This is an optimization exercise on Yosys and OpenROAD, whose aim is small area, a short achievable clock period and few clock cycles, not a production implementation. Function was checked by simulation only, so behaviour that the tests miss may differ from the original. Some runs may be left out. An edit can pass the tests and still lose a function that they never use.

==> design/flow/config.mk <==
export PLATFORM = sky130hd
export DESIGN_NAME = Architecture
export DESIGN_NICKNAME = Architecture
export VERILOG_FILES = /design/flow/design.v
export SDC_FILE = /design/flow/constraint.sdc
export NUM_CORES = 4
export LEC_CHECK = 0
export CAP_MARGIN = 20
export CELL_PAD_IN_SITES_DETAIL_PLACEMENT = 1
export CELL_PAD_IN_SITES_GLOBAL_PLACEMENT = 2
export CORE_MARGIN = 2
export CORE_UTILIZATION = 30
export PLACE_DENSITY = 0.5
export SLEW_MARGIN = 20
==> design/flow/constraint.sdc <==
create_clock -name core_clock -period 12.0 [get_ports {clk}]
set_input_delay 2.4000 -clock core_clock [delete_from_list [all_inputs] [get_ports {clk}]]
set_output_delay 2.4000 -clock core_clock [all_outputs]
set_load 0.01 [all_outputs]
==> design/flow/design.v <==
`timescale 1ns / 1ps
module Multiplier #(parameter BITS = 16) (
    input   [BITS-1:0]  A,
    input   [BITS-1:0]  B,
    output  [BITS-1:0]  AB
);
wire signed [(2*BITS)-1:0] mult;
assign mult = $signed(A) * $signed(B);
assign AB = mult[(2*BITS)-(BITS/2)-1:(BITS/2)];
endmodule  
`timescale 1ns / 1ps
module Adder #(parameter BITS = 16) (
	input	[BITS-1:0]	A,
	input	[BITS-1:0]	B,
	output	[BITS-1:0]	C
);
assign C = A + B;
endmodule  
`timescale 1ns / 1ps
module ReLU #(parameter BITS = 16) (
	input	[BITS-1:0]	x,
	output	[BITS-1:0]	z
);
assign z = x[BITS-1] ? 0 : x;
endmodule  
`timescale 1ns / 1ps
module Sigmoid_16(
	input	[15:0]	x,
	output	[15:0]	z
);
reg [3:0] addr;
reg [15:0] m, c;
wire [15:0]	xa, mx, y;
wire neg;
assign neg = x[15];
assign xa = neg ? (~x)+1 : x;
always @ (*)
begin
	casez(xa)
	16'b0000_0000_0???_???? : addr = 0;
	16'b0000_0000_1???_???? : addr = 1;
	16'b0000_0001_0???_???? : addr = 2;
	16'b0000_0001_1???_???? : addr = 3;
	16'b0000_0010_0???_???? : addr = 4;
	16'b0000_0010_1???_???? : addr = 5;
	16'b0000_0011_0???_???? : addr = 6;
	16'b0000_0011_1???_???? : addr = 7;
	16'b0000_0100_0???_???? : addr = 8;
	16'b0000_0100_1???_???? : addr = 9;
	16'b0000_0101_0???_???? : addr = 10;
	16'b0000_0101_1???_???? : addr = 11;
	default : addr = 12;
	endcase
end
always @ (*)
begin
	case (addr)
	4'd0:  begin m = 16'h003f; c = 16'h0080; end
	4'd1:  begin m = 16'h0038; c = 16'h0084; end
	4'd2:  begin m = 16'h002c; c = 16'h008f; end
	4'd3:  begin m = 16'h0020; c = 16'h00a1; end
	4'd4:  begin m = 16'h0016; c = 16'h00b5; end
	4'd5:  begin m = 16'h000f; c = 16'h00c8; end
	4'd6:  begin m = 16'h0009; c = 16'h00d8; end
	4'd7:  begin m = 16'h0006; c = 16'h00e4; end
	4'd8:  begin m = 16'h0004; c = 16'h00ed; end
	4'd9:  begin m = 16'h0002; c = 16'h00f3; end
	4'd10: begin m = 16'h0001; c = 16'h00f8; end
	4'd11: begin m = 16'h0001; c = 16'h00fa; end
	default: begin m = 16'h0000; c = 16'h0100; end
	endcase
end
Multiplier #(.BITS(16)) MX(
	.A(xa),
	.B(m),
	.AB(mx)
);
assign y = mx + c;
assign z = neg ? 16'h0100 - y : y;
endmodule  
`timescale 1ns / 1ps
module Neuron_ReLU #(parameter N = 6, parameter BITS = 16) (
	input						clk,		 
	input						FP,			 
	input						BP,			 
	input	[N-1:0][BITS-1:0]	x,			 
	input	[N-1:0][BITS-1:0]	w,			 
	input	[BITS-1:0]			b,			 
	input	[BITS-1:0]			dZ_in,		 
	input	[BITS-1:0]			W_in,		 
	input	[BITS-1:0]			lr,			 
	output	[BITS-1:0]			y,			 
	output	[N:0][BITS-1:0]		W_out		 
);
reg [4:0] itr1, itr2, itr3;		 
reg INC;						 
reg [4:0] itr1_n, itr2_n;		 
reg INC_n;
reg [BITS-1:0] ACT, OUT, dz;
reg [BITS-1:0] dz_n;
reg [N:0][BITS-1:0] WL;
wire [BITS-1:0] val;
wire [BITS-1:0] AB1, AB2, S1, S2;	 
reg [BITS-1:0] A1, B1, A2, B2;		 
reg [BITS-1:0] R1, R2, R3, R4;		 
Multiplier M1(
	.A(A1),
	.B(B1),
	.AB(AB1)
);
Multiplier M2(
	.A(A2),
	.B(B2),
	.AB(AB2)
);
Adder AD1(
	.A(R1),
	.B(R2),
	.C(S1)
);
Adder AD2(
	.A(R3),
	.B(R4),
	.C(S2)
);
ReLU reluActFunc(
	.x(S2),
	.z(val)
);
assign W_out = WL;	 
assign y = OUT;		 
always @ (*) begin
	itr1_n = (INC) ? itr1 + 5'b00010 : 5'b00000;
	itr2_n = (INC) ? itr1_n + 5'b00001 : 5'b00000;
	INC_n = (itr1_n == N) ? 1'b0 : INC;
	dz_n = (itr1 == 5'b00000) ? ((ACT[BITS-1]) ? {BITS{1'b0}} : AB2) : dz;
end
always @ (posedge clk) begin
	if ({FP,BP} == 2'b00) begin					 
		itr1 <= 5'b00000;
		itr2 <= 5'b00001;
		itr3 <= 5'b00000;
		INC <= 1'b1;
		A1 <= x[0];		 
		B1 <= w[0];
		A2 <= x[1];
		B2 <= w[1];
		R1 <= 16'h00_00;
		R2 <= 16'h00_00;
		R3 <= 16'h00_00;
		R4 <= b;
	end
	else if ({FP,BP} == 2'b10) begin			 
		itr1 <= itr1_n;
		itr2 <= itr2_n;
		INC <= INC_n;
		A1 <= INC_n ? x[itr1_n] : 0;		 
		B1 <= INC_n ? w[itr1_n] : 0;
		A2 <= INC_n ? x[itr2_n] : 0;
		B2 <= INC_n ? w[itr2_n] : 0;
		R1 <= AB1;						 
		R2 <= AB2;
		R3 <= S1;
		R4 <= S2;
		ACT <= S2;		 
		OUT <= val;		 
	end
	else if ({FP,BP} == 2'b01) begin			 
		dz <= dz_n;
		itr1 <= itr1 + 5'b00001;
		itr2 <= itr1;
		itr3 <= itr2;
		A1 <= (itr1 == 5'b00000) ? dz_n : AB2;	 
		B1 <= lr;
		A2 <= dz_n;			 
		B2 <= (itr1 < N) ? x[itr1] : 0;
		R1 <= (itr2 <= N) ? WL[itr2] : 0;		 
		R2 <= AB1;
		if (itr3 <= N)
			WL[itr3] <= S1;		 
	end
	else if ({FP,BP} == 2'b11) begin			 
		itr1 <= 5'b00000;
		itr2 <= 5'b00000;
		itr3 <= 5'b00000;
		INC <= 1'b1;
		A1 <= 16'h00_00;
		B1 <= 16'h00_00;
		A2 <= W_in;			 
		B2 <= dZ_in;
		R1 <= b;
		R2 <= 16'h00_00;
		R3 <= 16'h00_00;
		R4 <= 16'h00_00;
		WL <= {w, b};
	end
end
endmodule  
`timescale 1ns / 1ps
module Neuron_Sigmoid #(parameter N = 30, parameter BITS = 16) (
	input						clk,		 
	input						FP,			 
	input						BP,			 
	input	[N-1:0][BITS-1:0]	x,			 
	input	[N-1:0][BITS-1:0]	w,			 
	input	[BITS-1:0]			b,			 
	input	[BITS-1:0]			y_true,		 
	input	[BITS-1:0]			lr,			 
	output	[BITS-1:0]			y,			 
	output	[BITS-1:0]			yhat,		 
	output	[BITS-1:0]			dZ_out,		 
	output	[N:0][BITS-1:0]		W_out		 
);
reg [4:0] itr1, itr2, itr3;		 
reg INC;						 
reg [4:0] itr1_n, itr2_n;		 
reg INC_n;
reg [BITS-1:0] ACT, OUT, dz;
reg [BITS-1:0] dz_n;
reg [N:0][BITS-1:0] WL;
wire [BITS-1:0] val;
wire [BITS-1:0] AB1, AB2, S1, S2;	 
reg [BITS-1:0] A1, B1, A2, B2;		 
reg [BITS-1:0] R1, R2, R3, R4;		 
Multiplier M1(
	.A(A1),
	.B(B1),
	.AB(AB1)
);
Multiplier M2(
	.A(A2),
	.B(B2),
	.AB(AB2)
);
Adder AD1(
	.A(R1),
	.B(R2),
	.C(S1)
);
Adder AD2(
	.A(R3),
	.B(R4),
	.C(S2)
);
Sigmoid_16 sigmoidActFunc(
	.x(S2),
	.z(val)
);
assign dZ_out = dz;							 
assign W_out = WL;							 
assign yhat = ACT[15] ? 0 : 16'h0100;		 
assign y = OUT;								 
always @ (*) begin
	itr1_n = (INC) ? itr1 + 5'b00010 : 5'b00000;
	itr2_n = (INC) ? itr1_n + 5'b00001 : 5'b00000;
	INC_n = (itr1_n == N) ? 1'b0 : INC;
	dz_n = (itr1 == 5'b00000) ? S2 : dz;
end
always @ (posedge clk) begin
	if ({FP,BP} == 2'b00) begin						 
		itr1 <= 5'b00000;
		itr2 <= 5'b00001;
		INC <= 1'b1;
		A1 <= x[0];		 
		B1 <= w[0];
		A2 <= x[1];
		B2 <= w[1];
		R1 <= 16'h00_00;
		R2 <= 16'h00_00;
		R3 <= 16'h00_00;
		R4 <= b;
	end
	else if ({FP,BP} == 2'b10) begin				 
		itr1 <= itr1_n;
		itr2 <= itr2_n;
		INC <= INC_n;
		A1 <= INC_n ? x[itr1_n] : 0;			 
		B1 <= INC_n ? w[itr1_n] : 0;
		A2 <= INC_n ? x[itr2_n] : 0;
		B2 <= INC_n ? w[itr2_n] : 0;
		R1 <= AB1;							 
		R2 <= AB2;
		R3 <= S1;
		R4 <= S2;
		ACT <= S2;			 
		OUT <= val;			 
	end
	else if ({FP,BP} == 2'b01) begin				 
		dz <= dz_n;
		itr1 <= itr1 + 5'b00001;
		itr2 <= itr1;
		itr3 <= itr2;
		A1 <= (itr1 == 5'b00000) ? S2 : AB2;	 
		B1 <= lr;
		A2 <= dz_n;								 
		B2 <= (itr1 < N) ? x[itr1] : 0;
		R1 <= (itr2 <= N) ? WL[itr2] : 0;		 
		R2 <= AB1;
		if (itr3 <= N)
			WL[itr3] <= S1;		 
	end
	else if ({FP,BP} == 2'b11) begin				 
		itr1 <= 5'b00000;
		itr2 <= 5'b00000;
		itr3 <= 5'b00000;
		INC <= 1'b1;
		A1 <= 16'h00_00;
		B1 <= 16'h00_00;
		A2 <= 16'h00_00;
		B2 <= 16'h00_00;
		R1 <= b; 
		R2 <= 16'h00_00;
		R3 <= OUT;					 
		R4 <= (~y_true) + 1;
		WL <= {w, b};
	end
end
endmodule
`timescale 1ns / 1ps
module ArchCTRL #(parameter NX = 6, parameter NH = 30) (
	input	clk,
	input	rst,
	input	TR,
	input	VL,
	output	FPH,
	output	FPO,
	output	BPH,
	output	BPO,
	output	S_Train,
	output	S_Error
);
localparam [5:0] HF_END = NX/2 + 2;				 
localparam [5:0] OS     = HF_END + 1;			 
localparam [5:0] OF_END = OS + NH/2 + 2;		 
localparam [5:0] OBS    = OF_END + 1;			 
localparam [5:0] OB_END = OBS + NH + 3;			 
localparam [5:0] HBS    = OBS + 2;				 
localparam [5:0] HB_END = HBS + NX + 3;			 
localparam [5:0] T_DONE = ((OB_END > HB_END) ? OB_END : HB_END) + 1;
localparam [5:0] V_DONE = OF_END + 1;
reg [5:0] count;
reg [3:0] Signal;
reg [1:0] TV;
reg ST, SE;
reg [5:0] count_n;
reg [1:0] TV_n;
reg [3:0] Signal_n;
assign {FPH, FPO, BPH, BPO} = Signal;
assign S_Train = ST;
assign S_Error = SE;
always @ (*) begin
	if (TR) begin
		TV_n = 2'b10;
		count_n = 6'd1;
	end
	else if (VL) begin
		TV_n = 2'b01;
		count_n = 6'd1;
	end
	else if ((TV == 2'b10 && count == T_DONE) || (TV == 2'b01 && count == V_DONE) || TV == 2'b00) begin
		TV_n = 2'b00;
		count_n = 6'd0;
	end
	else begin
		TV_n = TV;
		count_n = count + 6'd1;
	end
	Signal_n = 4'b0000;
	if (TV_n != 2'b00) begin
		if (count_n <= HF_END)
			Signal_n[3] = 1'b1;
		if (count_n > OS && count_n <= OF_END)
			Signal_n[2] = 1'b1;
	end
	if (TV_n == 2'b10) begin
		if (count_n == OBS)
			Signal_n[2] = 1'b1;
		if (count_n >= OBS && count_n <= OB_END)
			Signal_n[0] = 1'b1;
		if (count_n == HBS)
			Signal_n[3] = 1'b1;
		if (count_n >= HBS && count_n <= HB_END)
			Signal_n[1] = 1'b1;
	end
end
always @ (posedge clk) begin
	if (rst) begin
		TV <= 2'b00;
		count <= 6'd0;
		Signal <= 4'b0000;
		ST <= 1'b0;
		SE <= 1'b0;
	end
	else begin
		TV <= TV_n;
		count <= count_n;
		Signal <= Signal_n;
		ST <= (TV_n == 2'b10) && (count_n == T_DONE);	 
		SE <= (TV_n == 2'b01) && (count_n == V_DONE);	 
	end
end
endmodule  
`timescale 1ns / 1ps
module Architecture #(parameter NX = 6, parameter NH = 4, parameter BITS = 16) (
	input								clk,		 
	input								rst,		 
	input								TR,			 
	input								VL,			 
	input	[NX-1:0][BITS-1:0]			x,			 
	input	[BITS-1:0]					y,			 
	input	[BITS-1:0]					lr,			 
	output	[BITS-1:0]					yhat,
	output	[BITS-1:0]					Error,
	output								S_Train,	 
	output								S_Error,	 
	output	[NH-1:0][NX:0][BITS-1:0]	WH,
	output	[NH:0][BITS-1:0]			WO
);
wire FPH, FPO, BPH, BPO;	 
wire [BITS-1:0] dz2;		 
reg [NH-1:0][NX:0][BITS-1:0] W1;
reg [NH:0][BITS-1:0] W2;
wire [NH-1:0][BITS-1:0] a1;		 
wire [BITS-1:0] a2;				 
ArchCTRL #(.NX(NX), .NH(NH)) archControl(
	.clk(clk),
	.rst(rst),
	.TR(TR),
	.VL(VL),
	.FPH(FPH),
	.FPO(FPO),
	.BPH(BPH),
	.BPO(BPO),
	.S_Train(S_Train),
	.S_Error(S_Error)
);
assign Error = (y == yhat) ? 0 : 1;
always @ (posedge clk) begin
	if (rst) begin
		W1 <= {
			112'h0072_fff0_0021_fff7_ff60_ffd8_ffb6,
			112'h000c_011c_ff4d_003a_0116_ffe9_ffc3,
			112'h00ae_0087_fed4_0011_ff5d_ffd9_002d,
			112'hffc9_ff96_001d_0037_00d5_ff7c_ff9a
		};
		W2 <= 80'hffca_006f_0047_0008__0000;
	end
	else if (S_Train) begin
		W2 <= WO;		 
		W1 <= WH;		 
	end
end
genvar i;
generate
	for (i = 0; i < NH; i = i+1) begin : hidden
		Neuron_ReLU #(.N(NX), .BITS(BITS)) HiddenUnit (
			.clk(clk),
			.FP(FPH),
			.BP(BPH),
			.x(x),
			.w(W1[i][NX:1]),
			.b(W1[i][0]),
			.dZ_in(dz2),
			.W_in(W2[i+1]),
			.lr(lr),
			.y(a1[i]),
			.W_out(WH[i])
		);
	end
endgenerate
Neuron_Sigmoid #(.N(NH), .BITS(BITS)) OutputUnit (
			.clk(clk),
			.FP(FPO),
			.BP(BPO),
			.x(a1),
			.w(W2[NH:1]),
			.b(W2[0]),
			.y_true(y),
			.lr(lr),
			.y(a2),
			.yhat(yhat),
			.dZ_out(dz2),
			.W_out(WO)
);
endmodule  
==> design/flow/run.sh <==
#!/bin/bash
# synth_recipe.tcl (not shown) runs the flow's synth.tcl, then flattens the netlist and writes it again
# the make line also repeats each setting of config.mk as NAME=value (left out here)
make -C /OpenROAD-flow-scripts/flow DESIGN_CONFIG=/design/flow/config.mk WORK_HOME=/design/flow/orfs CLKGATE_MAP_FILE= SYNTH_SCRIPT=/design/flow/synth_recipe.tcl finish
run_1/pdn.png
Scale bar: 200 um. Pins as bars on the die edge. Tap cells in gray.
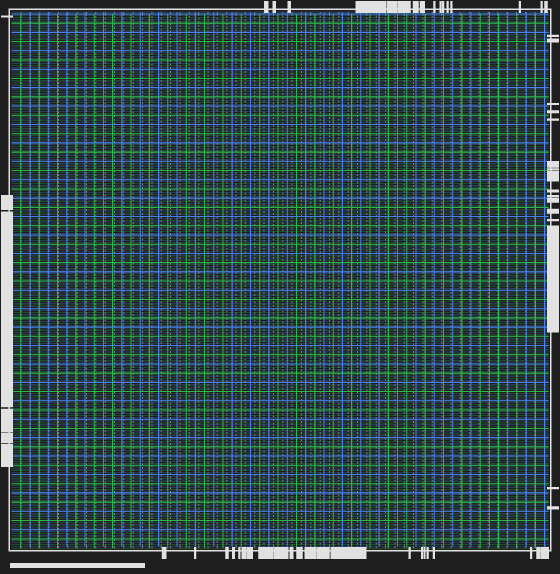
VSS -> green
VDD -> blue
rows = 291
signal pins = 694
Die H: 797 um
horizontal die dimension: 797 um
Placeable Area: 0.628 mm^2

run_1/cell_classes.png
Scale bar: 200 um.
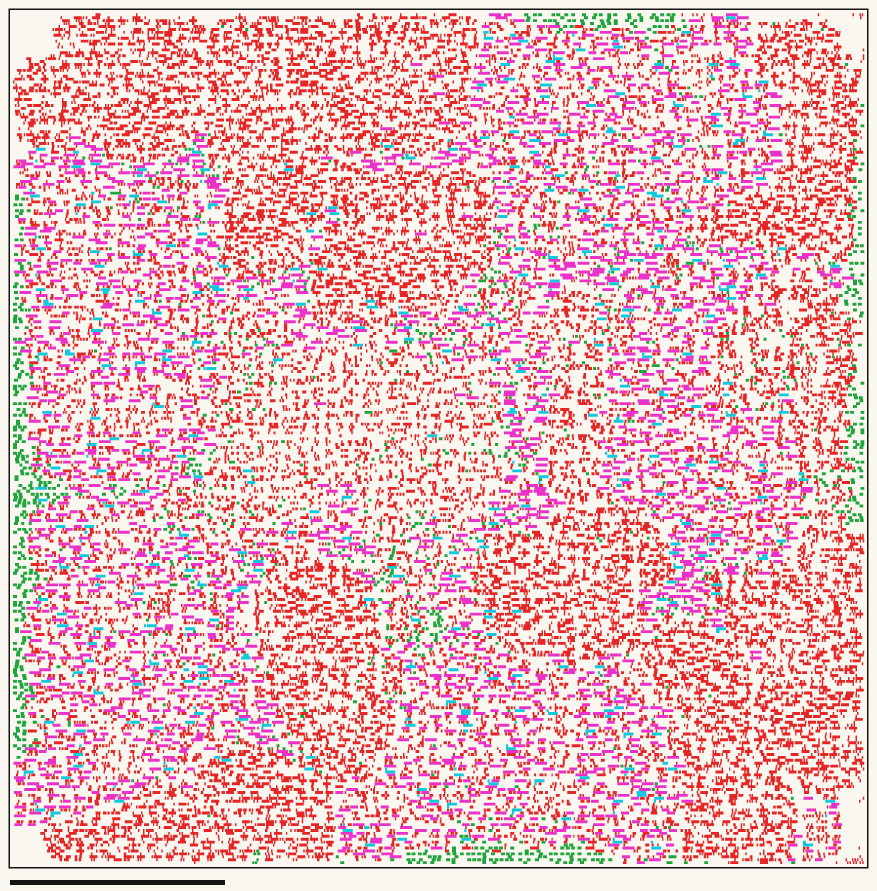
flip-flops -> magenta  # cells 1,951
clock drivers and dummy loads -> cyan  # cells 503
all other logic -> red  # cells 17,528
other buffers and delay cells -> green  # cells 1,311

==> implementation parameters, run 1 <==
Parameter                              Value

Placed design
  HPWL Detailed ... 767 mm
  Place WS ... 0.201 ns

Synthesis
  Number of different library cells in the post-synthesis netlist ... 105
  Flip-flop and latch count after synthesis ... 1,951
  Post-Synth Adder-Cell Area ... 0.271
  Number of flops mapped to enable cells by yosys ... 1,094
  Area share of the largest cell type after synthesis ... 0.205
  Synth Area in Simple Gates ... 0.145
  Main combinational cell family by area after synthesis ... adder cells

Global routing
  Wire length of the first global-routing pass ... 1400 mm

Worst setup path
  Kind of end point of the critical path ... register
  Critical path start-end classification ... reg2reg
  Data required, critical path ... 12.73 ns
  Cell depth of the worst flop-to-flop path ... 47
  Crit start category ... register

Cells and area
  Synthesis-to-layout area growth ... 15.0%
  Area of combinational cells with multiple inputs ... 0.126 mm^2
  Commonest non-fill, non-tap cells in the layout ... nand2_1 (3,105), inv_1 (2,493), fa_1 (1,938)
  Final sequential cell count ... 1,951
  Fraction of area in registers ... 0.231
  Number of multi-input combinational cells ... 15.0k
  Post-route non-filler standard cell count ... 29.8k
  Clock buffer and inverter area fraction after layout ... 0.0417
  Share of post-route cells with drive strength above 1 ... 0.0737
  Total of plain and repair buffers excluding clock buffers ... 1,311
  Share of the core filled with cells in the final layout ... 0.346

Outcome
  Run status ... finished clean

Die
  Tap cell count ... 8,350
  Placement Rows ... 291
  Total die area ... 0.636 mm^2
  I/O pin count ... 694

Detailed routing
  Number of violations reported at the end of detailed-routing iteration 0 ... 12.6k
  Detailed-route wire length per cell ... 34.0 um
  Iteration count of the initial detailed-routing pass ... 8
  Met3 WL ... 60.9 mm
  Number of vias per cell ... 5.36
  Met2 wirelength from detailed routing ... 466 mm

CTS
  Clock tree from TritonCTS ... done
  Reg clk slew, reported paths ... 0.06 ns
  CTS root buf ... clkbuf_16
  Inserted Clock Buffers ... 275
  CTS HTree Levels ... 5
  Post-CTS Hold Fix Bufs ... 0

STA
  Final Slew Violations ... 0
  RSZ-0062 raised after global routing ... no
  Peak clock frequency supported by timing ... 87.4 MHz
Testbench counts for the RTL of run 1, summed over its fixed seeds: cycles 32,328.
run_1/clock_map.png
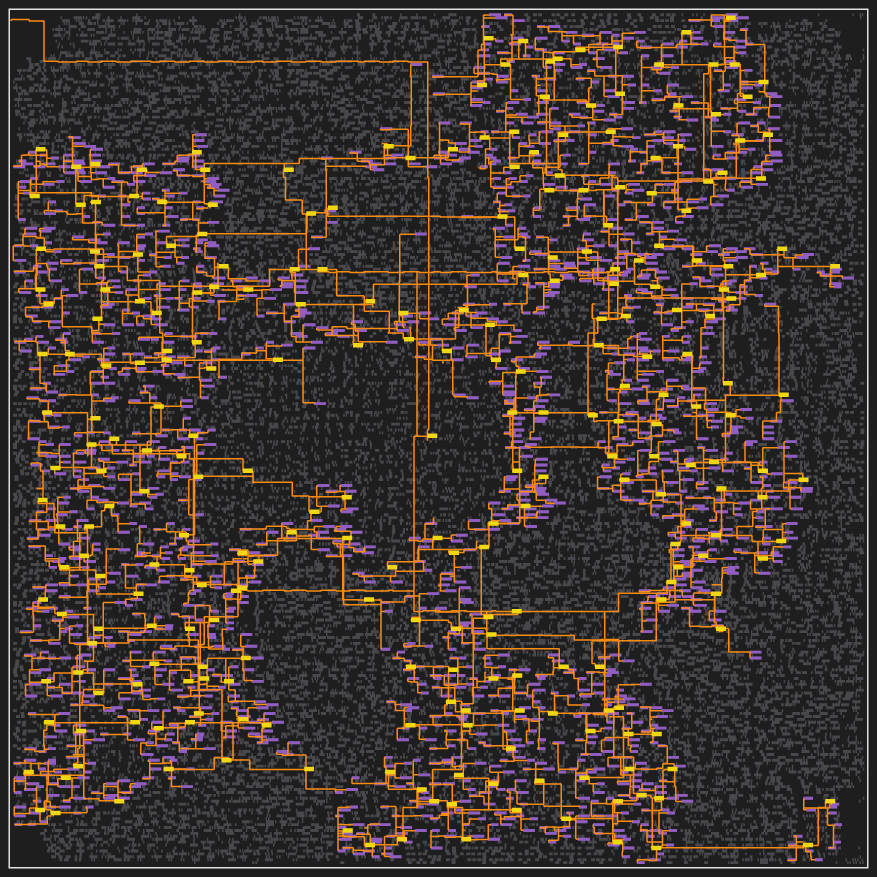
cells driving clock nets -> yellow  # count 275
clock wires -> orange  # length 39.5 mm
flip-flops -> purple  # count 1,951
routed clock nets = 276
clock skew: 0.0945 ns

run_1/metal_stack.png
Only two layers are drawn.
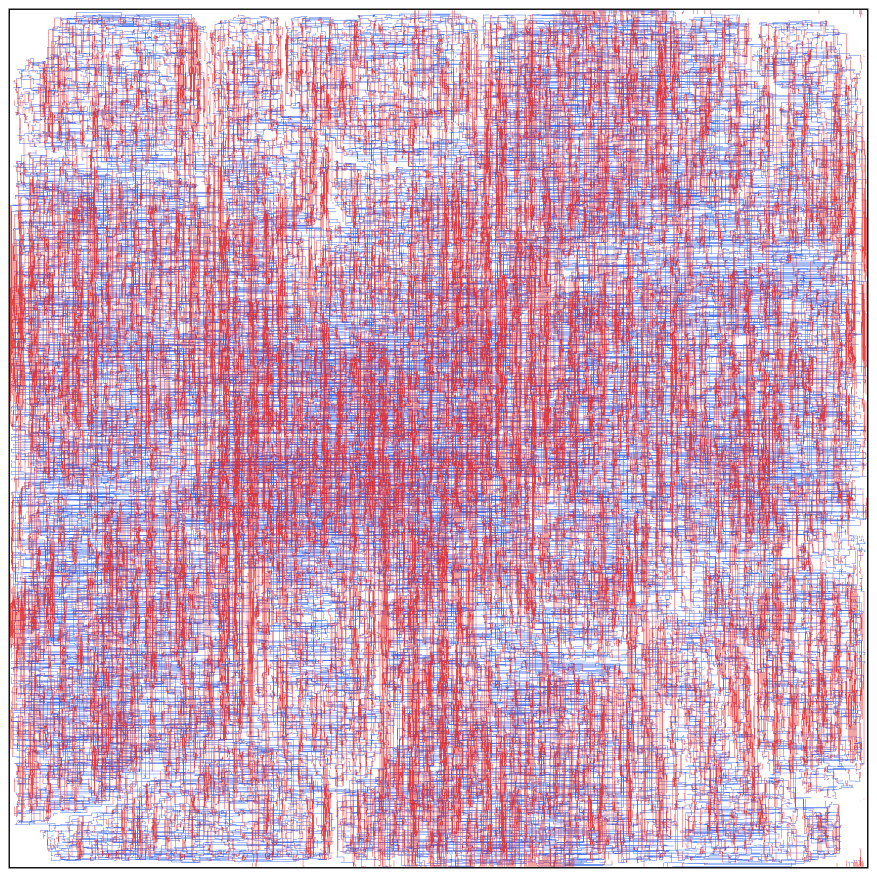
met2 -> red  # wire length 466 mm
met1 -> blue  # wire length 451 mm

## run 1: worst max-delay path: cells and delay by family (launching register included)
| kind | cells | cell delay, ns |
|---|---|---|
| AO/OA/AOI/OAI | 13 | 2.84 |
| XOR/XNOR | 4 | 0.63 |
| adder cells (fa/ha/maj) | 11 | 3.64 |
| buffers and inverters | 4 | 0.34 |
| flip-flops | 1 | 0.38 |
| AND/OR/NAND/NOR | 15 | 3.33 |
## run 1: metal layers
metal  vias up  track usage
li1      69014            -
met1     84383        0.426
met2      4958        0.506
met3      1118       0.0534
met4        68       0.0949
met5         -            0
## run 1: worst paths after layout
kind                                        from                  to  slack [ns]
worst max register to register  OutputUnit.R4[0]  OutputUnit.OUT[14]        0.56
worst max-delay path            OutputUnit.R4[0]  OutputUnit.OUT[14]        0.56
worst min-delay path            OutputUnit.R3[0]    OutputUnit.R3[0]        0.47
worst min register to register  OutputUnit.R3[0]    OutputUnit.R3[0]        0.47
## run 1: what timing repair did
item,in CTS,in global routing
setup endpoints to repair,0,7
gates resized for setup,0,21
setup buffers,0,2
==> run 1 -> run 2 <==
--- a/design/flow/design.v
+++ b/design/flow/design.v
@@ -403,83 +403,213 @@
 `timescale 1ns / 1ps
 module Architecture #(parameter NX = 6, parameter NH = 4, parameter BITS = 16) (
-	input								clk,		 
-	input								rst,		 
-	input								TR,			 
-	input								VL,			 
-	input	[NX-1:0][BITS-1:0]			x,			 
-	input	[BITS-1:0]					y,			 
-	input	[BITS-1:0]					lr,			 
+	input								clk,
+	input								rst,
+	input								TR,
+	input								VL,
+	input	[NX-1:0][BITS-1:0]			x,
+	input	[BITS-1:0]					y,
+	input	[BITS-1:0]					lr,
 	output	[BITS-1:0]					yhat,
 	output	[BITS-1:0]					Error,
-	output								S_Train,	 
-	output								S_Error,	 
+	output								S_Train,
+	output								S_Error,
 	output	[NH-1:0][NX:0][BITS-1:0]	WH,
 	output	[NH:0][BITS-1:0]			WO
 );
-wire FPH, FPO, BPH, BPO;	 
-wire [BITS-1:0] dz2;		 
-reg [NH-1:0][NX:0][BITS-1:0] W1;
-reg [NH:0][BITS-1:0] W2;
-wire [NH-1:0][BITS-1:0] a1;		 
-wire [BITS-1:0] a2;				 
-ArchCTRL #(.NX(NX), .NH(NH)) archControl(
-	.clk(clk),
-	.rst(rst),
-	.TR(TR),
-	.VL(VL),
-	.FPH(FPH),
-	.FPO(FPO),
-	.BPH(BPH),
-	.BPO(BPO),
-	.S_Train(S_Train),
-	.S_Error(S_Error)
-);
-assign Error = (y == yhat) ? 0 : 1;
-always @ (posedge clk) begin
+localparam [NH*(NX+1)*BITS-1:0] WH_INIT = {
+	112'h0072_fff0_0021_fff7_ff60_ffd8_ffb6,
+	112'h000c_011c_ff4d_003a_0116_ffe9_ffc3,
+	112'h00ae_0087_fed4_0011_ff5d_ffd9_002d,
+	112'hffc9_ff96_001d_0037_00d5_ff7c_ff9a
+};
+localparam [(NH+1)*BITS-1:0] WO_INIT = 80'hffca_006f_0047_0008_0000;
+reg [3:0] cnt;			 
+reg       mode_tr;		 
+reg       ST, SE;
+wire start = TR | VL;
+always @(posedge clk) begin
 	if (rst) begin
-		W1 <= {
-			112'h0072_fff0_0021_fff7_ff60_ffd8_ffb6,
-			112'h000c_011c_ff4d_003a_0116_ffe9_ffc3,
-			112'h00ae_0087_fed4_0011_ff5d_ffd9_002d,
-			112'hffc9_ff96_001d_0037_00d5_ff7c_ff9a
-		};
-		W2 <= 80'hffca_006f_0047_0008__0000;
+		cnt <= 4'd0;
+		mode_tr <= 1'b0;
+		ST <= 1'b0;
+		SE <= 1'b0;
+	end
+	else begin
+		if (start) begin
+			cnt <= 4'd1;
+			mode_tr <= TR;
+		end
+		else if (cnt == 4'd5 && !mode_tr)
+			cnt <= 4'd0;
+		else if (cnt == 4'd14)
+			cnt <= 4'd0;
+		else if (cnt != 4'd0)
+			cnt <= cnt + 4'd1;
+		SE <= !start && cnt == 4'd4 && !mode_tr;
+		ST <= !start && cnt == 4'd13 && mode_tr;
 	end
-	else if (S_Train) begin
-		W2 <= WO;		 
-		W1 <= WH;		 
+end
+assign S_Train = ST;
+assign S_Error = SE;
+wire c1 = (cnt == 4'd1);
+wire c2 = (cnt == 4'd2);
+wire c3 = (cnt == 4'd3);
+wire c4 = (cnt == 4'd4);
+wire c5 = (cnt == 4'd5);
+wire c6 = (cnt == 4'd6);
+wire c13 = (cnt == 4'd13);
+wire fwd = c1 | c2 | c3;
+wire bwd = mode_tr && (cnt >= 4'd7) && (cnt <= 4'd13);
+reg [NX-1:0][BITS-1:0] xr;
+reg [BITS-1:0] yr, lrr;
+always @(posedge clk) begin
+	xr <= x;
+	yr <= y;
+	lrr <= lr;
+end
+reg [BITS-1:0] xa_bus, xb_bus;
+always @(*) begin
+	case (cnt)
+	4'd1:    xa_bus = xr[0];
+	4'd2:    xa_bus = xr[2];
+	4'd3:    xa_bus = xr[4];
+	4'd7:    xa_bus = xr[0];
+	4'd8:    xa_bus = xr[1];
+	4'd9:    xa_bus = xr[2];
+	4'd10:   xa_bus = xr[3];
+	4'd11:   xa_bus = xr[4];
+	default: xa_bus = xr[5];
+	endcase
+	case (cnt)
+	4'd1:    xb_bus = xr[1];
+	4'd2:    xb_bus = xr[3];
+	default: xb_bus = xr[5];
+	endcase
+end
+reg [BITS-1:0] WO0;
+reg [BITS-1:0] zo, d;
+reg            yneg;
+wire [NH-1:0][BITS-1:0] pa_all;
+wire [BITS-1:0] zsum = WO0 + pa_all[0] + pa_all[1] + pa_all[2] + pa_all[3];
+wire y_is0   = (yr == 16'h0000);
+wire y_is100 = (yr == 16'h0100);
+always @(posedge clk) begin
+	if (c4) begin
+		zo <= zsum;
+		yneg <= zsum[BITS-1];
 	end
 end
+assign yhat  = yneg ? 16'h0000 : 16'h0100;
+assign Error = {15'd0, yneg ? !y_is0 : !y_is100};
+wire        zneg = zo[BITS-1];
+wire [15:0] zabs = zneg ? (~zo + 16'd1) : zo;
+reg  [3:0]  seg;
+reg  [5:0]  sm;
+reg  [8:0]  sc;
+always @(*) begin
+	seg = (zabs < 16'h0600) ? zabs[10:7] : 4'd12;
+	case (seg)
+	4'd0:    begin sm = 6'h3f; sc = 9'h080; end
+	4'd1:    begin sm = 6'h38; sc = 9'h084; end
+	4'd2:    begin sm = 6'h2c; sc = 9'h08f; end
+	4'd3:    begin sm = 6'h20; sc = 9'h0a1; end
+	4'd4:    begin sm = 6'h16; sc = 9'h0b5; end
+	4'd5:    begin sm = 6'h0f; sc = 9'h0c8; end
+	4'd6:    begin sm = 6'h09; sc = 9'h0d8; end
+	4'd7:    begin sm = 6'h06; sc = 9'h0e4; end
+	4'd8:    begin sm = 6'h04; sc = 9'h0ed; end
+	4'd9:    begin sm = 6'h02; sc = 9'h0f3; end
+	4'd10:   begin sm = 6'h01; sc = 9'h0f8; end
+	4'd11:   begin sm = 6'h01; sc = 9'h0fa; end
+	default: begin sm = 6'h00; sc = 9'h100; end
+	endcase
+end
+wire [16:0] smx = zabs[10:0] * sm;				 
+wire [15:0] st  = {7'd0, sc} + {7'd0, smx[16:8]};
+wire [15:0] sv  = zneg ? (16'h0100 - st) : st;
+always @(posedge clk)
+	if (c5)
+		d <= sv - yr;
+wire [23:0] dlr = $signed(d) * $signed(lrr);
+always @(posedge clk) begin
+	if (rst)
+		WO0 <= WO_INIT[BITS-1:0];
+	else if (c6 && mode_tr)
+		WO0 <= WO0 + dlr[23:8];
+end
+assign WO[0] = WO0;
+reg [NH-1:0][NX:0][BITS-1:0] Wh;
+reg [NH-1:0][BITS-1:0] Vo, accr, dhr, m1r, pr;
 genvar i;
 generate
-	for (i = 0; i < NH; i = i+1) begin : hidden
-		Neuron_ReLU #(.N(NX), .BITS(BITS)) HiddenUnit (
-			.clk(clk),
-			.FP(FPH),
-			.BP(BPH),
-			.x(x),
-			.w(W1[i][NX:1]),
-			.b(W1[i][0]),
-			.dZ_in(dz2),
-			.W_in(W2[i+1]),
-			.lr(lr),
-			.y(a1[i]),
-			.W_out(WH[i])
-		);
+	for (i = 0; i < NH; i = i + 1) begin : lane
+		wire [BITS-1:0] a  = accr[i][BITS-1] ? 16'h0000 : accr[i];
+		reg [BITS-1:0] ma_a, ma_b;
+		always @(*) begin
+			if (c4 | c6)      ma_a = a;
+			else if (c13)     ma_a = m1r[i];
+			else              ma_a = xa_bus;
+			case (cnt)
+			4'd1:    ma_b = Wh[i][1];
+			4'd2:    ma_b = Wh[i][3];
+			4'd3:    ma_b = Wh[i][5];
+			4'd4:    ma_b = Vo[i];
+			4'd6:    ma_b = d;
+			4'd13:   ma_b = lrr;
+			default: ma_b = dhr[i];
+			endcase
+		end
+		reg [BITS-1:0] mb_a, mb_b;
+		always @(*) begin
+			if (fwd)          mb_a = xb_bus;
+			else if (c6)      mb_a = Vo[i];
+			else              mb_a = pr[i];
+			case (cnt)
+			4'd1:    mb_b = Wh[i][2];
+			4'd2:    mb_b = Wh[i][4];
+			4'd3:    mb_b = Wh[i][6];
+			4'd6:    mb_b = d;
+			default: mb_b = lrr;
+			endcase
+		end
+		wire [23:0] pa_full = $signed(ma_a) * $signed(ma_b);
+		wire [23:0] pb_full = $signed(mb_a) * $signed(mb_b);
+		wire [BITS-1:0] pa = pa_full[23:8];
+		wire [BITS-1:0] pb = pb_full[23:8];
+		assign pa_all[i] = pa;
+		wire [BITS-1:0] s_x = (c1 | bwd) ? Wh[i][0] : accr[i];
+		wire [BITS-1:0] s_a = fwd ? pa : 16'h0000;
+		wire [BITS-1:0] sum3 = s_x + s_a + pb;
+		always @(posedge clk) begin
+			if (fwd)
+				accr[i] <= sum3;
+			if (c6) begin
+				m1r[i] <= pa;
+				dhr[i] <= accr[i][BITS-1] ? 16'h0000 : pb;
+				pr[i]  <= accr[i][BITS-1] ? 16'h0000 : pb;
+			end
+			else if (bwd)
+				pr[i] <= pa;
+		end
+		integer k;
+		always @(posedge clk) begin
+			if (rst) begin
+				for (k = 0; k <= NX; k = k + 1)
+					Wh[i][k] <= WH_INIT[(i*(NX+1)+k)*BITS +: BITS];
+				Vo[i] <= WO_INIT[(i+1)*BITS +: BITS];
+			end
+			else begin
+				if (bwd) begin
+					for (k = 0; k < NX; k = k + 1)
+						Wh[i][k] <= Wh[i][k+1];
+					Wh[i][NX] <= sum3;
+				end
+				if (c13 && mode_tr)
+					Vo[i] <= Vo[i] + pa;
+			end
+		end
+		assign WH[i] = Wh[i];
+		assign WO[i+1] = Vo[i];
 	end
 endgenerate
-Neuron_Sigmoid #(.N(NH), .BITS(BITS)) OutputUnit (
-			.clk(clk),
-			.FP(FPO),
-			.BP(BPO),
-			.x(a1),
-			.w(W2[NH:1]),
-			.b(W2[0]),
-			.y_true(y),
-			.lr(lr),
-			.y(a2),
-			.yhat(yhat),
-			.dZ_out(dz2),
-			.W_out(WO)
-);
 endmodule  
run_2/final_all.png
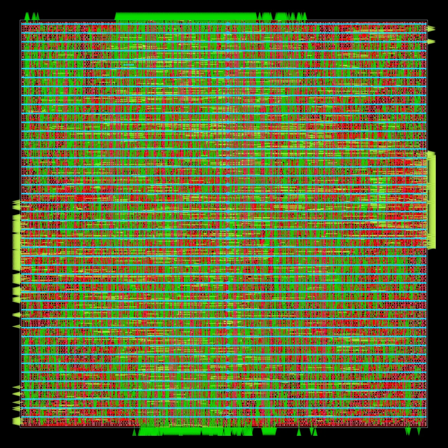
Routed Wire Length: 637 mm
post-route non-filler standard cell count: 19.4k
share of the core filled with cells in the final layout: 0.370
horizontal die dimension: 621 um

run_2/pdn.png
Scale bar: 200 um. Pins as bars on the die edge. Tap cells in gray.
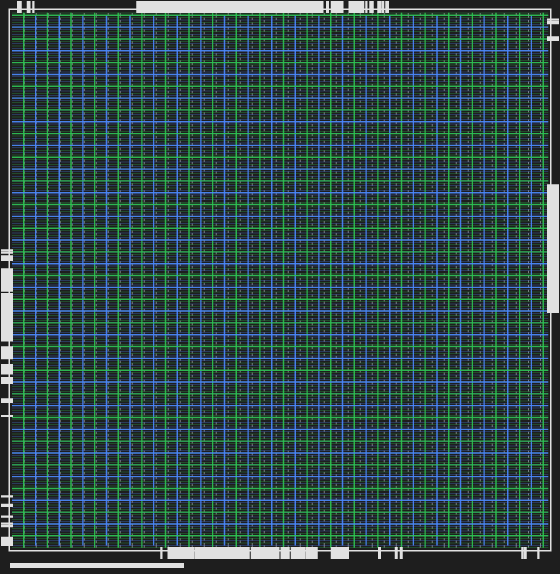
VDD -> blue
VSS -> green
met4 straps = 45
met1 rails = 227
signal pins = 694
rows = 226

==> implementation parameters, run 2 <==
Parameter                              Value

Synthesis
  Main combinational cell family by area after synthesis ... adder cells (unchanged)
  Number of flops mapped to enable cells by yosys ... 288 (was 1,094)
  Area share of the largest cell type after synthesis ... 0.320 (was 0.205)
  Number of different library cells in the post-synthesis netlist ... 103 (was 105)
  Post-Synth Adder-Cell Area ... 0.412 (was 0.271)
  Flip-flop and latch count after synthesis ... 951 (was 1,951)
  Netlist area before placement ... 0.114 mm^2 (was 0.189 mm^2)

Die
  I/O pin count ... 694 (unchanged)
  Placeable Area ... 0.379 mm^2 (was 0.628 mm^2)
  Total die area ... 0.385 mm^2 (was 0.636 mm^2)
  Placement Rows ... 226 (was 291)

CTS
  Reg clk slew, reported paths ... 0.07 ns (was 0.06 ns)
  Inserted Clock Buffers ... 139 (was 275)
  CTS root buf ... clkbuf_16 (unchanged)
  Clock tree from TritonCTS ... done (unchanged)
  CTS HTree Levels ... 4 (was 5)
  Post-CTS Hold Fix Bufs ... 0 (unchanged)
  Longest Clk Path Bufs ... 4 (unchanged)

Cells and area
  Commonest non-fill, non-tap cells in the layout ... nand2_1 (2,344), inv_1 (1,991), fa_1 (1,825) (was nand2_1 (3,105), inv_1 (2,493), fa_1 (1,938))
  Share of post-route cells with drive strength above 1 ... 0.122 (was 0.0737)
  Synthesis-to-layout area growth ... 22.7% (was 15.0%)

Worst setup path
  Critical path buffers and inverters ... 16 (was 4)
  Kind of end point of the critical path ... register (unchanged)
  Critical path start-end classification ... reg2reg (unchanged)
  Data required, critical path ... 12.58 ns (was 12.73 ns)
  Crit start category ... register (unchanged)

Outcome
  Run status ... finished clean (unchanged)

Detailed routing
  Number of violations reported at the end of detailed-routing iteration 0 ... 9,135 (was 12.6k)
  Met2 wirelength from detailed routing ... 282 mm (was 466 mm)
  Number of vias per cell ... 5.19 (was 5.36)
  Met3 WL ... 34.5 mm (was 60.9 mm)
  Detailed-route wire length per cell ... 32.9 um (was 34.0 um)
  Iteration count of the initial detailed-routing pass ... 8 (unchanged)

STA
  Minimum clock period ... 11.83 ns (was 11.44 ns)
  Peak clock frequency supported by timing ... 84.6 MHz (was 87.4 MHz)
  Final Slew Violations ... 0 (unchanged)
  Clock skew ... 0.0504 ns (was 0.0945 ns)

Placed design
  Place WS ... -0.212 ns (was 0.201 ns)
  Placed Instance Area ... 0.135 mm^2 (was 0.208 mm^2)
  HPWL Detailed ... 538 mm (was 767 mm)

Global routing
  Initial antenna violation count ... 60 (was 205)
  Met3 GRT Util ... 0.0351 (was 0.0534)
  Most Used Layer, Global Route ... met2 (unchanged)
  Wire length of the first global-routing pass ... 877 mm (was 1400 mm)
Testbench counts for the RTL of run 2, summed over its fixed seeds: cycles 19,446.
run_2/cell_classes.png
Scale bar: 200 um.
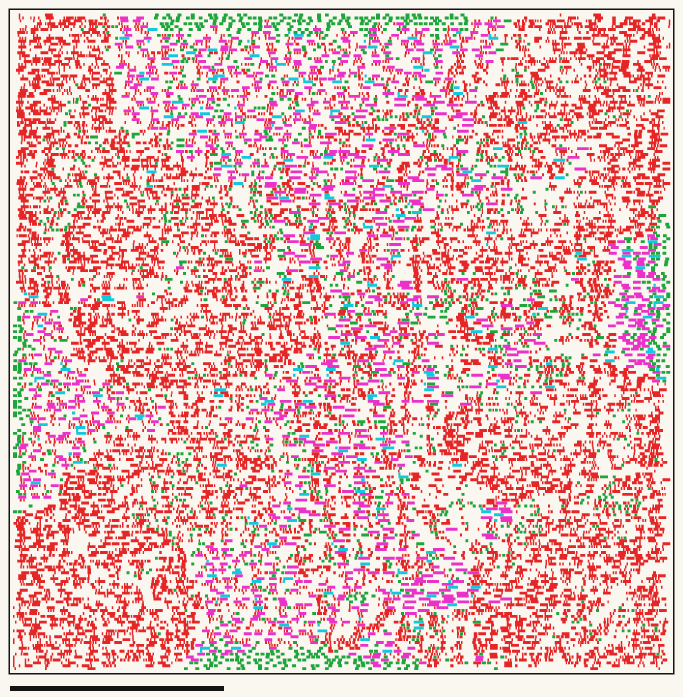
other buffers and delay cells -> green  # cells 1,880
clock drivers and dummy loads -> cyan  # cells 246
flip-flops -> magenta  # cells 951
all other logic -> red  # cells 11,267

run_2/clock_map.png
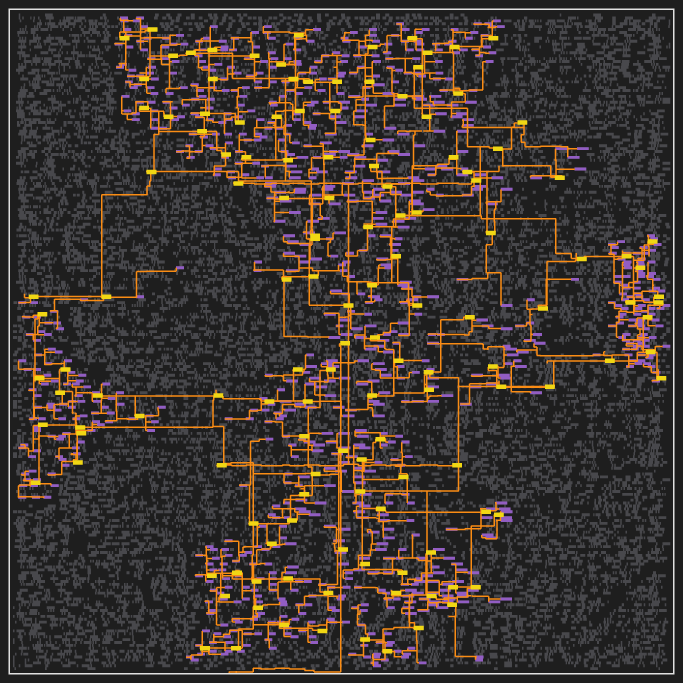
clock wires -> orange  # length 19,700 um
flip-flops -> purple  # count 951
cells driving clock nets -> yellow  # count 139
routed clock nets = 140

## run 2: timing repair
| item | 4_1_cts | 5_1_grt |
|---|---|---|
| pin swaps | 1 | 10 |
| buffers inserted | 0 | 12 |
| setup endpoints to repair | 1 | 22 |
| resized for setup | 5 | 73 |
| gates cloned | 0 | 0 |
| endpoints found under the hold margin | 0 | 0 |
## run 2: path summary, 6_finish.rpt
check / from / end / cells after the start / slack, ns
worst max-delay path: cnt[1] / yneg / 43 / 0.17
worst max register to register: cnt[1] / yneg / 43 / 0.17
worst min register to register: Wh[139] / Wh[139] / 2 / 0.48
worst min-delay path: Wh[139] / Wh[139] / 2 / 0.48
## run 2: kinds of logic (layout without fill, tap and decap cells)
group                    Yosys count  count (layout)
other                              2              60
multiplexers                     153             153
buffers and inverters           2590            4125
AND/OR/NAND/NOR                 4359            4359
AO/OA/AOI/OAI                   1543            1543
adder cells (fa/ha/maj)         2662            2662
flip-flops                       951             951
XOR/XNOR                         517             517
## run 2: cell type report
type,count,area [um^2]
fillers,43657,239000
multi-input cells,9268,83000
clock inverters,63,734
inverters,1999,7520
well taps,5016,6280
flip-flops and latches,951,21900
diodes,26,65.1
clock buffers,183,3840
repair buffers,1880,16700
## Run 3: large edit since run 2, in outline
design/flow/design.v: 615 -> 1243 lines; modules unchanged: 7
  mul_cs: new, 225 lines
  Architecture: edited, 212 -> 615 lines
==> module mul_cs as of run 3 <==
module mul_cs (
	input  [15:0] a,		 
	input  [23:0] enc,	 
	output [15:0] s,
	output [15:0] c,
	output        cy
);
wire [16:0] ax = {a[15], a};
wire [16:0] r0 = (({17{enc[0]}} & ax) | ({17{enc[1]}} & {ax[15:0], 1'b0})) ^ {17{enc[2]}};
wire [16:0] r1 = (({17{enc[3]}} & ax) | ({17{enc[4]}} & {ax[15:0], 1'b0})) ^ {17{enc[5]}};
wire [16:0] r2 = (({17{enc[6]}} & ax) | ({17{enc[7]}} & {ax[15:0], 1'b0})) ^ {17{enc[8]}};
wire [16:0] r3 = (({17{enc[9]}} & ax) | ({17{enc[10]}} & {ax[15:0], 1'b0})) ^ {17{enc[11]}};
wire [16:0] r4 = (({17{enc[12]}} & ax) | ({17{enc[13]}} & {ax[15:0], 1'b0})) ^ {17{enc[14]}};
wire [16:0] r5 = (({17{enc[15]}} & ax) | ({17{enc[16]}} & {ax[15:0], 1'b0})) ^ {17{enc[17]}};
wire [16:0] r6 = (({17{enc[18]}} & ax) | ({17{enc[19]}} & {ax[15:0], 1'b0})) ^ {17{enc[20]}};
wire [16:0] r7 = (({17{enc[21]}} & ax) | ({17{enc[22]}} & {ax[15:0], 1'b0})) ^ {17{enc[23]}};
wire t_s0 = enc[17] ^ r0[10];
wire t_c0 = enc[17] & r0[10];
wire t_s1 = r0[11] ^ r1[9];
wire t_c1 = r0[11] & r1[9];
wire t_s2 = enc[20] ^ r0[12] ^ r1[10];
wire t_c2 = (enc[20] & r0[12]) | (r1[10] & (enc[20] ^ r0[12]));
wire t_s3 = r2[8] ^ r3[6];
wire t_c3 = r2[8] & r3[6];
wire t_s4 = r0[13] ^ r1[11] ^ r2[9];
wire t_c4 = (r0[13] & r1[11]) | (r2[9] & (r0[13] ^ r1[11]));
wire t_s5 = r3[7] ^ r4[5];
wire t_c5 = r3[7] & r4[5];
wire t_s6 = enc[23] ^ r0[14] ^ r1[12];
wire t_c6 = (enc[23] & r0[14]) | (r1[12] & (enc[23] ^ r0[14]));
wire t_s7 = r2[10] ^ r3[8] ^ r4[6];
wire t_c7 = (r2[10] & r3[8]) | (r4[6] & (r2[10] ^ r3[8]));
wire t_s8 = r5[4] ^ r6[2];
wire t_c8 = r5[4] & r6[2];
wire t_s9 = r0[15] ^ r1[13] ^ r2[11];
wire t_c9 = (r0[15] & r1[13]) | (r2[11] & (r0[15] ^ r1[13]));
wire t_s10 = r3[9] ^ r4[7] ^ r5[5];
wire t_c10 = (r3[9] & r4[7]) | (r5[5] & (r3[9] ^ r4[7]));
wire t_s11 = r6[3] ^ r7[1];
wire t_c11 = r6[3] & r7[1];
wire t_s12 = r0[16] ^ r1[14] ^ r2[12];
wire t_c12 = (r0[16] & r1[14]) | (r2[12] & (r0[16] ^ r1[14]));
wire t_s13 = r3[10] ^ r4[8] ^ r5[6];
wire t_c13 = (r3[10] & r4[8]) | (r5[6] & (r3[10] ^ r4[8]));
wire t_s14 = r6[4] ^ r7[2];
wire t_c14 = r6[4] & r7[2];
wire t_s15 = r0[16] ^ r1[15] ^ r2[13];
wire t_c15 = (r0[16] & r1[15]) | (r2[13] & (r0[16] ^ r1[15]));
wire t_s16 = r3[11] ^ r4[9] ^ r5[7];
wire t_c16 = (r3[11] & r4[9]) | (r5[7] & (r3[11] ^ r4[9]));
wire t_s17 = r6[5] ^ r7[3];
wire t_c17 = r6[5] & r7[3];
wire t_s18 = ~r0[16] ^ ~r1[16] ^ r2[14];
wire t_c18 = (~r0[16] & ~r1[16]) | (r2[14] & (~r0[16] ^ ~r1[16]));
wire t_s19 = r3[12] ^ r4[10] ^ r5[8];
wire t_c19 = (r3[12] & r4[10]) | (r5[8] & (r3[12] ^ r4[10]));
wire t_s20 = r6[6] ^ r7[4];
wire t_c20 = r6[6] & r7[4];
wire t_s21 = 1'b1 ^ r2[15] ^ r3[13];
wire t_c21 = (1'b1 & r2[15]) | (r3[13] & (1'b1 ^ r2[15]));
wire t_s22 = r4[11] ^ r5[9] ^ r6[7];
wire t_c22 = (r4[11] & r5[9]) | (r6[7] & (r4[11] ^ r5[9]));
wire t_s23 = ~r2[16] ^ r3[14] ^ r4[12];
wire t_c23 = (~r2[16] & r3[14]) | (r4[12] & (~r2[16] ^ r3[14]));
wire t_s24 = 1'b1 ^ r3[15];
wire t_c24 = 1'b1 & r3[15];
wire t_s25 = enc[11] ^ r0[6];
wire t_c25 = enc[11] & r0[6];
wire t_s26 = r0[7] ^ r1[5];
wire t_c26 = r0[7] & r1[5];
wire t_s27 = enc[14] ^ r0[8] ^ r1[6];
wire t_c27 = (enc[14] & r0[8]) | (r1[6] & (enc[14] ^ r0[8]));
wire t_s28 = r2[4] ^ r3[2];
wire t_c28 = r2[4] & r3[2];
wire t_s29 = r0[9] ^ r1[7] ^ r2[5];
wire t_c29 = (r0[9] & r1[7]) | (r2[5] & (r0[9] ^ r1[7]));
wire t_s30 = r3[3] ^ r4[1];
wire t_c30 = r3[3] & r4[1];
wire t_s31 = r1[8] ^ r2[6] ^ r3[4];
wire t_c31 = (r1[8] & r2[6]) | (r3[4] & (r1[8] ^ r2[6]));
wire t_s32 = r4[2] ^ r5[0] ^ t_s0;
wire t_c32 = (r4[2] & r5[0]) | (t_s0 & (r4[2] ^ r5[0]));
wire t_s33 = r2[7] ^ r3[5] ^ r4[3];
wire t_c33 = (r2[7] & r3[5]) | (r4[3] & (r2[7] ^ r3[5]));
wire t_s34 = r5[1] ^ t_c0 ^ t_s1;
wire t_c34 = (r5[1] & t_c0) | (t_s1 & (r5[1] ^ t_c0));
wire t_s35 = r4[4] ^ r5[2] ^ r6[0];
wire t_c35 = (r4[4] & r5[2]) | (r6[0] & (r4[4] ^ r5[2]));
wire t_s36 = t_c1 ^ t_s3 ^ t_s2;
wire t_c36 = (t_c1 & t_s3) | (t_s2 & (t_c1 ^ t_s3));
wire t_s37 = r5[3] ^ r6[1] ^ t_c3;
wire t_c37 = (r5[3] & r6[1]) | (t_c3 & (r5[3] ^ r6[1]));
wire t_s38 = t_s5 ^ t_c2 ^ t_s4;
wire t_c38 = (t_s5 & t_c2) | (t_s4 & (t_s5 ^ t_c2));
wire t_s39 = r7[0] ^ t_c5 ^ t_s8;
wire t_c39 = (r7[0] & t_c5) | (t_s8 & (r7[0] ^ t_c5));
wire t_s40 = t_c4 ^ t_s6 ^ t_s7;
wire t_c40 = (t_c4 & t_s6) | (t_s7 & (t_c4 ^ t_s6));
wire t_s41 = t_c8 ^ t_s11 ^ t_c6;
wire t_c41 = (t_c8 & t_s11) | (t_c6 & (t_c8 ^ t_s11));
wire t_s42 = t_c7 ^ t_s9 ^ t_s10;
wire t_c42 = (t_c7 & t_s9) | (t_s10 & (t_c7 ^ t_s9));
wire t_s43 = t_c11 ^ t_s14 ^ t_c9;
wire t_c43 = (t_c11 & t_s14) | (t_c9 & (t_c11 ^ t_s14));
wire t_s44 = t_c10 ^ t_s12 ^ t_s13;
wire t_c44 = (t_c10 & t_s12) | (t_s13 & (t_c10 ^ t_s12));
wire t_s45 = t_c14 ^ t_s17 ^ t_c12;
wire t_c45 = (t_c14 & t_s17) | (t_c12 & (t_c14 ^ t_s17));
wire t_s46 = t_c13 ^ t_s15 ^ t_s16;
wire t_c46 = (t_c13 & t_s15) | (t_s16 & (t_c13 ^ t_s15));
wire t_s47 = t_c17 ^ t_s20 ^ t_c15;
wire t_c47 = (t_c17 & t_s20) | (t_c15 & (t_c17 ^ t_s20));
wire t_s48 = t_c16 ^ t_s18 ^ t_s19;
wire t_c48 = (t_c16 & t_s18) | (t_s19 & (t_c16 ^ t_s18));
wire t_s49 = r7[5] ^ t_c20 ^ t_c18;
wire t_c49 = (r7[5] & t_c20) | (t_c18 & (r7[5] ^ t_c20));
wire t_s50 = t_c19 ^ t_s21 ^ t_s22;
wire t_c50 = (t_c19 & t_s21) | (t_s22 & (t_c19 ^ t_s21));
wire t_s51 = r5[10] ^ r6[8] ^ r7[6];
wire t_c51 = (r5[10] & r6[8]) | (r7[6] & (r5[10] ^ r6[8]));
wire t_s52 = t_c21 ^ t_c22 ^ t_s23;
wire t_c52 = (t_c21 & t_c22) | (t_s23 & (t_c21 ^ t_c22));
wire t_s53 = r4[13] ^ r5[11] ^ r6[9];
wire t_c53 = (r4[13] & r5[11]) | (r6[9] & (r4[13] ^ r5[11]));
wire t_s54 = r7[7] ^ t_s24 ^ t_c23;
wire t_c54 = (r7[7] & t_s24) | (t_c23 & (r7[7] ^ t_s24));
wire t_s55 = ~r3[16] ^ r4[14] ^ r5[12];
wire t_c55 = (~r3[16] & r4[14]) | (r5[12] & (~r3[16] ^ r4[14]));
wire t_s56 = r6[10] ^ r7[8] ^ t_c24;
wire t_c56 = (r6[10] & r7[8]) | (t_c24 & (r6[10] ^ r7[8]));
wire t_s57 = 1'b1 ^ r4[15] ^ r5[13];
wire t_c57 = (1'b1 & r4[15]) | (r5[13] & (1'b1 ^ r4[15]));
wire t_s58 = r6[11] ^ r7[9];
wire t_c58 = r6[11] & r7[9];
wire t_s59 = enc[8] ^ r0[4];
wire t_c59 = enc[8] & r0[4];
wire t_s60 = r0[5] ^ r1[3];
wire t_c60 = r0[5] & r1[3];
wire t_s61 = r1[4] ^ r2[2] ^ r3[0];
wire t_c61 = (r1[4] & r2[2]) | (r3[0] & (r1[4] ^ r2[2]));
wire t_s62 = r2[3] ^ r3[1] ^ t_c25;
wire t_c62 = (r2[3] & r3[1]) | (t_c25 & (r2[3] ^ r3[1]));
wire t_s63 = r4[0] ^ t_c26 ^ t_s28;
wire t_c63 = (r4[0] & t_c26) | (t_s28 & (r4[0] ^ t_c26));
wire t_s64 = t_c28 ^ t_s30 ^ t_c27;
wire t_c64 = (t_c28 & t_s30) | (t_c27 & (t_c28 ^ t_s30));
wire t_s65 = t_c30 ^ t_c29 ^ t_s31;
wire t_c65 = (t_c30 & t_c29) | (t_s31 & (t_c30 ^ t_c29));
wire t_s66 = t_c31 ^ t_s33 ^ t_c32;
wire t_c66 = (t_c31 & t_s33) | (t_c32 & (t_c31 ^ t_s33));
wire t_s67 = t_c33 ^ t_s35 ^ t_c34;
wire t_c67 = (t_c33 & t_s35) | (t_c34 & (t_c33 ^ t_s35));
wire t_s68 = t_c35 ^ t_s37 ^ t_c36;
wire t_c68 = (t_c35 & t_s37) | (t_c36 & (t_c35 ^ t_s37));
wire t_s69 = t_c37 ^ t_s39 ^ t_c38;
wire t_c69 = (t_c37 & t_s39) | (t_c38 & (t_c37 ^ t_s39));
wire t_s70 = t_c39 ^ t_s41 ^ t_c40;
wire t_c70 = (t_c39 & t_s41) | (t_c40 & (t_c39 ^ t_s41));
wire t_s71 = t_c41 ^ t_s43 ^ t_c42;
wire t_c71 = (t_c41 & t_s43) | (t_c42 & (t_c41 ^ t_s43));
wire t_s72 = t_c43 ^ t_s45 ^ t_c44;
wire t_c72 = (t_c43 & t_s45) | (t_c44 & (t_c43 ^ t_s45));
wire t_s73 = t_c45 ^ t_s47 ^ t_c46;
wire t_c73 = (t_c45 & t_s47) | (t_c46 & (t_c45 ^ t_s47));
wire t_s74 = t_c47 ^ t_s49 ^ t_c48;
wire t_c74 = (t_c47 & t_s49) | (t_c48 & (t_c47 ^ t_s49));
wire t_s75 = t_s51 ^ t_c49 ^ t_c50;
wire t_c75 = (t_s51 & t_c49) | (t_c50 & (t_s51 ^ t_c49));
wire t_s76 = t_c51 ^ t_s53 ^ t_s54;
wire t_c76 = (t_c51 & t_s53) | (t_s54 & (t_c51 ^ t_s53));
wire t_s77 = t_c53 ^ t_s55 ^ t_s56;
wire t_c77 = (t_c53 & t_s55) | (t_s56 & (t_c53 ^ t_s55));
wire t_s78 = t_s58 ^ t_c55 ^ t_s57;
wire t_c78 = (t_s58 & t_c55) | (t_s57 & (t_s58 ^ t_c55));
wire t_s79 = enc[5] ^ r0[2];
wire t_c79 = enc[5] & r0[2];
wire t_s80 = r0[3] ^ r1[1];
wire t_c80 = r0[3] & r1[1];
wire t_s81 = r1[2] ^ r2[0] ^ t_s59;
wire t_c81 = (r1[2] & r2[0]) | (t_s59 & (r1[2] ^ r2[0]));
wire t_s82 = r2[1] ^ t_c59 ^ t_s60;
wire t_c82 = (r2[1] & t_c59) | (t_s60 & (r2[1] ^ t_c59));
wire t_s83 = t_c60 ^ t_s25 ^ t_s61;
wire t_c83 = (t_c60 & t_s25) | (t_s61 & (t_c60 ^ t_s25));
wire t_s84 = t_s26 ^ t_c61 ^ t_s62;
wire t_c84 = (t_s26 & t_c61) | (t_s62 & (t_s26 ^ t_c61));
wire t_s85 = t_s27 ^ t_c62 ^ t_s63;
wire t_c85 = (t_s27 & t_c62) | (t_s63 & (t_s27 ^ t_c62));
wire t_s86 = t_s29 ^ t_c63 ^ t_s64;
wire t_c86 = (t_s29 & t_c63) | (t_s64 & (t_s29 ^ t_c63));
wire t_s87 = t_s32 ^ t_c64 ^ t_s65;
wire t_c87 = (t_s32 & t_c64) | (t_s65 & (t_s32 ^ t_c64));
wire t_s88 = t_s34 ^ t_c65 ^ t_s66;
wire t_c88 = (t_s34 & t_c65) | (t_s66 & (t_s34 ^ t_c65));
wire t_s89 = t_s36 ^ t_c66 ^ t_s67;
wire t_c89 = (t_s36 & t_c66) | (t_s67 & (t_s36 ^ t_c66));
wire t_s90 = t_s38 ^ t_c67 ^ t_s68;
wire t_c90 = (t_s38 & t_c67) | (t_s68 & (t_s38 ^ t_c67));
wire t_s91 = t_s40 ^ t_c68 ^ t_s69;
wire t_c91 = (t_s40 & t_c68) | (t_s69 & (t_s40 ^ t_c68));
wire t_s92 = t_s42 ^ t_c69 ^ t_s70;
wire t_c92 = (t_s42 & t_c69) | (t_s70 & (t_s42 ^ t_c69));
wire t_s93 = t_s44 ^ t_c70 ^ t_s71;
wire t_c93 = (t_s44 & t_c70) | (t_s71 & (t_s44 ^ t_c70));
wire t_s94 = t_s46 ^ t_c71 ^ t_s72;
wire t_c94 = (t_s46 & t_c71) | (t_s72 & (t_s46 ^ t_c71));
wire t_s95 = t_s48 ^ t_c72 ^ t_s73;
wire t_c95 = (t_s48 & t_c72) | (t_s73 & (t_s48 ^ t_c72));
wire t_s96 = t_s50 ^ t_c73 ^ t_s74;
wire t_c96 = (t_s50 & t_c73) | (t_s74 & (t_s50 ^ t_c73));
wire t_s97 = t_s52 ^ t_c74 ^ t_s75;
wire t_c97 = (t_s52 & t_c74) | (t_s75 & (t_s52 ^ t_c74));
wire t_s98 = t_c52 ^ t_c75 ^ t_s76;
wire t_c98 = (t_c52 & t_c75) | (t_s76 & (t_c52 ^ t_c75));
wire t_s99 = t_c54 ^ t_s77 ^ t_c76;
wire t_c99 = (t_c54 & t_s77) | (t_c76 & (t_c54 ^ t_s77));
wire t_s100 = t_c56 ^ t_s78 ^ t_c77;
wire t_c100 = (t_c56 & t_s78) | (t_c77 & (t_c56 ^ t_s78));
wire [23:0] q0 = {t_s100, t_s99, t_s98, t_s97, t_s96, t_s95, t_s94, t_s93, t_s92, t_s91, t_s90, t_s89, t_s88, t_s87, t_s86, t_s85, t_s84, t_s83, t_s82, t_s81, t_s80, r1[0], r0[1], enc[2]};
wire [23:0] q1 = {t_c99, t_c98, t_c97, t_c96, t_c95, t_c94, t_c93, t_c92, t_c91, t_c90, t_c89, t_c88, t_c87, t_c86, t_c85, t_c84, t_c83, t_c82, t_c81, t_c80, t_c79, t_s79, 1'b0, r0[0]};
wire [8:0] lo = {1'b0, q0[7:0]} + {1'b0, q1[7:0]};
assign cy = lo[8];
assign s = q0[23:8];
assign c = q1[23:8];
endmodule
run_3/clock_map.png
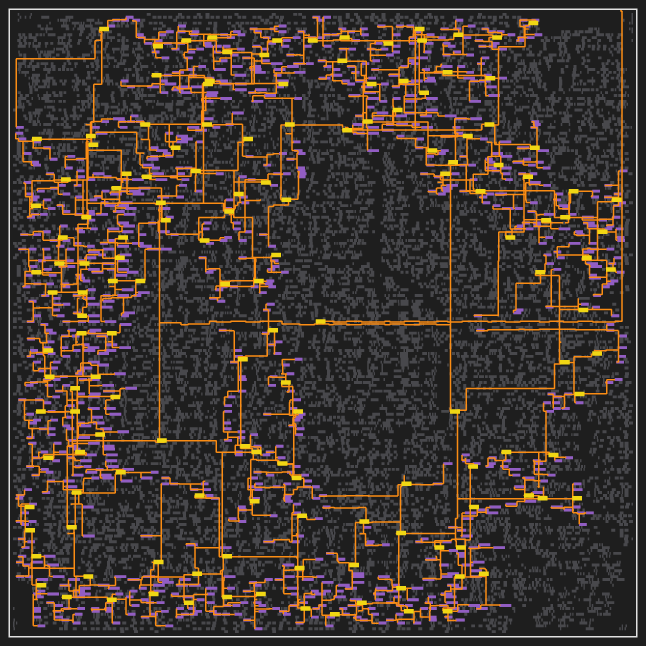
cells driving clock nets -> yellow  # count 151
flip-flops -> purple  # count 1,052
clock wires -> orange  # length 21.3 mm
flops lie = all over the die
routed clock nets = 152
clock skew: 0.119 ns
source-to-sink clock delay at the later pin of the worst-skew pair: 0.91 ns

run_3/pdn.png
Scale bar: 200 um. Pins as bars on the die edge. Tap cells in gray.
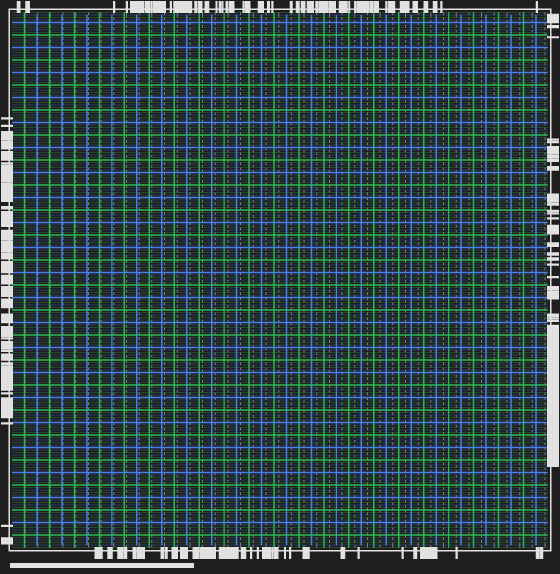
VDD -> blue
VSS -> green
rows = 214
tap cells = 4,536
met4 straps = 42
Die H: 588 um
Placeable Area: 0.339 mm^2

==> implementation parameters, run 3 <==
Parameter                              Value

Cells and area
  FF/Latch Area ... 0.0240 mm^2 (was 0.0219 mm^2)
  Non-clock inverter total of the final layout ... 1,268 (was 1,999)
  Number of multi-input combinational cells ... 7,615 (was 9,268)
  Layout clock buffers ... 230 (was 183)
  Fraction of area in registers ... 0.200 (was 0.157)
  Signal buffers share of area ... 0.0809 (was 0.119)
  Commonest non-fill, non-tap cells in the layout ... inv_1 (1,262), a22oi_1 (1,236), fa_1 (1,105) (was nand2_1 (2,344), inv_1 (1,991), fa_1 (1,825))
  Synthesis-to-layout area growth ... 17.1% (was 22.7%)
  Share of post-route cells with drive strength above 1 ... 0.0674 (was 0.122)
  Area of combinational cells with multiple inputs ... 0.0706 mm^2 (was 0.0830 mm^2)
  Filler Cells Inserted ... 38.2k (was 43.7k)
  Cell class ranked first by area ... multi-input combinational cells (unchanged)
  Proportion of cell area occupied by multi-input gates ... 0.590 (was 0.593)
  Final sequential cell count ... 1,052 (was 951)
  Clock buffer and inverter area fraction after layout ... 0.0408 (was 0.0327)
  Total of plain and repair buffers excluding clock buffers ... 1,045 (was 1,880)

Detailed routing
  Met3 WL ... 36.0 mm (was 34.5 mm)
  Iteration count of the initial detailed-routing pass ... 10 (was 8)
  Detailed-route wire length per cell ... 33.9 um (was 32.9 um)
  Number of vias per cell ... 5.45 (was 5.19)
  Via count ... 86.2k (was 101k)
  Number of violations reported at the end of detailed-routing iteration 0 ... 7,408 (was 9,135)
  Post-route ant nets ... 0 (unchanged)

Global routing
  Met3 GRT Util ... 0.0591 (was 0.0351)
  Initial antenna violation count ... 48 (was 60)
  Most Used Layer, Global Route ... met2 (unchanged)
  GR Util met1 ... 0.431 (was 0.471)
  Met2 usage in global routing ... 0.453 (was 0.511)
  Wire length of the first global-routing pass ... 749 mm (was 877 mm)

Hold path
  Hold-critical path depth ... 1 (was 2)
  Worst min-delay path endpoint ... s[9] (was Wh[139])
  Min-Delay Startpoint ... s[8] (was Wh[139])

Outcome
  Run status ... finished clean (unchanged)

CTS
  CTS root buf ... clkbuf_16 (unchanged)
  Reg clk slew, reported paths ... 0.05 ns (was 0.07 ns)
  Longest Clk Path Bufs ... 4 (unchanged)
  Clock tree from TritonCTS ... done (unchanged)
  Inserted Clock Buffers ... 151 (was 139)
  CTS HTree Levels ... 4 (unchanged)

Die
  Total die area ... 0.345 mm^2 (was 0.385 mm^2)
  I/O pin count ... 694 (unchanged)
  Tap cell count ... 4,536 (was 5,016)
  Horizontal die dimension ... 588 um (was 621 um)

STA
  Final period util ... 0.930 (was 0.986)
  Setup WS post-layout ... 0.835 ns (was 0.173 ns)
  Peak clock frequency supported by timing ... 89.6 MHz (was 84.6 MHz)
  Final Slew Violations ... 0 (unchanged)
  Minimum clock period ... 11.16 ns (was 11.83 ns)

Worst setup path
  Data required, critical path ... 12.56 ns (was 12.58 ns)
  Crit start category ... register (unchanged)
  Kind of end point of the critical path ... register (unchanged)
  Slack of the worst reg-to-reg path ... 0.84 ns (was 0.17 ns)
  Critical path start-end classification ... reg2reg (unchanged)
  Endpoint of the worst register-to-register path ... d[14] (was yneg)
  Setup crit end ... d[14] (was yneg)
  FF-to-FF Start ... zo[3] (was cnt[1])
  Critical path depth in cells ... 44 (was 43)
  Critical path buffers and inverters ... 4 (was 16)
  Cell depth of the worst flop-to-flop path ... 44 (was 43)
  Origin of the worst setup path ... zo[3] (was cnt[1])
  Cell class contributing the biggest share of worst-path delay ... compound AO/OA/AOI/OAI gates (was adder cells)

Synthesis
  Flip-flop and latch count after synthesis ... 1,052 (was 951)
  Primary FF master, synth ... dfxtp_1 (unchanged)
  Number of flops mapped to enable cells by yosys ... 289 (was 288)
  Area share of the largest cell type after synthesis ... 0.217 (was 0.320)
  Netlist area before placement ... 0.102 mm^2 (was 0.114 mm^2)
  Number of different library cells in the post-synthesis netlist ... 75 (was 103)

Placed design
  Place WS ... 0.500 ns (was -0.212 ns)
  HPWL Detailed ... 415 mm (was 538 mm)
Testbench counts for the RTL of run 3, summed over its fixed seeds: cycles 19,446.
run_3/metal_stack.png
Only two layers are drawn.
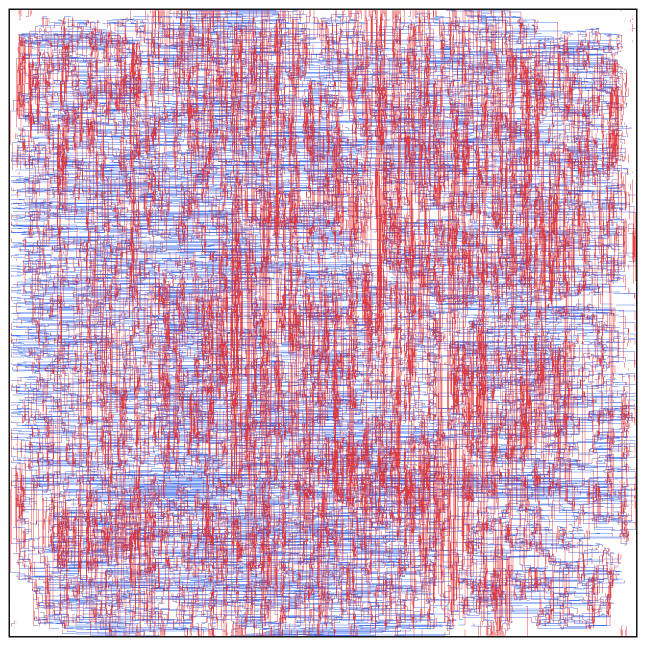
met1 -> blue  # wire length 246 mm
met2 -> red  # wire length 229 mm

run_3/final_all.png
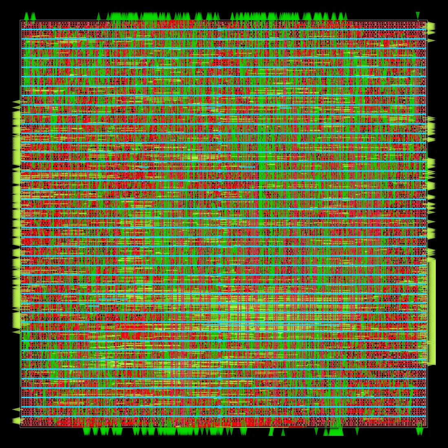
Routed Wire Length: 536 mm
Placement Rows: 214

run 3: metrics by stage:
step | util | TNS [ns] | std cells | instance area [um^2]
after floorplan | - | 0 | 10757 | 102000
after global placement | 0.338 | 0 | 15508 | 115000
after detailed placement | 0.338 | 0 | 15512 | 115000
after CTS | 0.352 | 0 | 15786 | 120000
after global routing | 0.353 | -0.00192 | 15793 | 120000
final | 0.353 | 0 | 15824 | 120000
run 3: kinds of logic after synthesis:
logic type               Yosys count  synth area share
AO/OA/AOI/OAI                   2113             0.153
XOR/XNOR                        1315             0.114
adder cells (fa/ha/maj)         1605             0.278
buffers and inverters           2090            0.0780
flip-flops                      1052             0.234
multiplexers                     554            0.0549
other                              2         0.0000735
AND/OR/NAND/NOR                 1994            0.0879
run 3: what timing repair did:
| action | CTS | global route |
|---|---|---|
| setup endpoints to repair | 0 | 8 |
| hold endpoints to repair | 0 | 0 |
| hold buffers | 0 | 0 |
| buffers inserted | 0 | 3 |
| resized for setup | 0 | 11 |
==> run 3 -> run 4 <==
--- a/design/flow/config.mk
+++ b/design/flow/config.mk
@@ -12,3 +12,4 @@
 export CORE_UTILIZATION = 30
 export PLACE_DENSITY = 0.5
+export SETUP_SLACK_MARGIN = 5
 export SLEW_MARGIN = 20
run_4/cell_classes.png
Scale bar: 200 um.
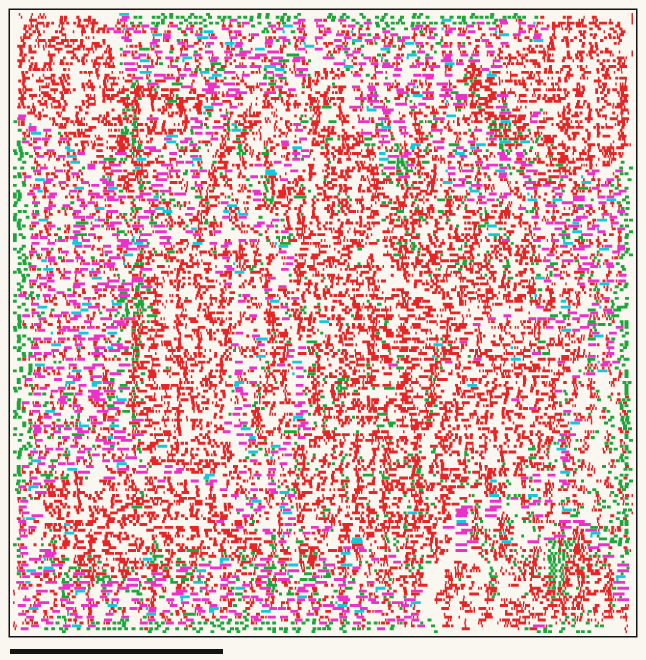
other buffers and delay cells -> green  # cells 1,711
clock drivers and dummy loads -> cyan  # cells 264
all other logic -> red  # cells 8,885
flip-flops -> magenta  # cells 1,052

run_4/final_all.png
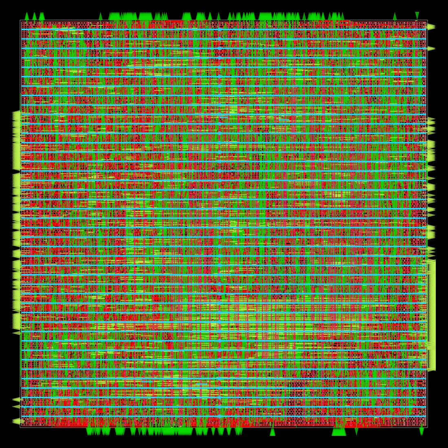
post-route non-filler standard cell count: 16.5k
share of the core filled with cells in the final layout: 0.395
horizontal die dimension: 588 um
I/O pin count: 694

==> implementation parameters, run 4 <==
Parameter                              Value

Global routing
  GR Util met1 ... 0.450 (was 0.431)
  Met2 usage in global routing ... 0.471 (was 0.453)
  Initial antenna violation count ... 35 (was 48)
  Most Used Layer, Global Route ... met2 (unchanged)

Worst setup path
  Cell depth of the worst flop-to-flop path ... 69 (was 44)
  Slack of the worst reg-to-reg path ... 1.52 ns (was 0.84 ns)
  FF-to-FF Start ... zo[3] (unchanged)
  Setup crit end ... d[13] (was d[14])
  Cell class contributing the biggest share of worst-path delay ... buffers and inverters (was compound AO/OA/AOI/OAI gates)
  Kind of end point of the critical path ... register (unchanged)
  Origin of the worst setup path ... zo[3] (unchanged)
  Endpoint of the worst register-to-register path ... d[13] (was d[14])
  Critical path start-end classification ... reg2reg (unchanged)

Hold path
  Hold-critical path depth ... 1 (unchanged)
  Worst min-delay path endpoint ... s[9] (unchanged)
  Min-Delay Startpoint ... s[8] (unchanged)

Detailed routing
  Routed Wire Length ... 563 mm (was 536 mm)
  Post-route ant nets ... 0 (unchanged)
  Detailed-route wire length per cell ... 34.2 um (was 33.9 um)
  Number of vias per cell ... 5.44 (was 5.45)
  Met2 wirelength from detailed routing ... 241 mm (was 229 mm)
  Number of violations reported at the end of detailed-routing iteration 0 ... 7,739 (was 7,408)
  Met3 WL ... 38.1 mm (was 36.0 mm)
  Via count ... 89.6k (was 86.2k)

Placed design
  Placed Instance Area ... 0.116 mm^2 (was 0.115 mm^2)
  HPWL Detailed ... 410 mm (was 415 mm)
  Place WS ... 0.714 ns (was 0.500 ns)

Synthesis
  Number of different library cells in the post-synthesis netlist ... 75 (unchanged)
  Post-Synth Adder-Cell Area ... 0.278 (unchanged)
  Area share of xor/xnor cells in the synthesized design ... 0.114 (unchanged)
  Primary FF master, synth ... dfxtp_1 (unchanged)
  Netlist area before placement ... 0.102 mm^2 (unchanged)
  Number of flops mapped to enable cells by yosys ... 289 (unchanged)
  Flip-flop and latch count after synthesis ... 1,052 (unchanged)
  Area share of the largest cell type after synthesis ... 0.217 (unchanged)
  Synth Area in Simple Gates ... 0.0879 (unchanged)
  Post-synthesis mux area share ... 0.0549 (unchanged)
  Main combinational cell family by area after synthesis ... adder cells (unchanged)
  Compound-Gate Fraction of Synth Area ... 0.153 (unchanged)

CTS
  Inserted Clock Buffers ... 148 (was 151)
  Number of resized instances in the post-cts repair step ... 1,068 (was 0)
  Source-to-sink clock delay at the later pin of the worst-skew pair ... 0.90 ns (was 0.91 ns)
  CTS root buf ... clkbuf_16 (unchanged)
  Post-CTS Hold Fix Bufs ... 0 (unchanged)
  Reg clk slew, reported paths ... 0.05 ns (about the same)

Die
  Placeable Area ... 0.339 mm^2 (unchanged)
  Total die area ... 0.345 mm^2 (unchanged)

STA
  Final Slew Violations ... 0 (unchanged)
  Setup TNS Final ... 0 ns (unchanged)
  Final period util ... 0.873 (was 0.930)
  Peak clock frequency supported by timing ... 95.5 MHz (was 89.6 MHz)
  Setup WS post-layout ... 1.52 ns (was 0.835 ns)
  Minimum clock period ... 10.48 ns (was 11.16 ns)

Outcome
  Run status ... finished clean (unchanged)

Cells and area
  Commonest non-fill, non-tap cells in the layout ... inv_1 (1,113), a22oi_1 (1,096), fa_1 (899) (was inv_1 (1,262), a22oi_1 (1,236), fa_1 (1,105))
  Filler Cells Inserted ... 37.3k (was 38.2k)
  Cell area after layout ... 0.134 mm^2 (was 0.120 mm^2)
  Synthesis-to-layout area growth ... 31.1% (was 17.1%)
run_4/metal_stack.png
Only two layers are drawn.
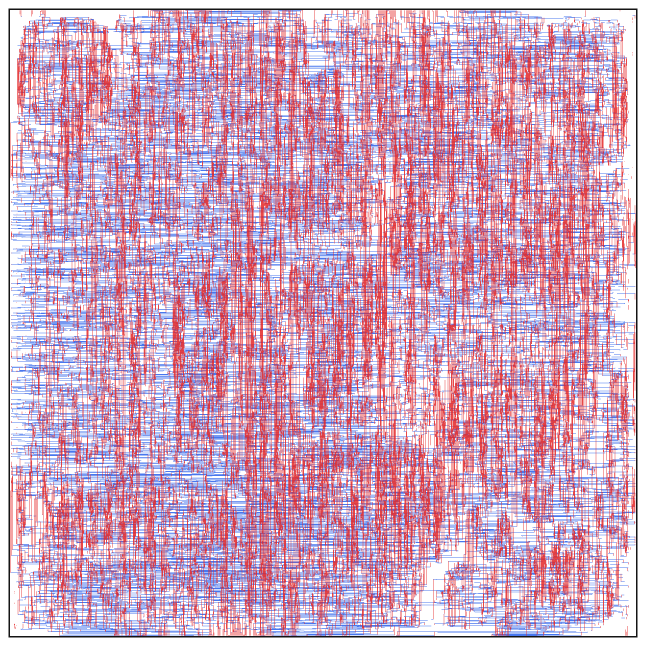
met1 -> blue  # wire length 260 mm
met2 -> red  # wire length 241 mm

run_4/clock_map.png
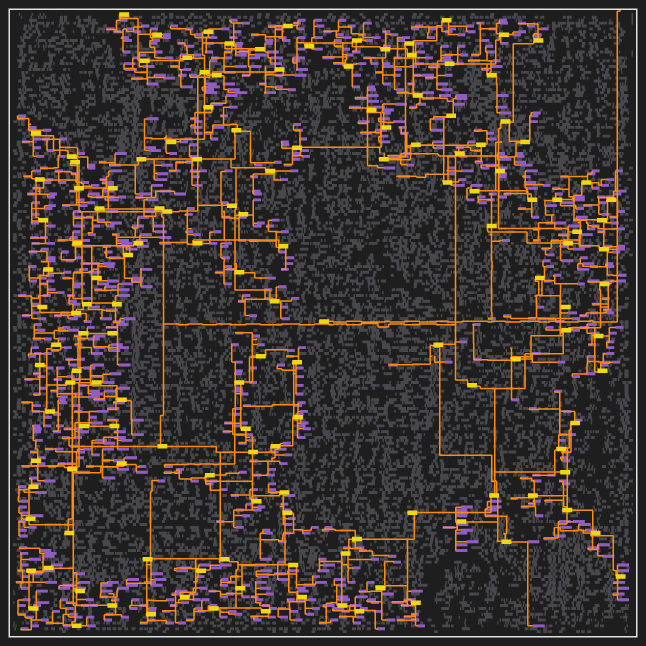
clock wires -> orange  # length 21.2 mm
cells driving clock nets -> yellow  # count 148
flip-flops -> purple  # count 1,052
flops lie = all over the die
routed clock nets = 149

==> run 4: final cells by class <==
cell class | count | area (um^2) | share of cell area
diodes | 33 | 82.6 | 0.000617
repair buffers | 1711 | 17200 | 0.128
multi-input cells | 7617 | 77300 | 0.577
clock inverters | 51 | 623 | 0.00465
inverters | 1268 | 4950 | 0.0370
flip-flops and latches | 1052 | 24000 | 0.179
well taps | 4536 | 5680 | 0.0424
clock buffers | 213 | 4170 | 0.0311
==> run 4: worst reg2reg max path, delay by kind of cell, from the launching register on <==
| kind | cells | cell delay [ns] |
|---|---|---|
| buf+inv | 53 | 6.43 |
| simple gates | 6 | 1.50 |
| compound gates | 5 | 0.93 |
| fa+ha+maj | 2 | 0.51 |
| xor+xnor | 3 | 0.46 |
| flops | 1 | 0.41 |
--- run 5: outline of the changes from run 4 ---
design/flow/design.v: 1243 -> 1431 lines; modules unchanged: 8
  Architecture: edited, 615 -> 803 lines
run_5/cell_classes.png
Scale bar: 200 um.
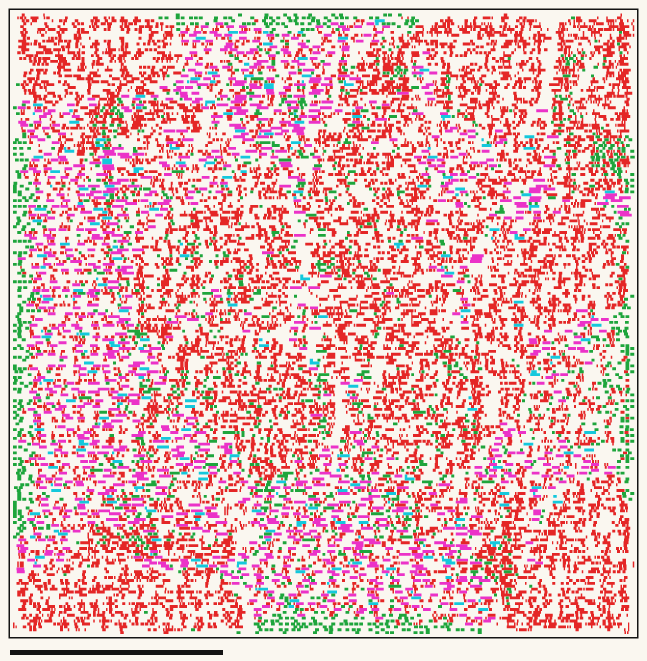
other buffers and delay cells -> green  # cells 1,687
all other logic -> red  # cells 8,827
flip-flops -> magenta  # cells 1,052
clock drivers and dummy loads -> cyan  # cells 269

run_5/final_all.png
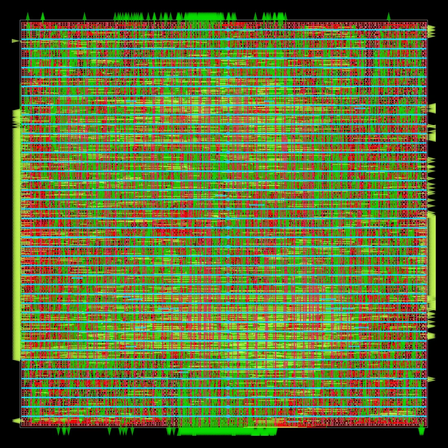
horizontal die dimension: 588 um
Die H: 588 um

==> implementation parameters, run 5 <==
Parameter                              Value

STA
  Final period util ... 0.710 (was 0.873)
  Peak clock frequency supported by timing ... 117 MHz (was 95.5 MHz)
  Setup TNS Final ... 0 ns (unchanged)
  Worst Hold Margin ... 0.491 ns (was 0.476 ns)
  Final Hold Vio Count ... 0 (unchanged)
  Setup WS post-layout ... 3.49 ns (was 1.52 ns)
  Final Slew Violations ... 0 (unchanged)
  Clock skew ... 0.0979 ns (was 0.100 ns)
  RSZ-0062 raised after global routing ... yes (unchanged)
  Minimum clock period ... 8.51 ns (was 10.48 ns)
  Final setup violating endpoints ... 0 (unchanged)

Cells and area
  Leading cell type in the layout, fill and taps excluded ... inv_1 (unchanged)
  Share of post-route cells with drive strength above 1 ... 0.202 (was 0.215)
  Cell area after layout ... 0.133 mm^2 (was 0.134 mm^2)
  Synthesis-to-layout area growth ... 29.9% (was 31.1%)
  Commonest non-fill, non-tap cells in the layout ... inv_1 (1,138), a22oi_1 (1,114), fa_1 (936) (was inv_1 (1,113), a22oi_1 (1,096), fa_1 (899))
  Largest register by flop count ... Wh (unchanged)
  Post-route non-filler standard cell count ... 16.4k (was 16.5k)
  Share of the core filled with cells in the final layout ... 0.391 (was 0.395)

Placed design
  Placed Instance Area ... 0.116 mm^2 (about the same)
  HPWL Detailed ... 449 mm (was 410 mm)
  Place WS ... 2.09 ns (was 0.714 ns)
  Count of placed standard cells including taps ... 15.4k (about the same)

Worst setup path
  Data required, critical path ... 12.50 ns (was 12.57 ns)
  Origin of the worst setup path ... s[4] (was zo[3])
  Setup crit end ... err (was d[13])
  Critical-path cell with the highest stage delay ... fa_1 (was or4_4)
  Kind of end point of the critical path ... register (unchanged)
  Critical path depth in cells ... 28 (was 69)
  Endpoint of the worst register-to-register path ... err (was d[13])
  Crit start category ... register (unchanged)
  Cell class contributing the biggest share of worst-path delay ... adder cells (was buffers and inverters)
  Slack of the worst reg-to-reg path ... 3.49 ns (was 1.52 ns)
  Worst-path maximum fanout ... 8 (was 3)
  Critical path start-end classification ... reg2reg (unchanged)
  Cell depth of the worst flop-to-flop path ... 28 (was 69)
  FF-to-FF Start ... s[4] (was zo[3])
  Critical path buffers and inverters ... 7 (was 53)

Synthesis
  Number of flops mapped to enable cells by yosys ... 289 (unchanged)
  Top cells by area in the synthesized netlist ... fa_1 (22%), dfxtp_1 (15%), a22oi_1 (9.0%) (was fa_1 (22%), dfxtp_1 (15%), a22oi_1 (9.1%))
  Count of warnings emitted by yosys ... 1 (unchanged)
  Primary FF master, synth ... dfxtp_1 (unchanged)
  Post-synthesis average cell area ... 9.60 um^2 (was 9.53 um^2)
  Flip-flop and latch count after synthesis ... 1,052 (unchanged)
  Netlist area before placement ... 0.102 mm^2 (about the same)
  Area share of the largest cell type after synthesis ... 0.220 (was 0.217)
  Number of different library cells in the post-synthesis netlist ... 83 (was 75)

Detailed routing
  Via count ... 92.2k (was 89.6k)
  Number of violations reported at the end of detailed-routing iteration 0 ... 9,622 (was 7,739)
  Detailed-route wire length per cell ... 37.5 um (was 34.2 um)
  Post-route ant nets ... 0 (unchanged)
  Iteration count of the initial detailed-routing pass ... 9 (was 8)
  Routed Wire Length ... 616 mm (was 563 mm)
  Number of vias per cell ... 5.62 (was 5.44)

CTS
  Inserted Clock Buffers ... 148 (unchanged)
  Longest Clk Path Bufs ... 4 (unchanged)
  Source-to-sink clock delay at the later pin of the worst-skew pair ... 0.88 ns (was 0.90 ns)
  CTS HTree Levels ... 4 (unchanged)
  CTS root buf ... clkbuf_16 (unchanged)
  Clock tree from TritonCTS ... done (unchanged)
  Reg clk slew, reported paths ... 0.07 ns (was 0.05 ns)
  Post-CTS Hold Fix Bufs ... 0 (unchanged)

Global routing
  Initial antenna violation count ... 92 (was 35)
  Met2 usage in global routing ... 0.530 (was 0.471)
  Wire length of the first global-routing pass ... 836 mm (was 780 mm)
  Total grt overflow ... 0 (unchanged)
  Most Used Layer, Global Route ... met2 (unchanged)
  GR Util met1 ... 0.476 (was 0.450)
  Met3 GRT Util ... 0.0851 (was 0.0644)

Die
  Placement Rows ... 214 (unchanged)
  Starting utilization of the core area ... 0.301 (about the same)
  Placeable Area ... 0.340 mm^2 (was 0.339 mm^2)
  I/O pin count ... 694 (unchanged)
  Total die area ... 0.346 mm^2 (was 0.345 mm^2)

Hold path
  Worst min-delay path endpoint ... s[9] (unchanged)
  Min-Delay Startpoint ... s[8] (unchanged)
  Hold-critical path depth ... 1 (unchanged)

Outcome
  Run status ... finished clean (unchanged)

Run
  # Max-Cap Violations ... 0 (unchanged)
Testbench counts for the RTL of run 5, summed over its fixed seeds: cycles 19,446.
run_5/clock_map.png
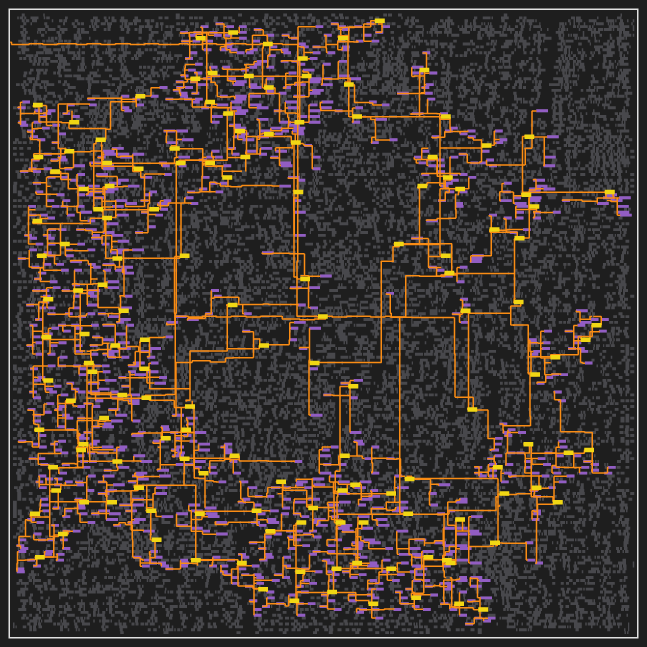
cells driving clock nets -> yellow  # count 148
clock wires -> orange  # length 21.0 mm
flip-flops -> purple  # count 1,052
routed clock nets = 149
flops lie = all over the die

run_5/pdn.png
Scale bar: 200 um. Pins as bars on the die edge. Tap cells in gray.
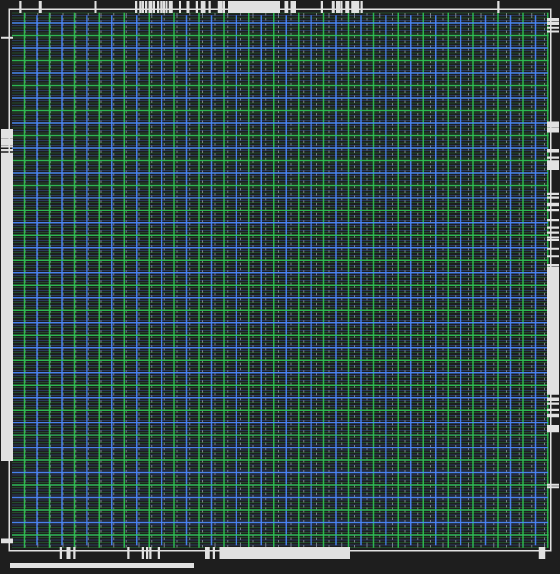
VDD -> blue
VSS -> green
signal pins = 694
met4 straps = 43
tap cells = 4,536

[run 5: kinds of logic (layout without fill, tap and decap cells)]
kind of cell,after synthesis,after routing,share of synthesized area
flip-flops,1052,1052,0.234
buffers and inverters,2083,3226,0.0781
AO/OA/AOI/OAI,2114,2114,0.154
other,2,71,0.0000734
adder cells (fa/ha/maj),1623,1623,0.281
XOR/XNOR,1329,1329,0.115
multiplexers,543,543,0.0538
AND/OR/NAND/NOR,1917,1917,0.0849
[run 5: what timing repair did]
action / in CTS / in global routing
setup buffers: 557 / 116
endpoints found under the setup margin: 384 / 276
pin swaps: 357 / 218
cloned: 19 / 2
gates resized for setup: 950 / 340
[run 5: per-layer routing]
| metal | vias up | part of all wire |
|---|---|---|
| li1 | 38107 | - |
| met1 | 49100 | 0.44 |
| met2 | 4111 | 0.44 |
| met3 | 817 | 0.086 |
| met4 | 38 | 0.040 |
| met5 | - | 0.00045 |
[run 5: cell type report]
class | count | area (um^2)
inverter | 1270 | 4830
timing repair buffer | 1687 | 17000
sequential | 1052 | 24000
fill | 37231 | 207000
multi-input combinational | 7557 | 76500
clock inverter | 61 | 562
tap | 4536 | 5680
antenna | 40 | 100
clock buffer | 208 | 4330

separate check: timing with driven ports:
The flow's constraints put no driver on any port. The routed layouts listed below were extracted and timed again, unchanged, in two steps. Step 1 (the two cells are an assumption about what drives the block):
set clk [get_ports {clk}]
set_driving_cell -lib_cell sky130_fd_sc_hd__clkbuf_16 $clk
set_driving_cell -lib_cell sky130_fd_sc_hd__buf_2 [delete_from_list [all_inputs] $clk]
Step 2 also shifts input and output timing later by t, the mid clock arrival at the registers, as if the neighbouring blocks saw the same clock. Slacks: ideal ports / drivers / drivers and shift; pairs: ideal ports / drivers.
run | shift t [ns] | setup slack, ns | worst data-port slew with drivers (ns) | cell pins on the clock port's net
run 1 | 1.118 | 0.560 / 0.560 / 0.560 | 0.40 | 1
run 2 | 0.956 | 0.173 / 0.173 / 0.173 | 0.08 | 1
run 3 | 0.975 | 0.835 / 0.835 / 0.835 | 0.11 | 1
run 4 | 0.974 | 1.524 / 1.524 / 1.524 | 0.16 | 1
run 5 | 0.957 | 3.485 / 3.485 / 3.485 | 0.10 | 1
After both steps setup and hold are still met in every run listed.
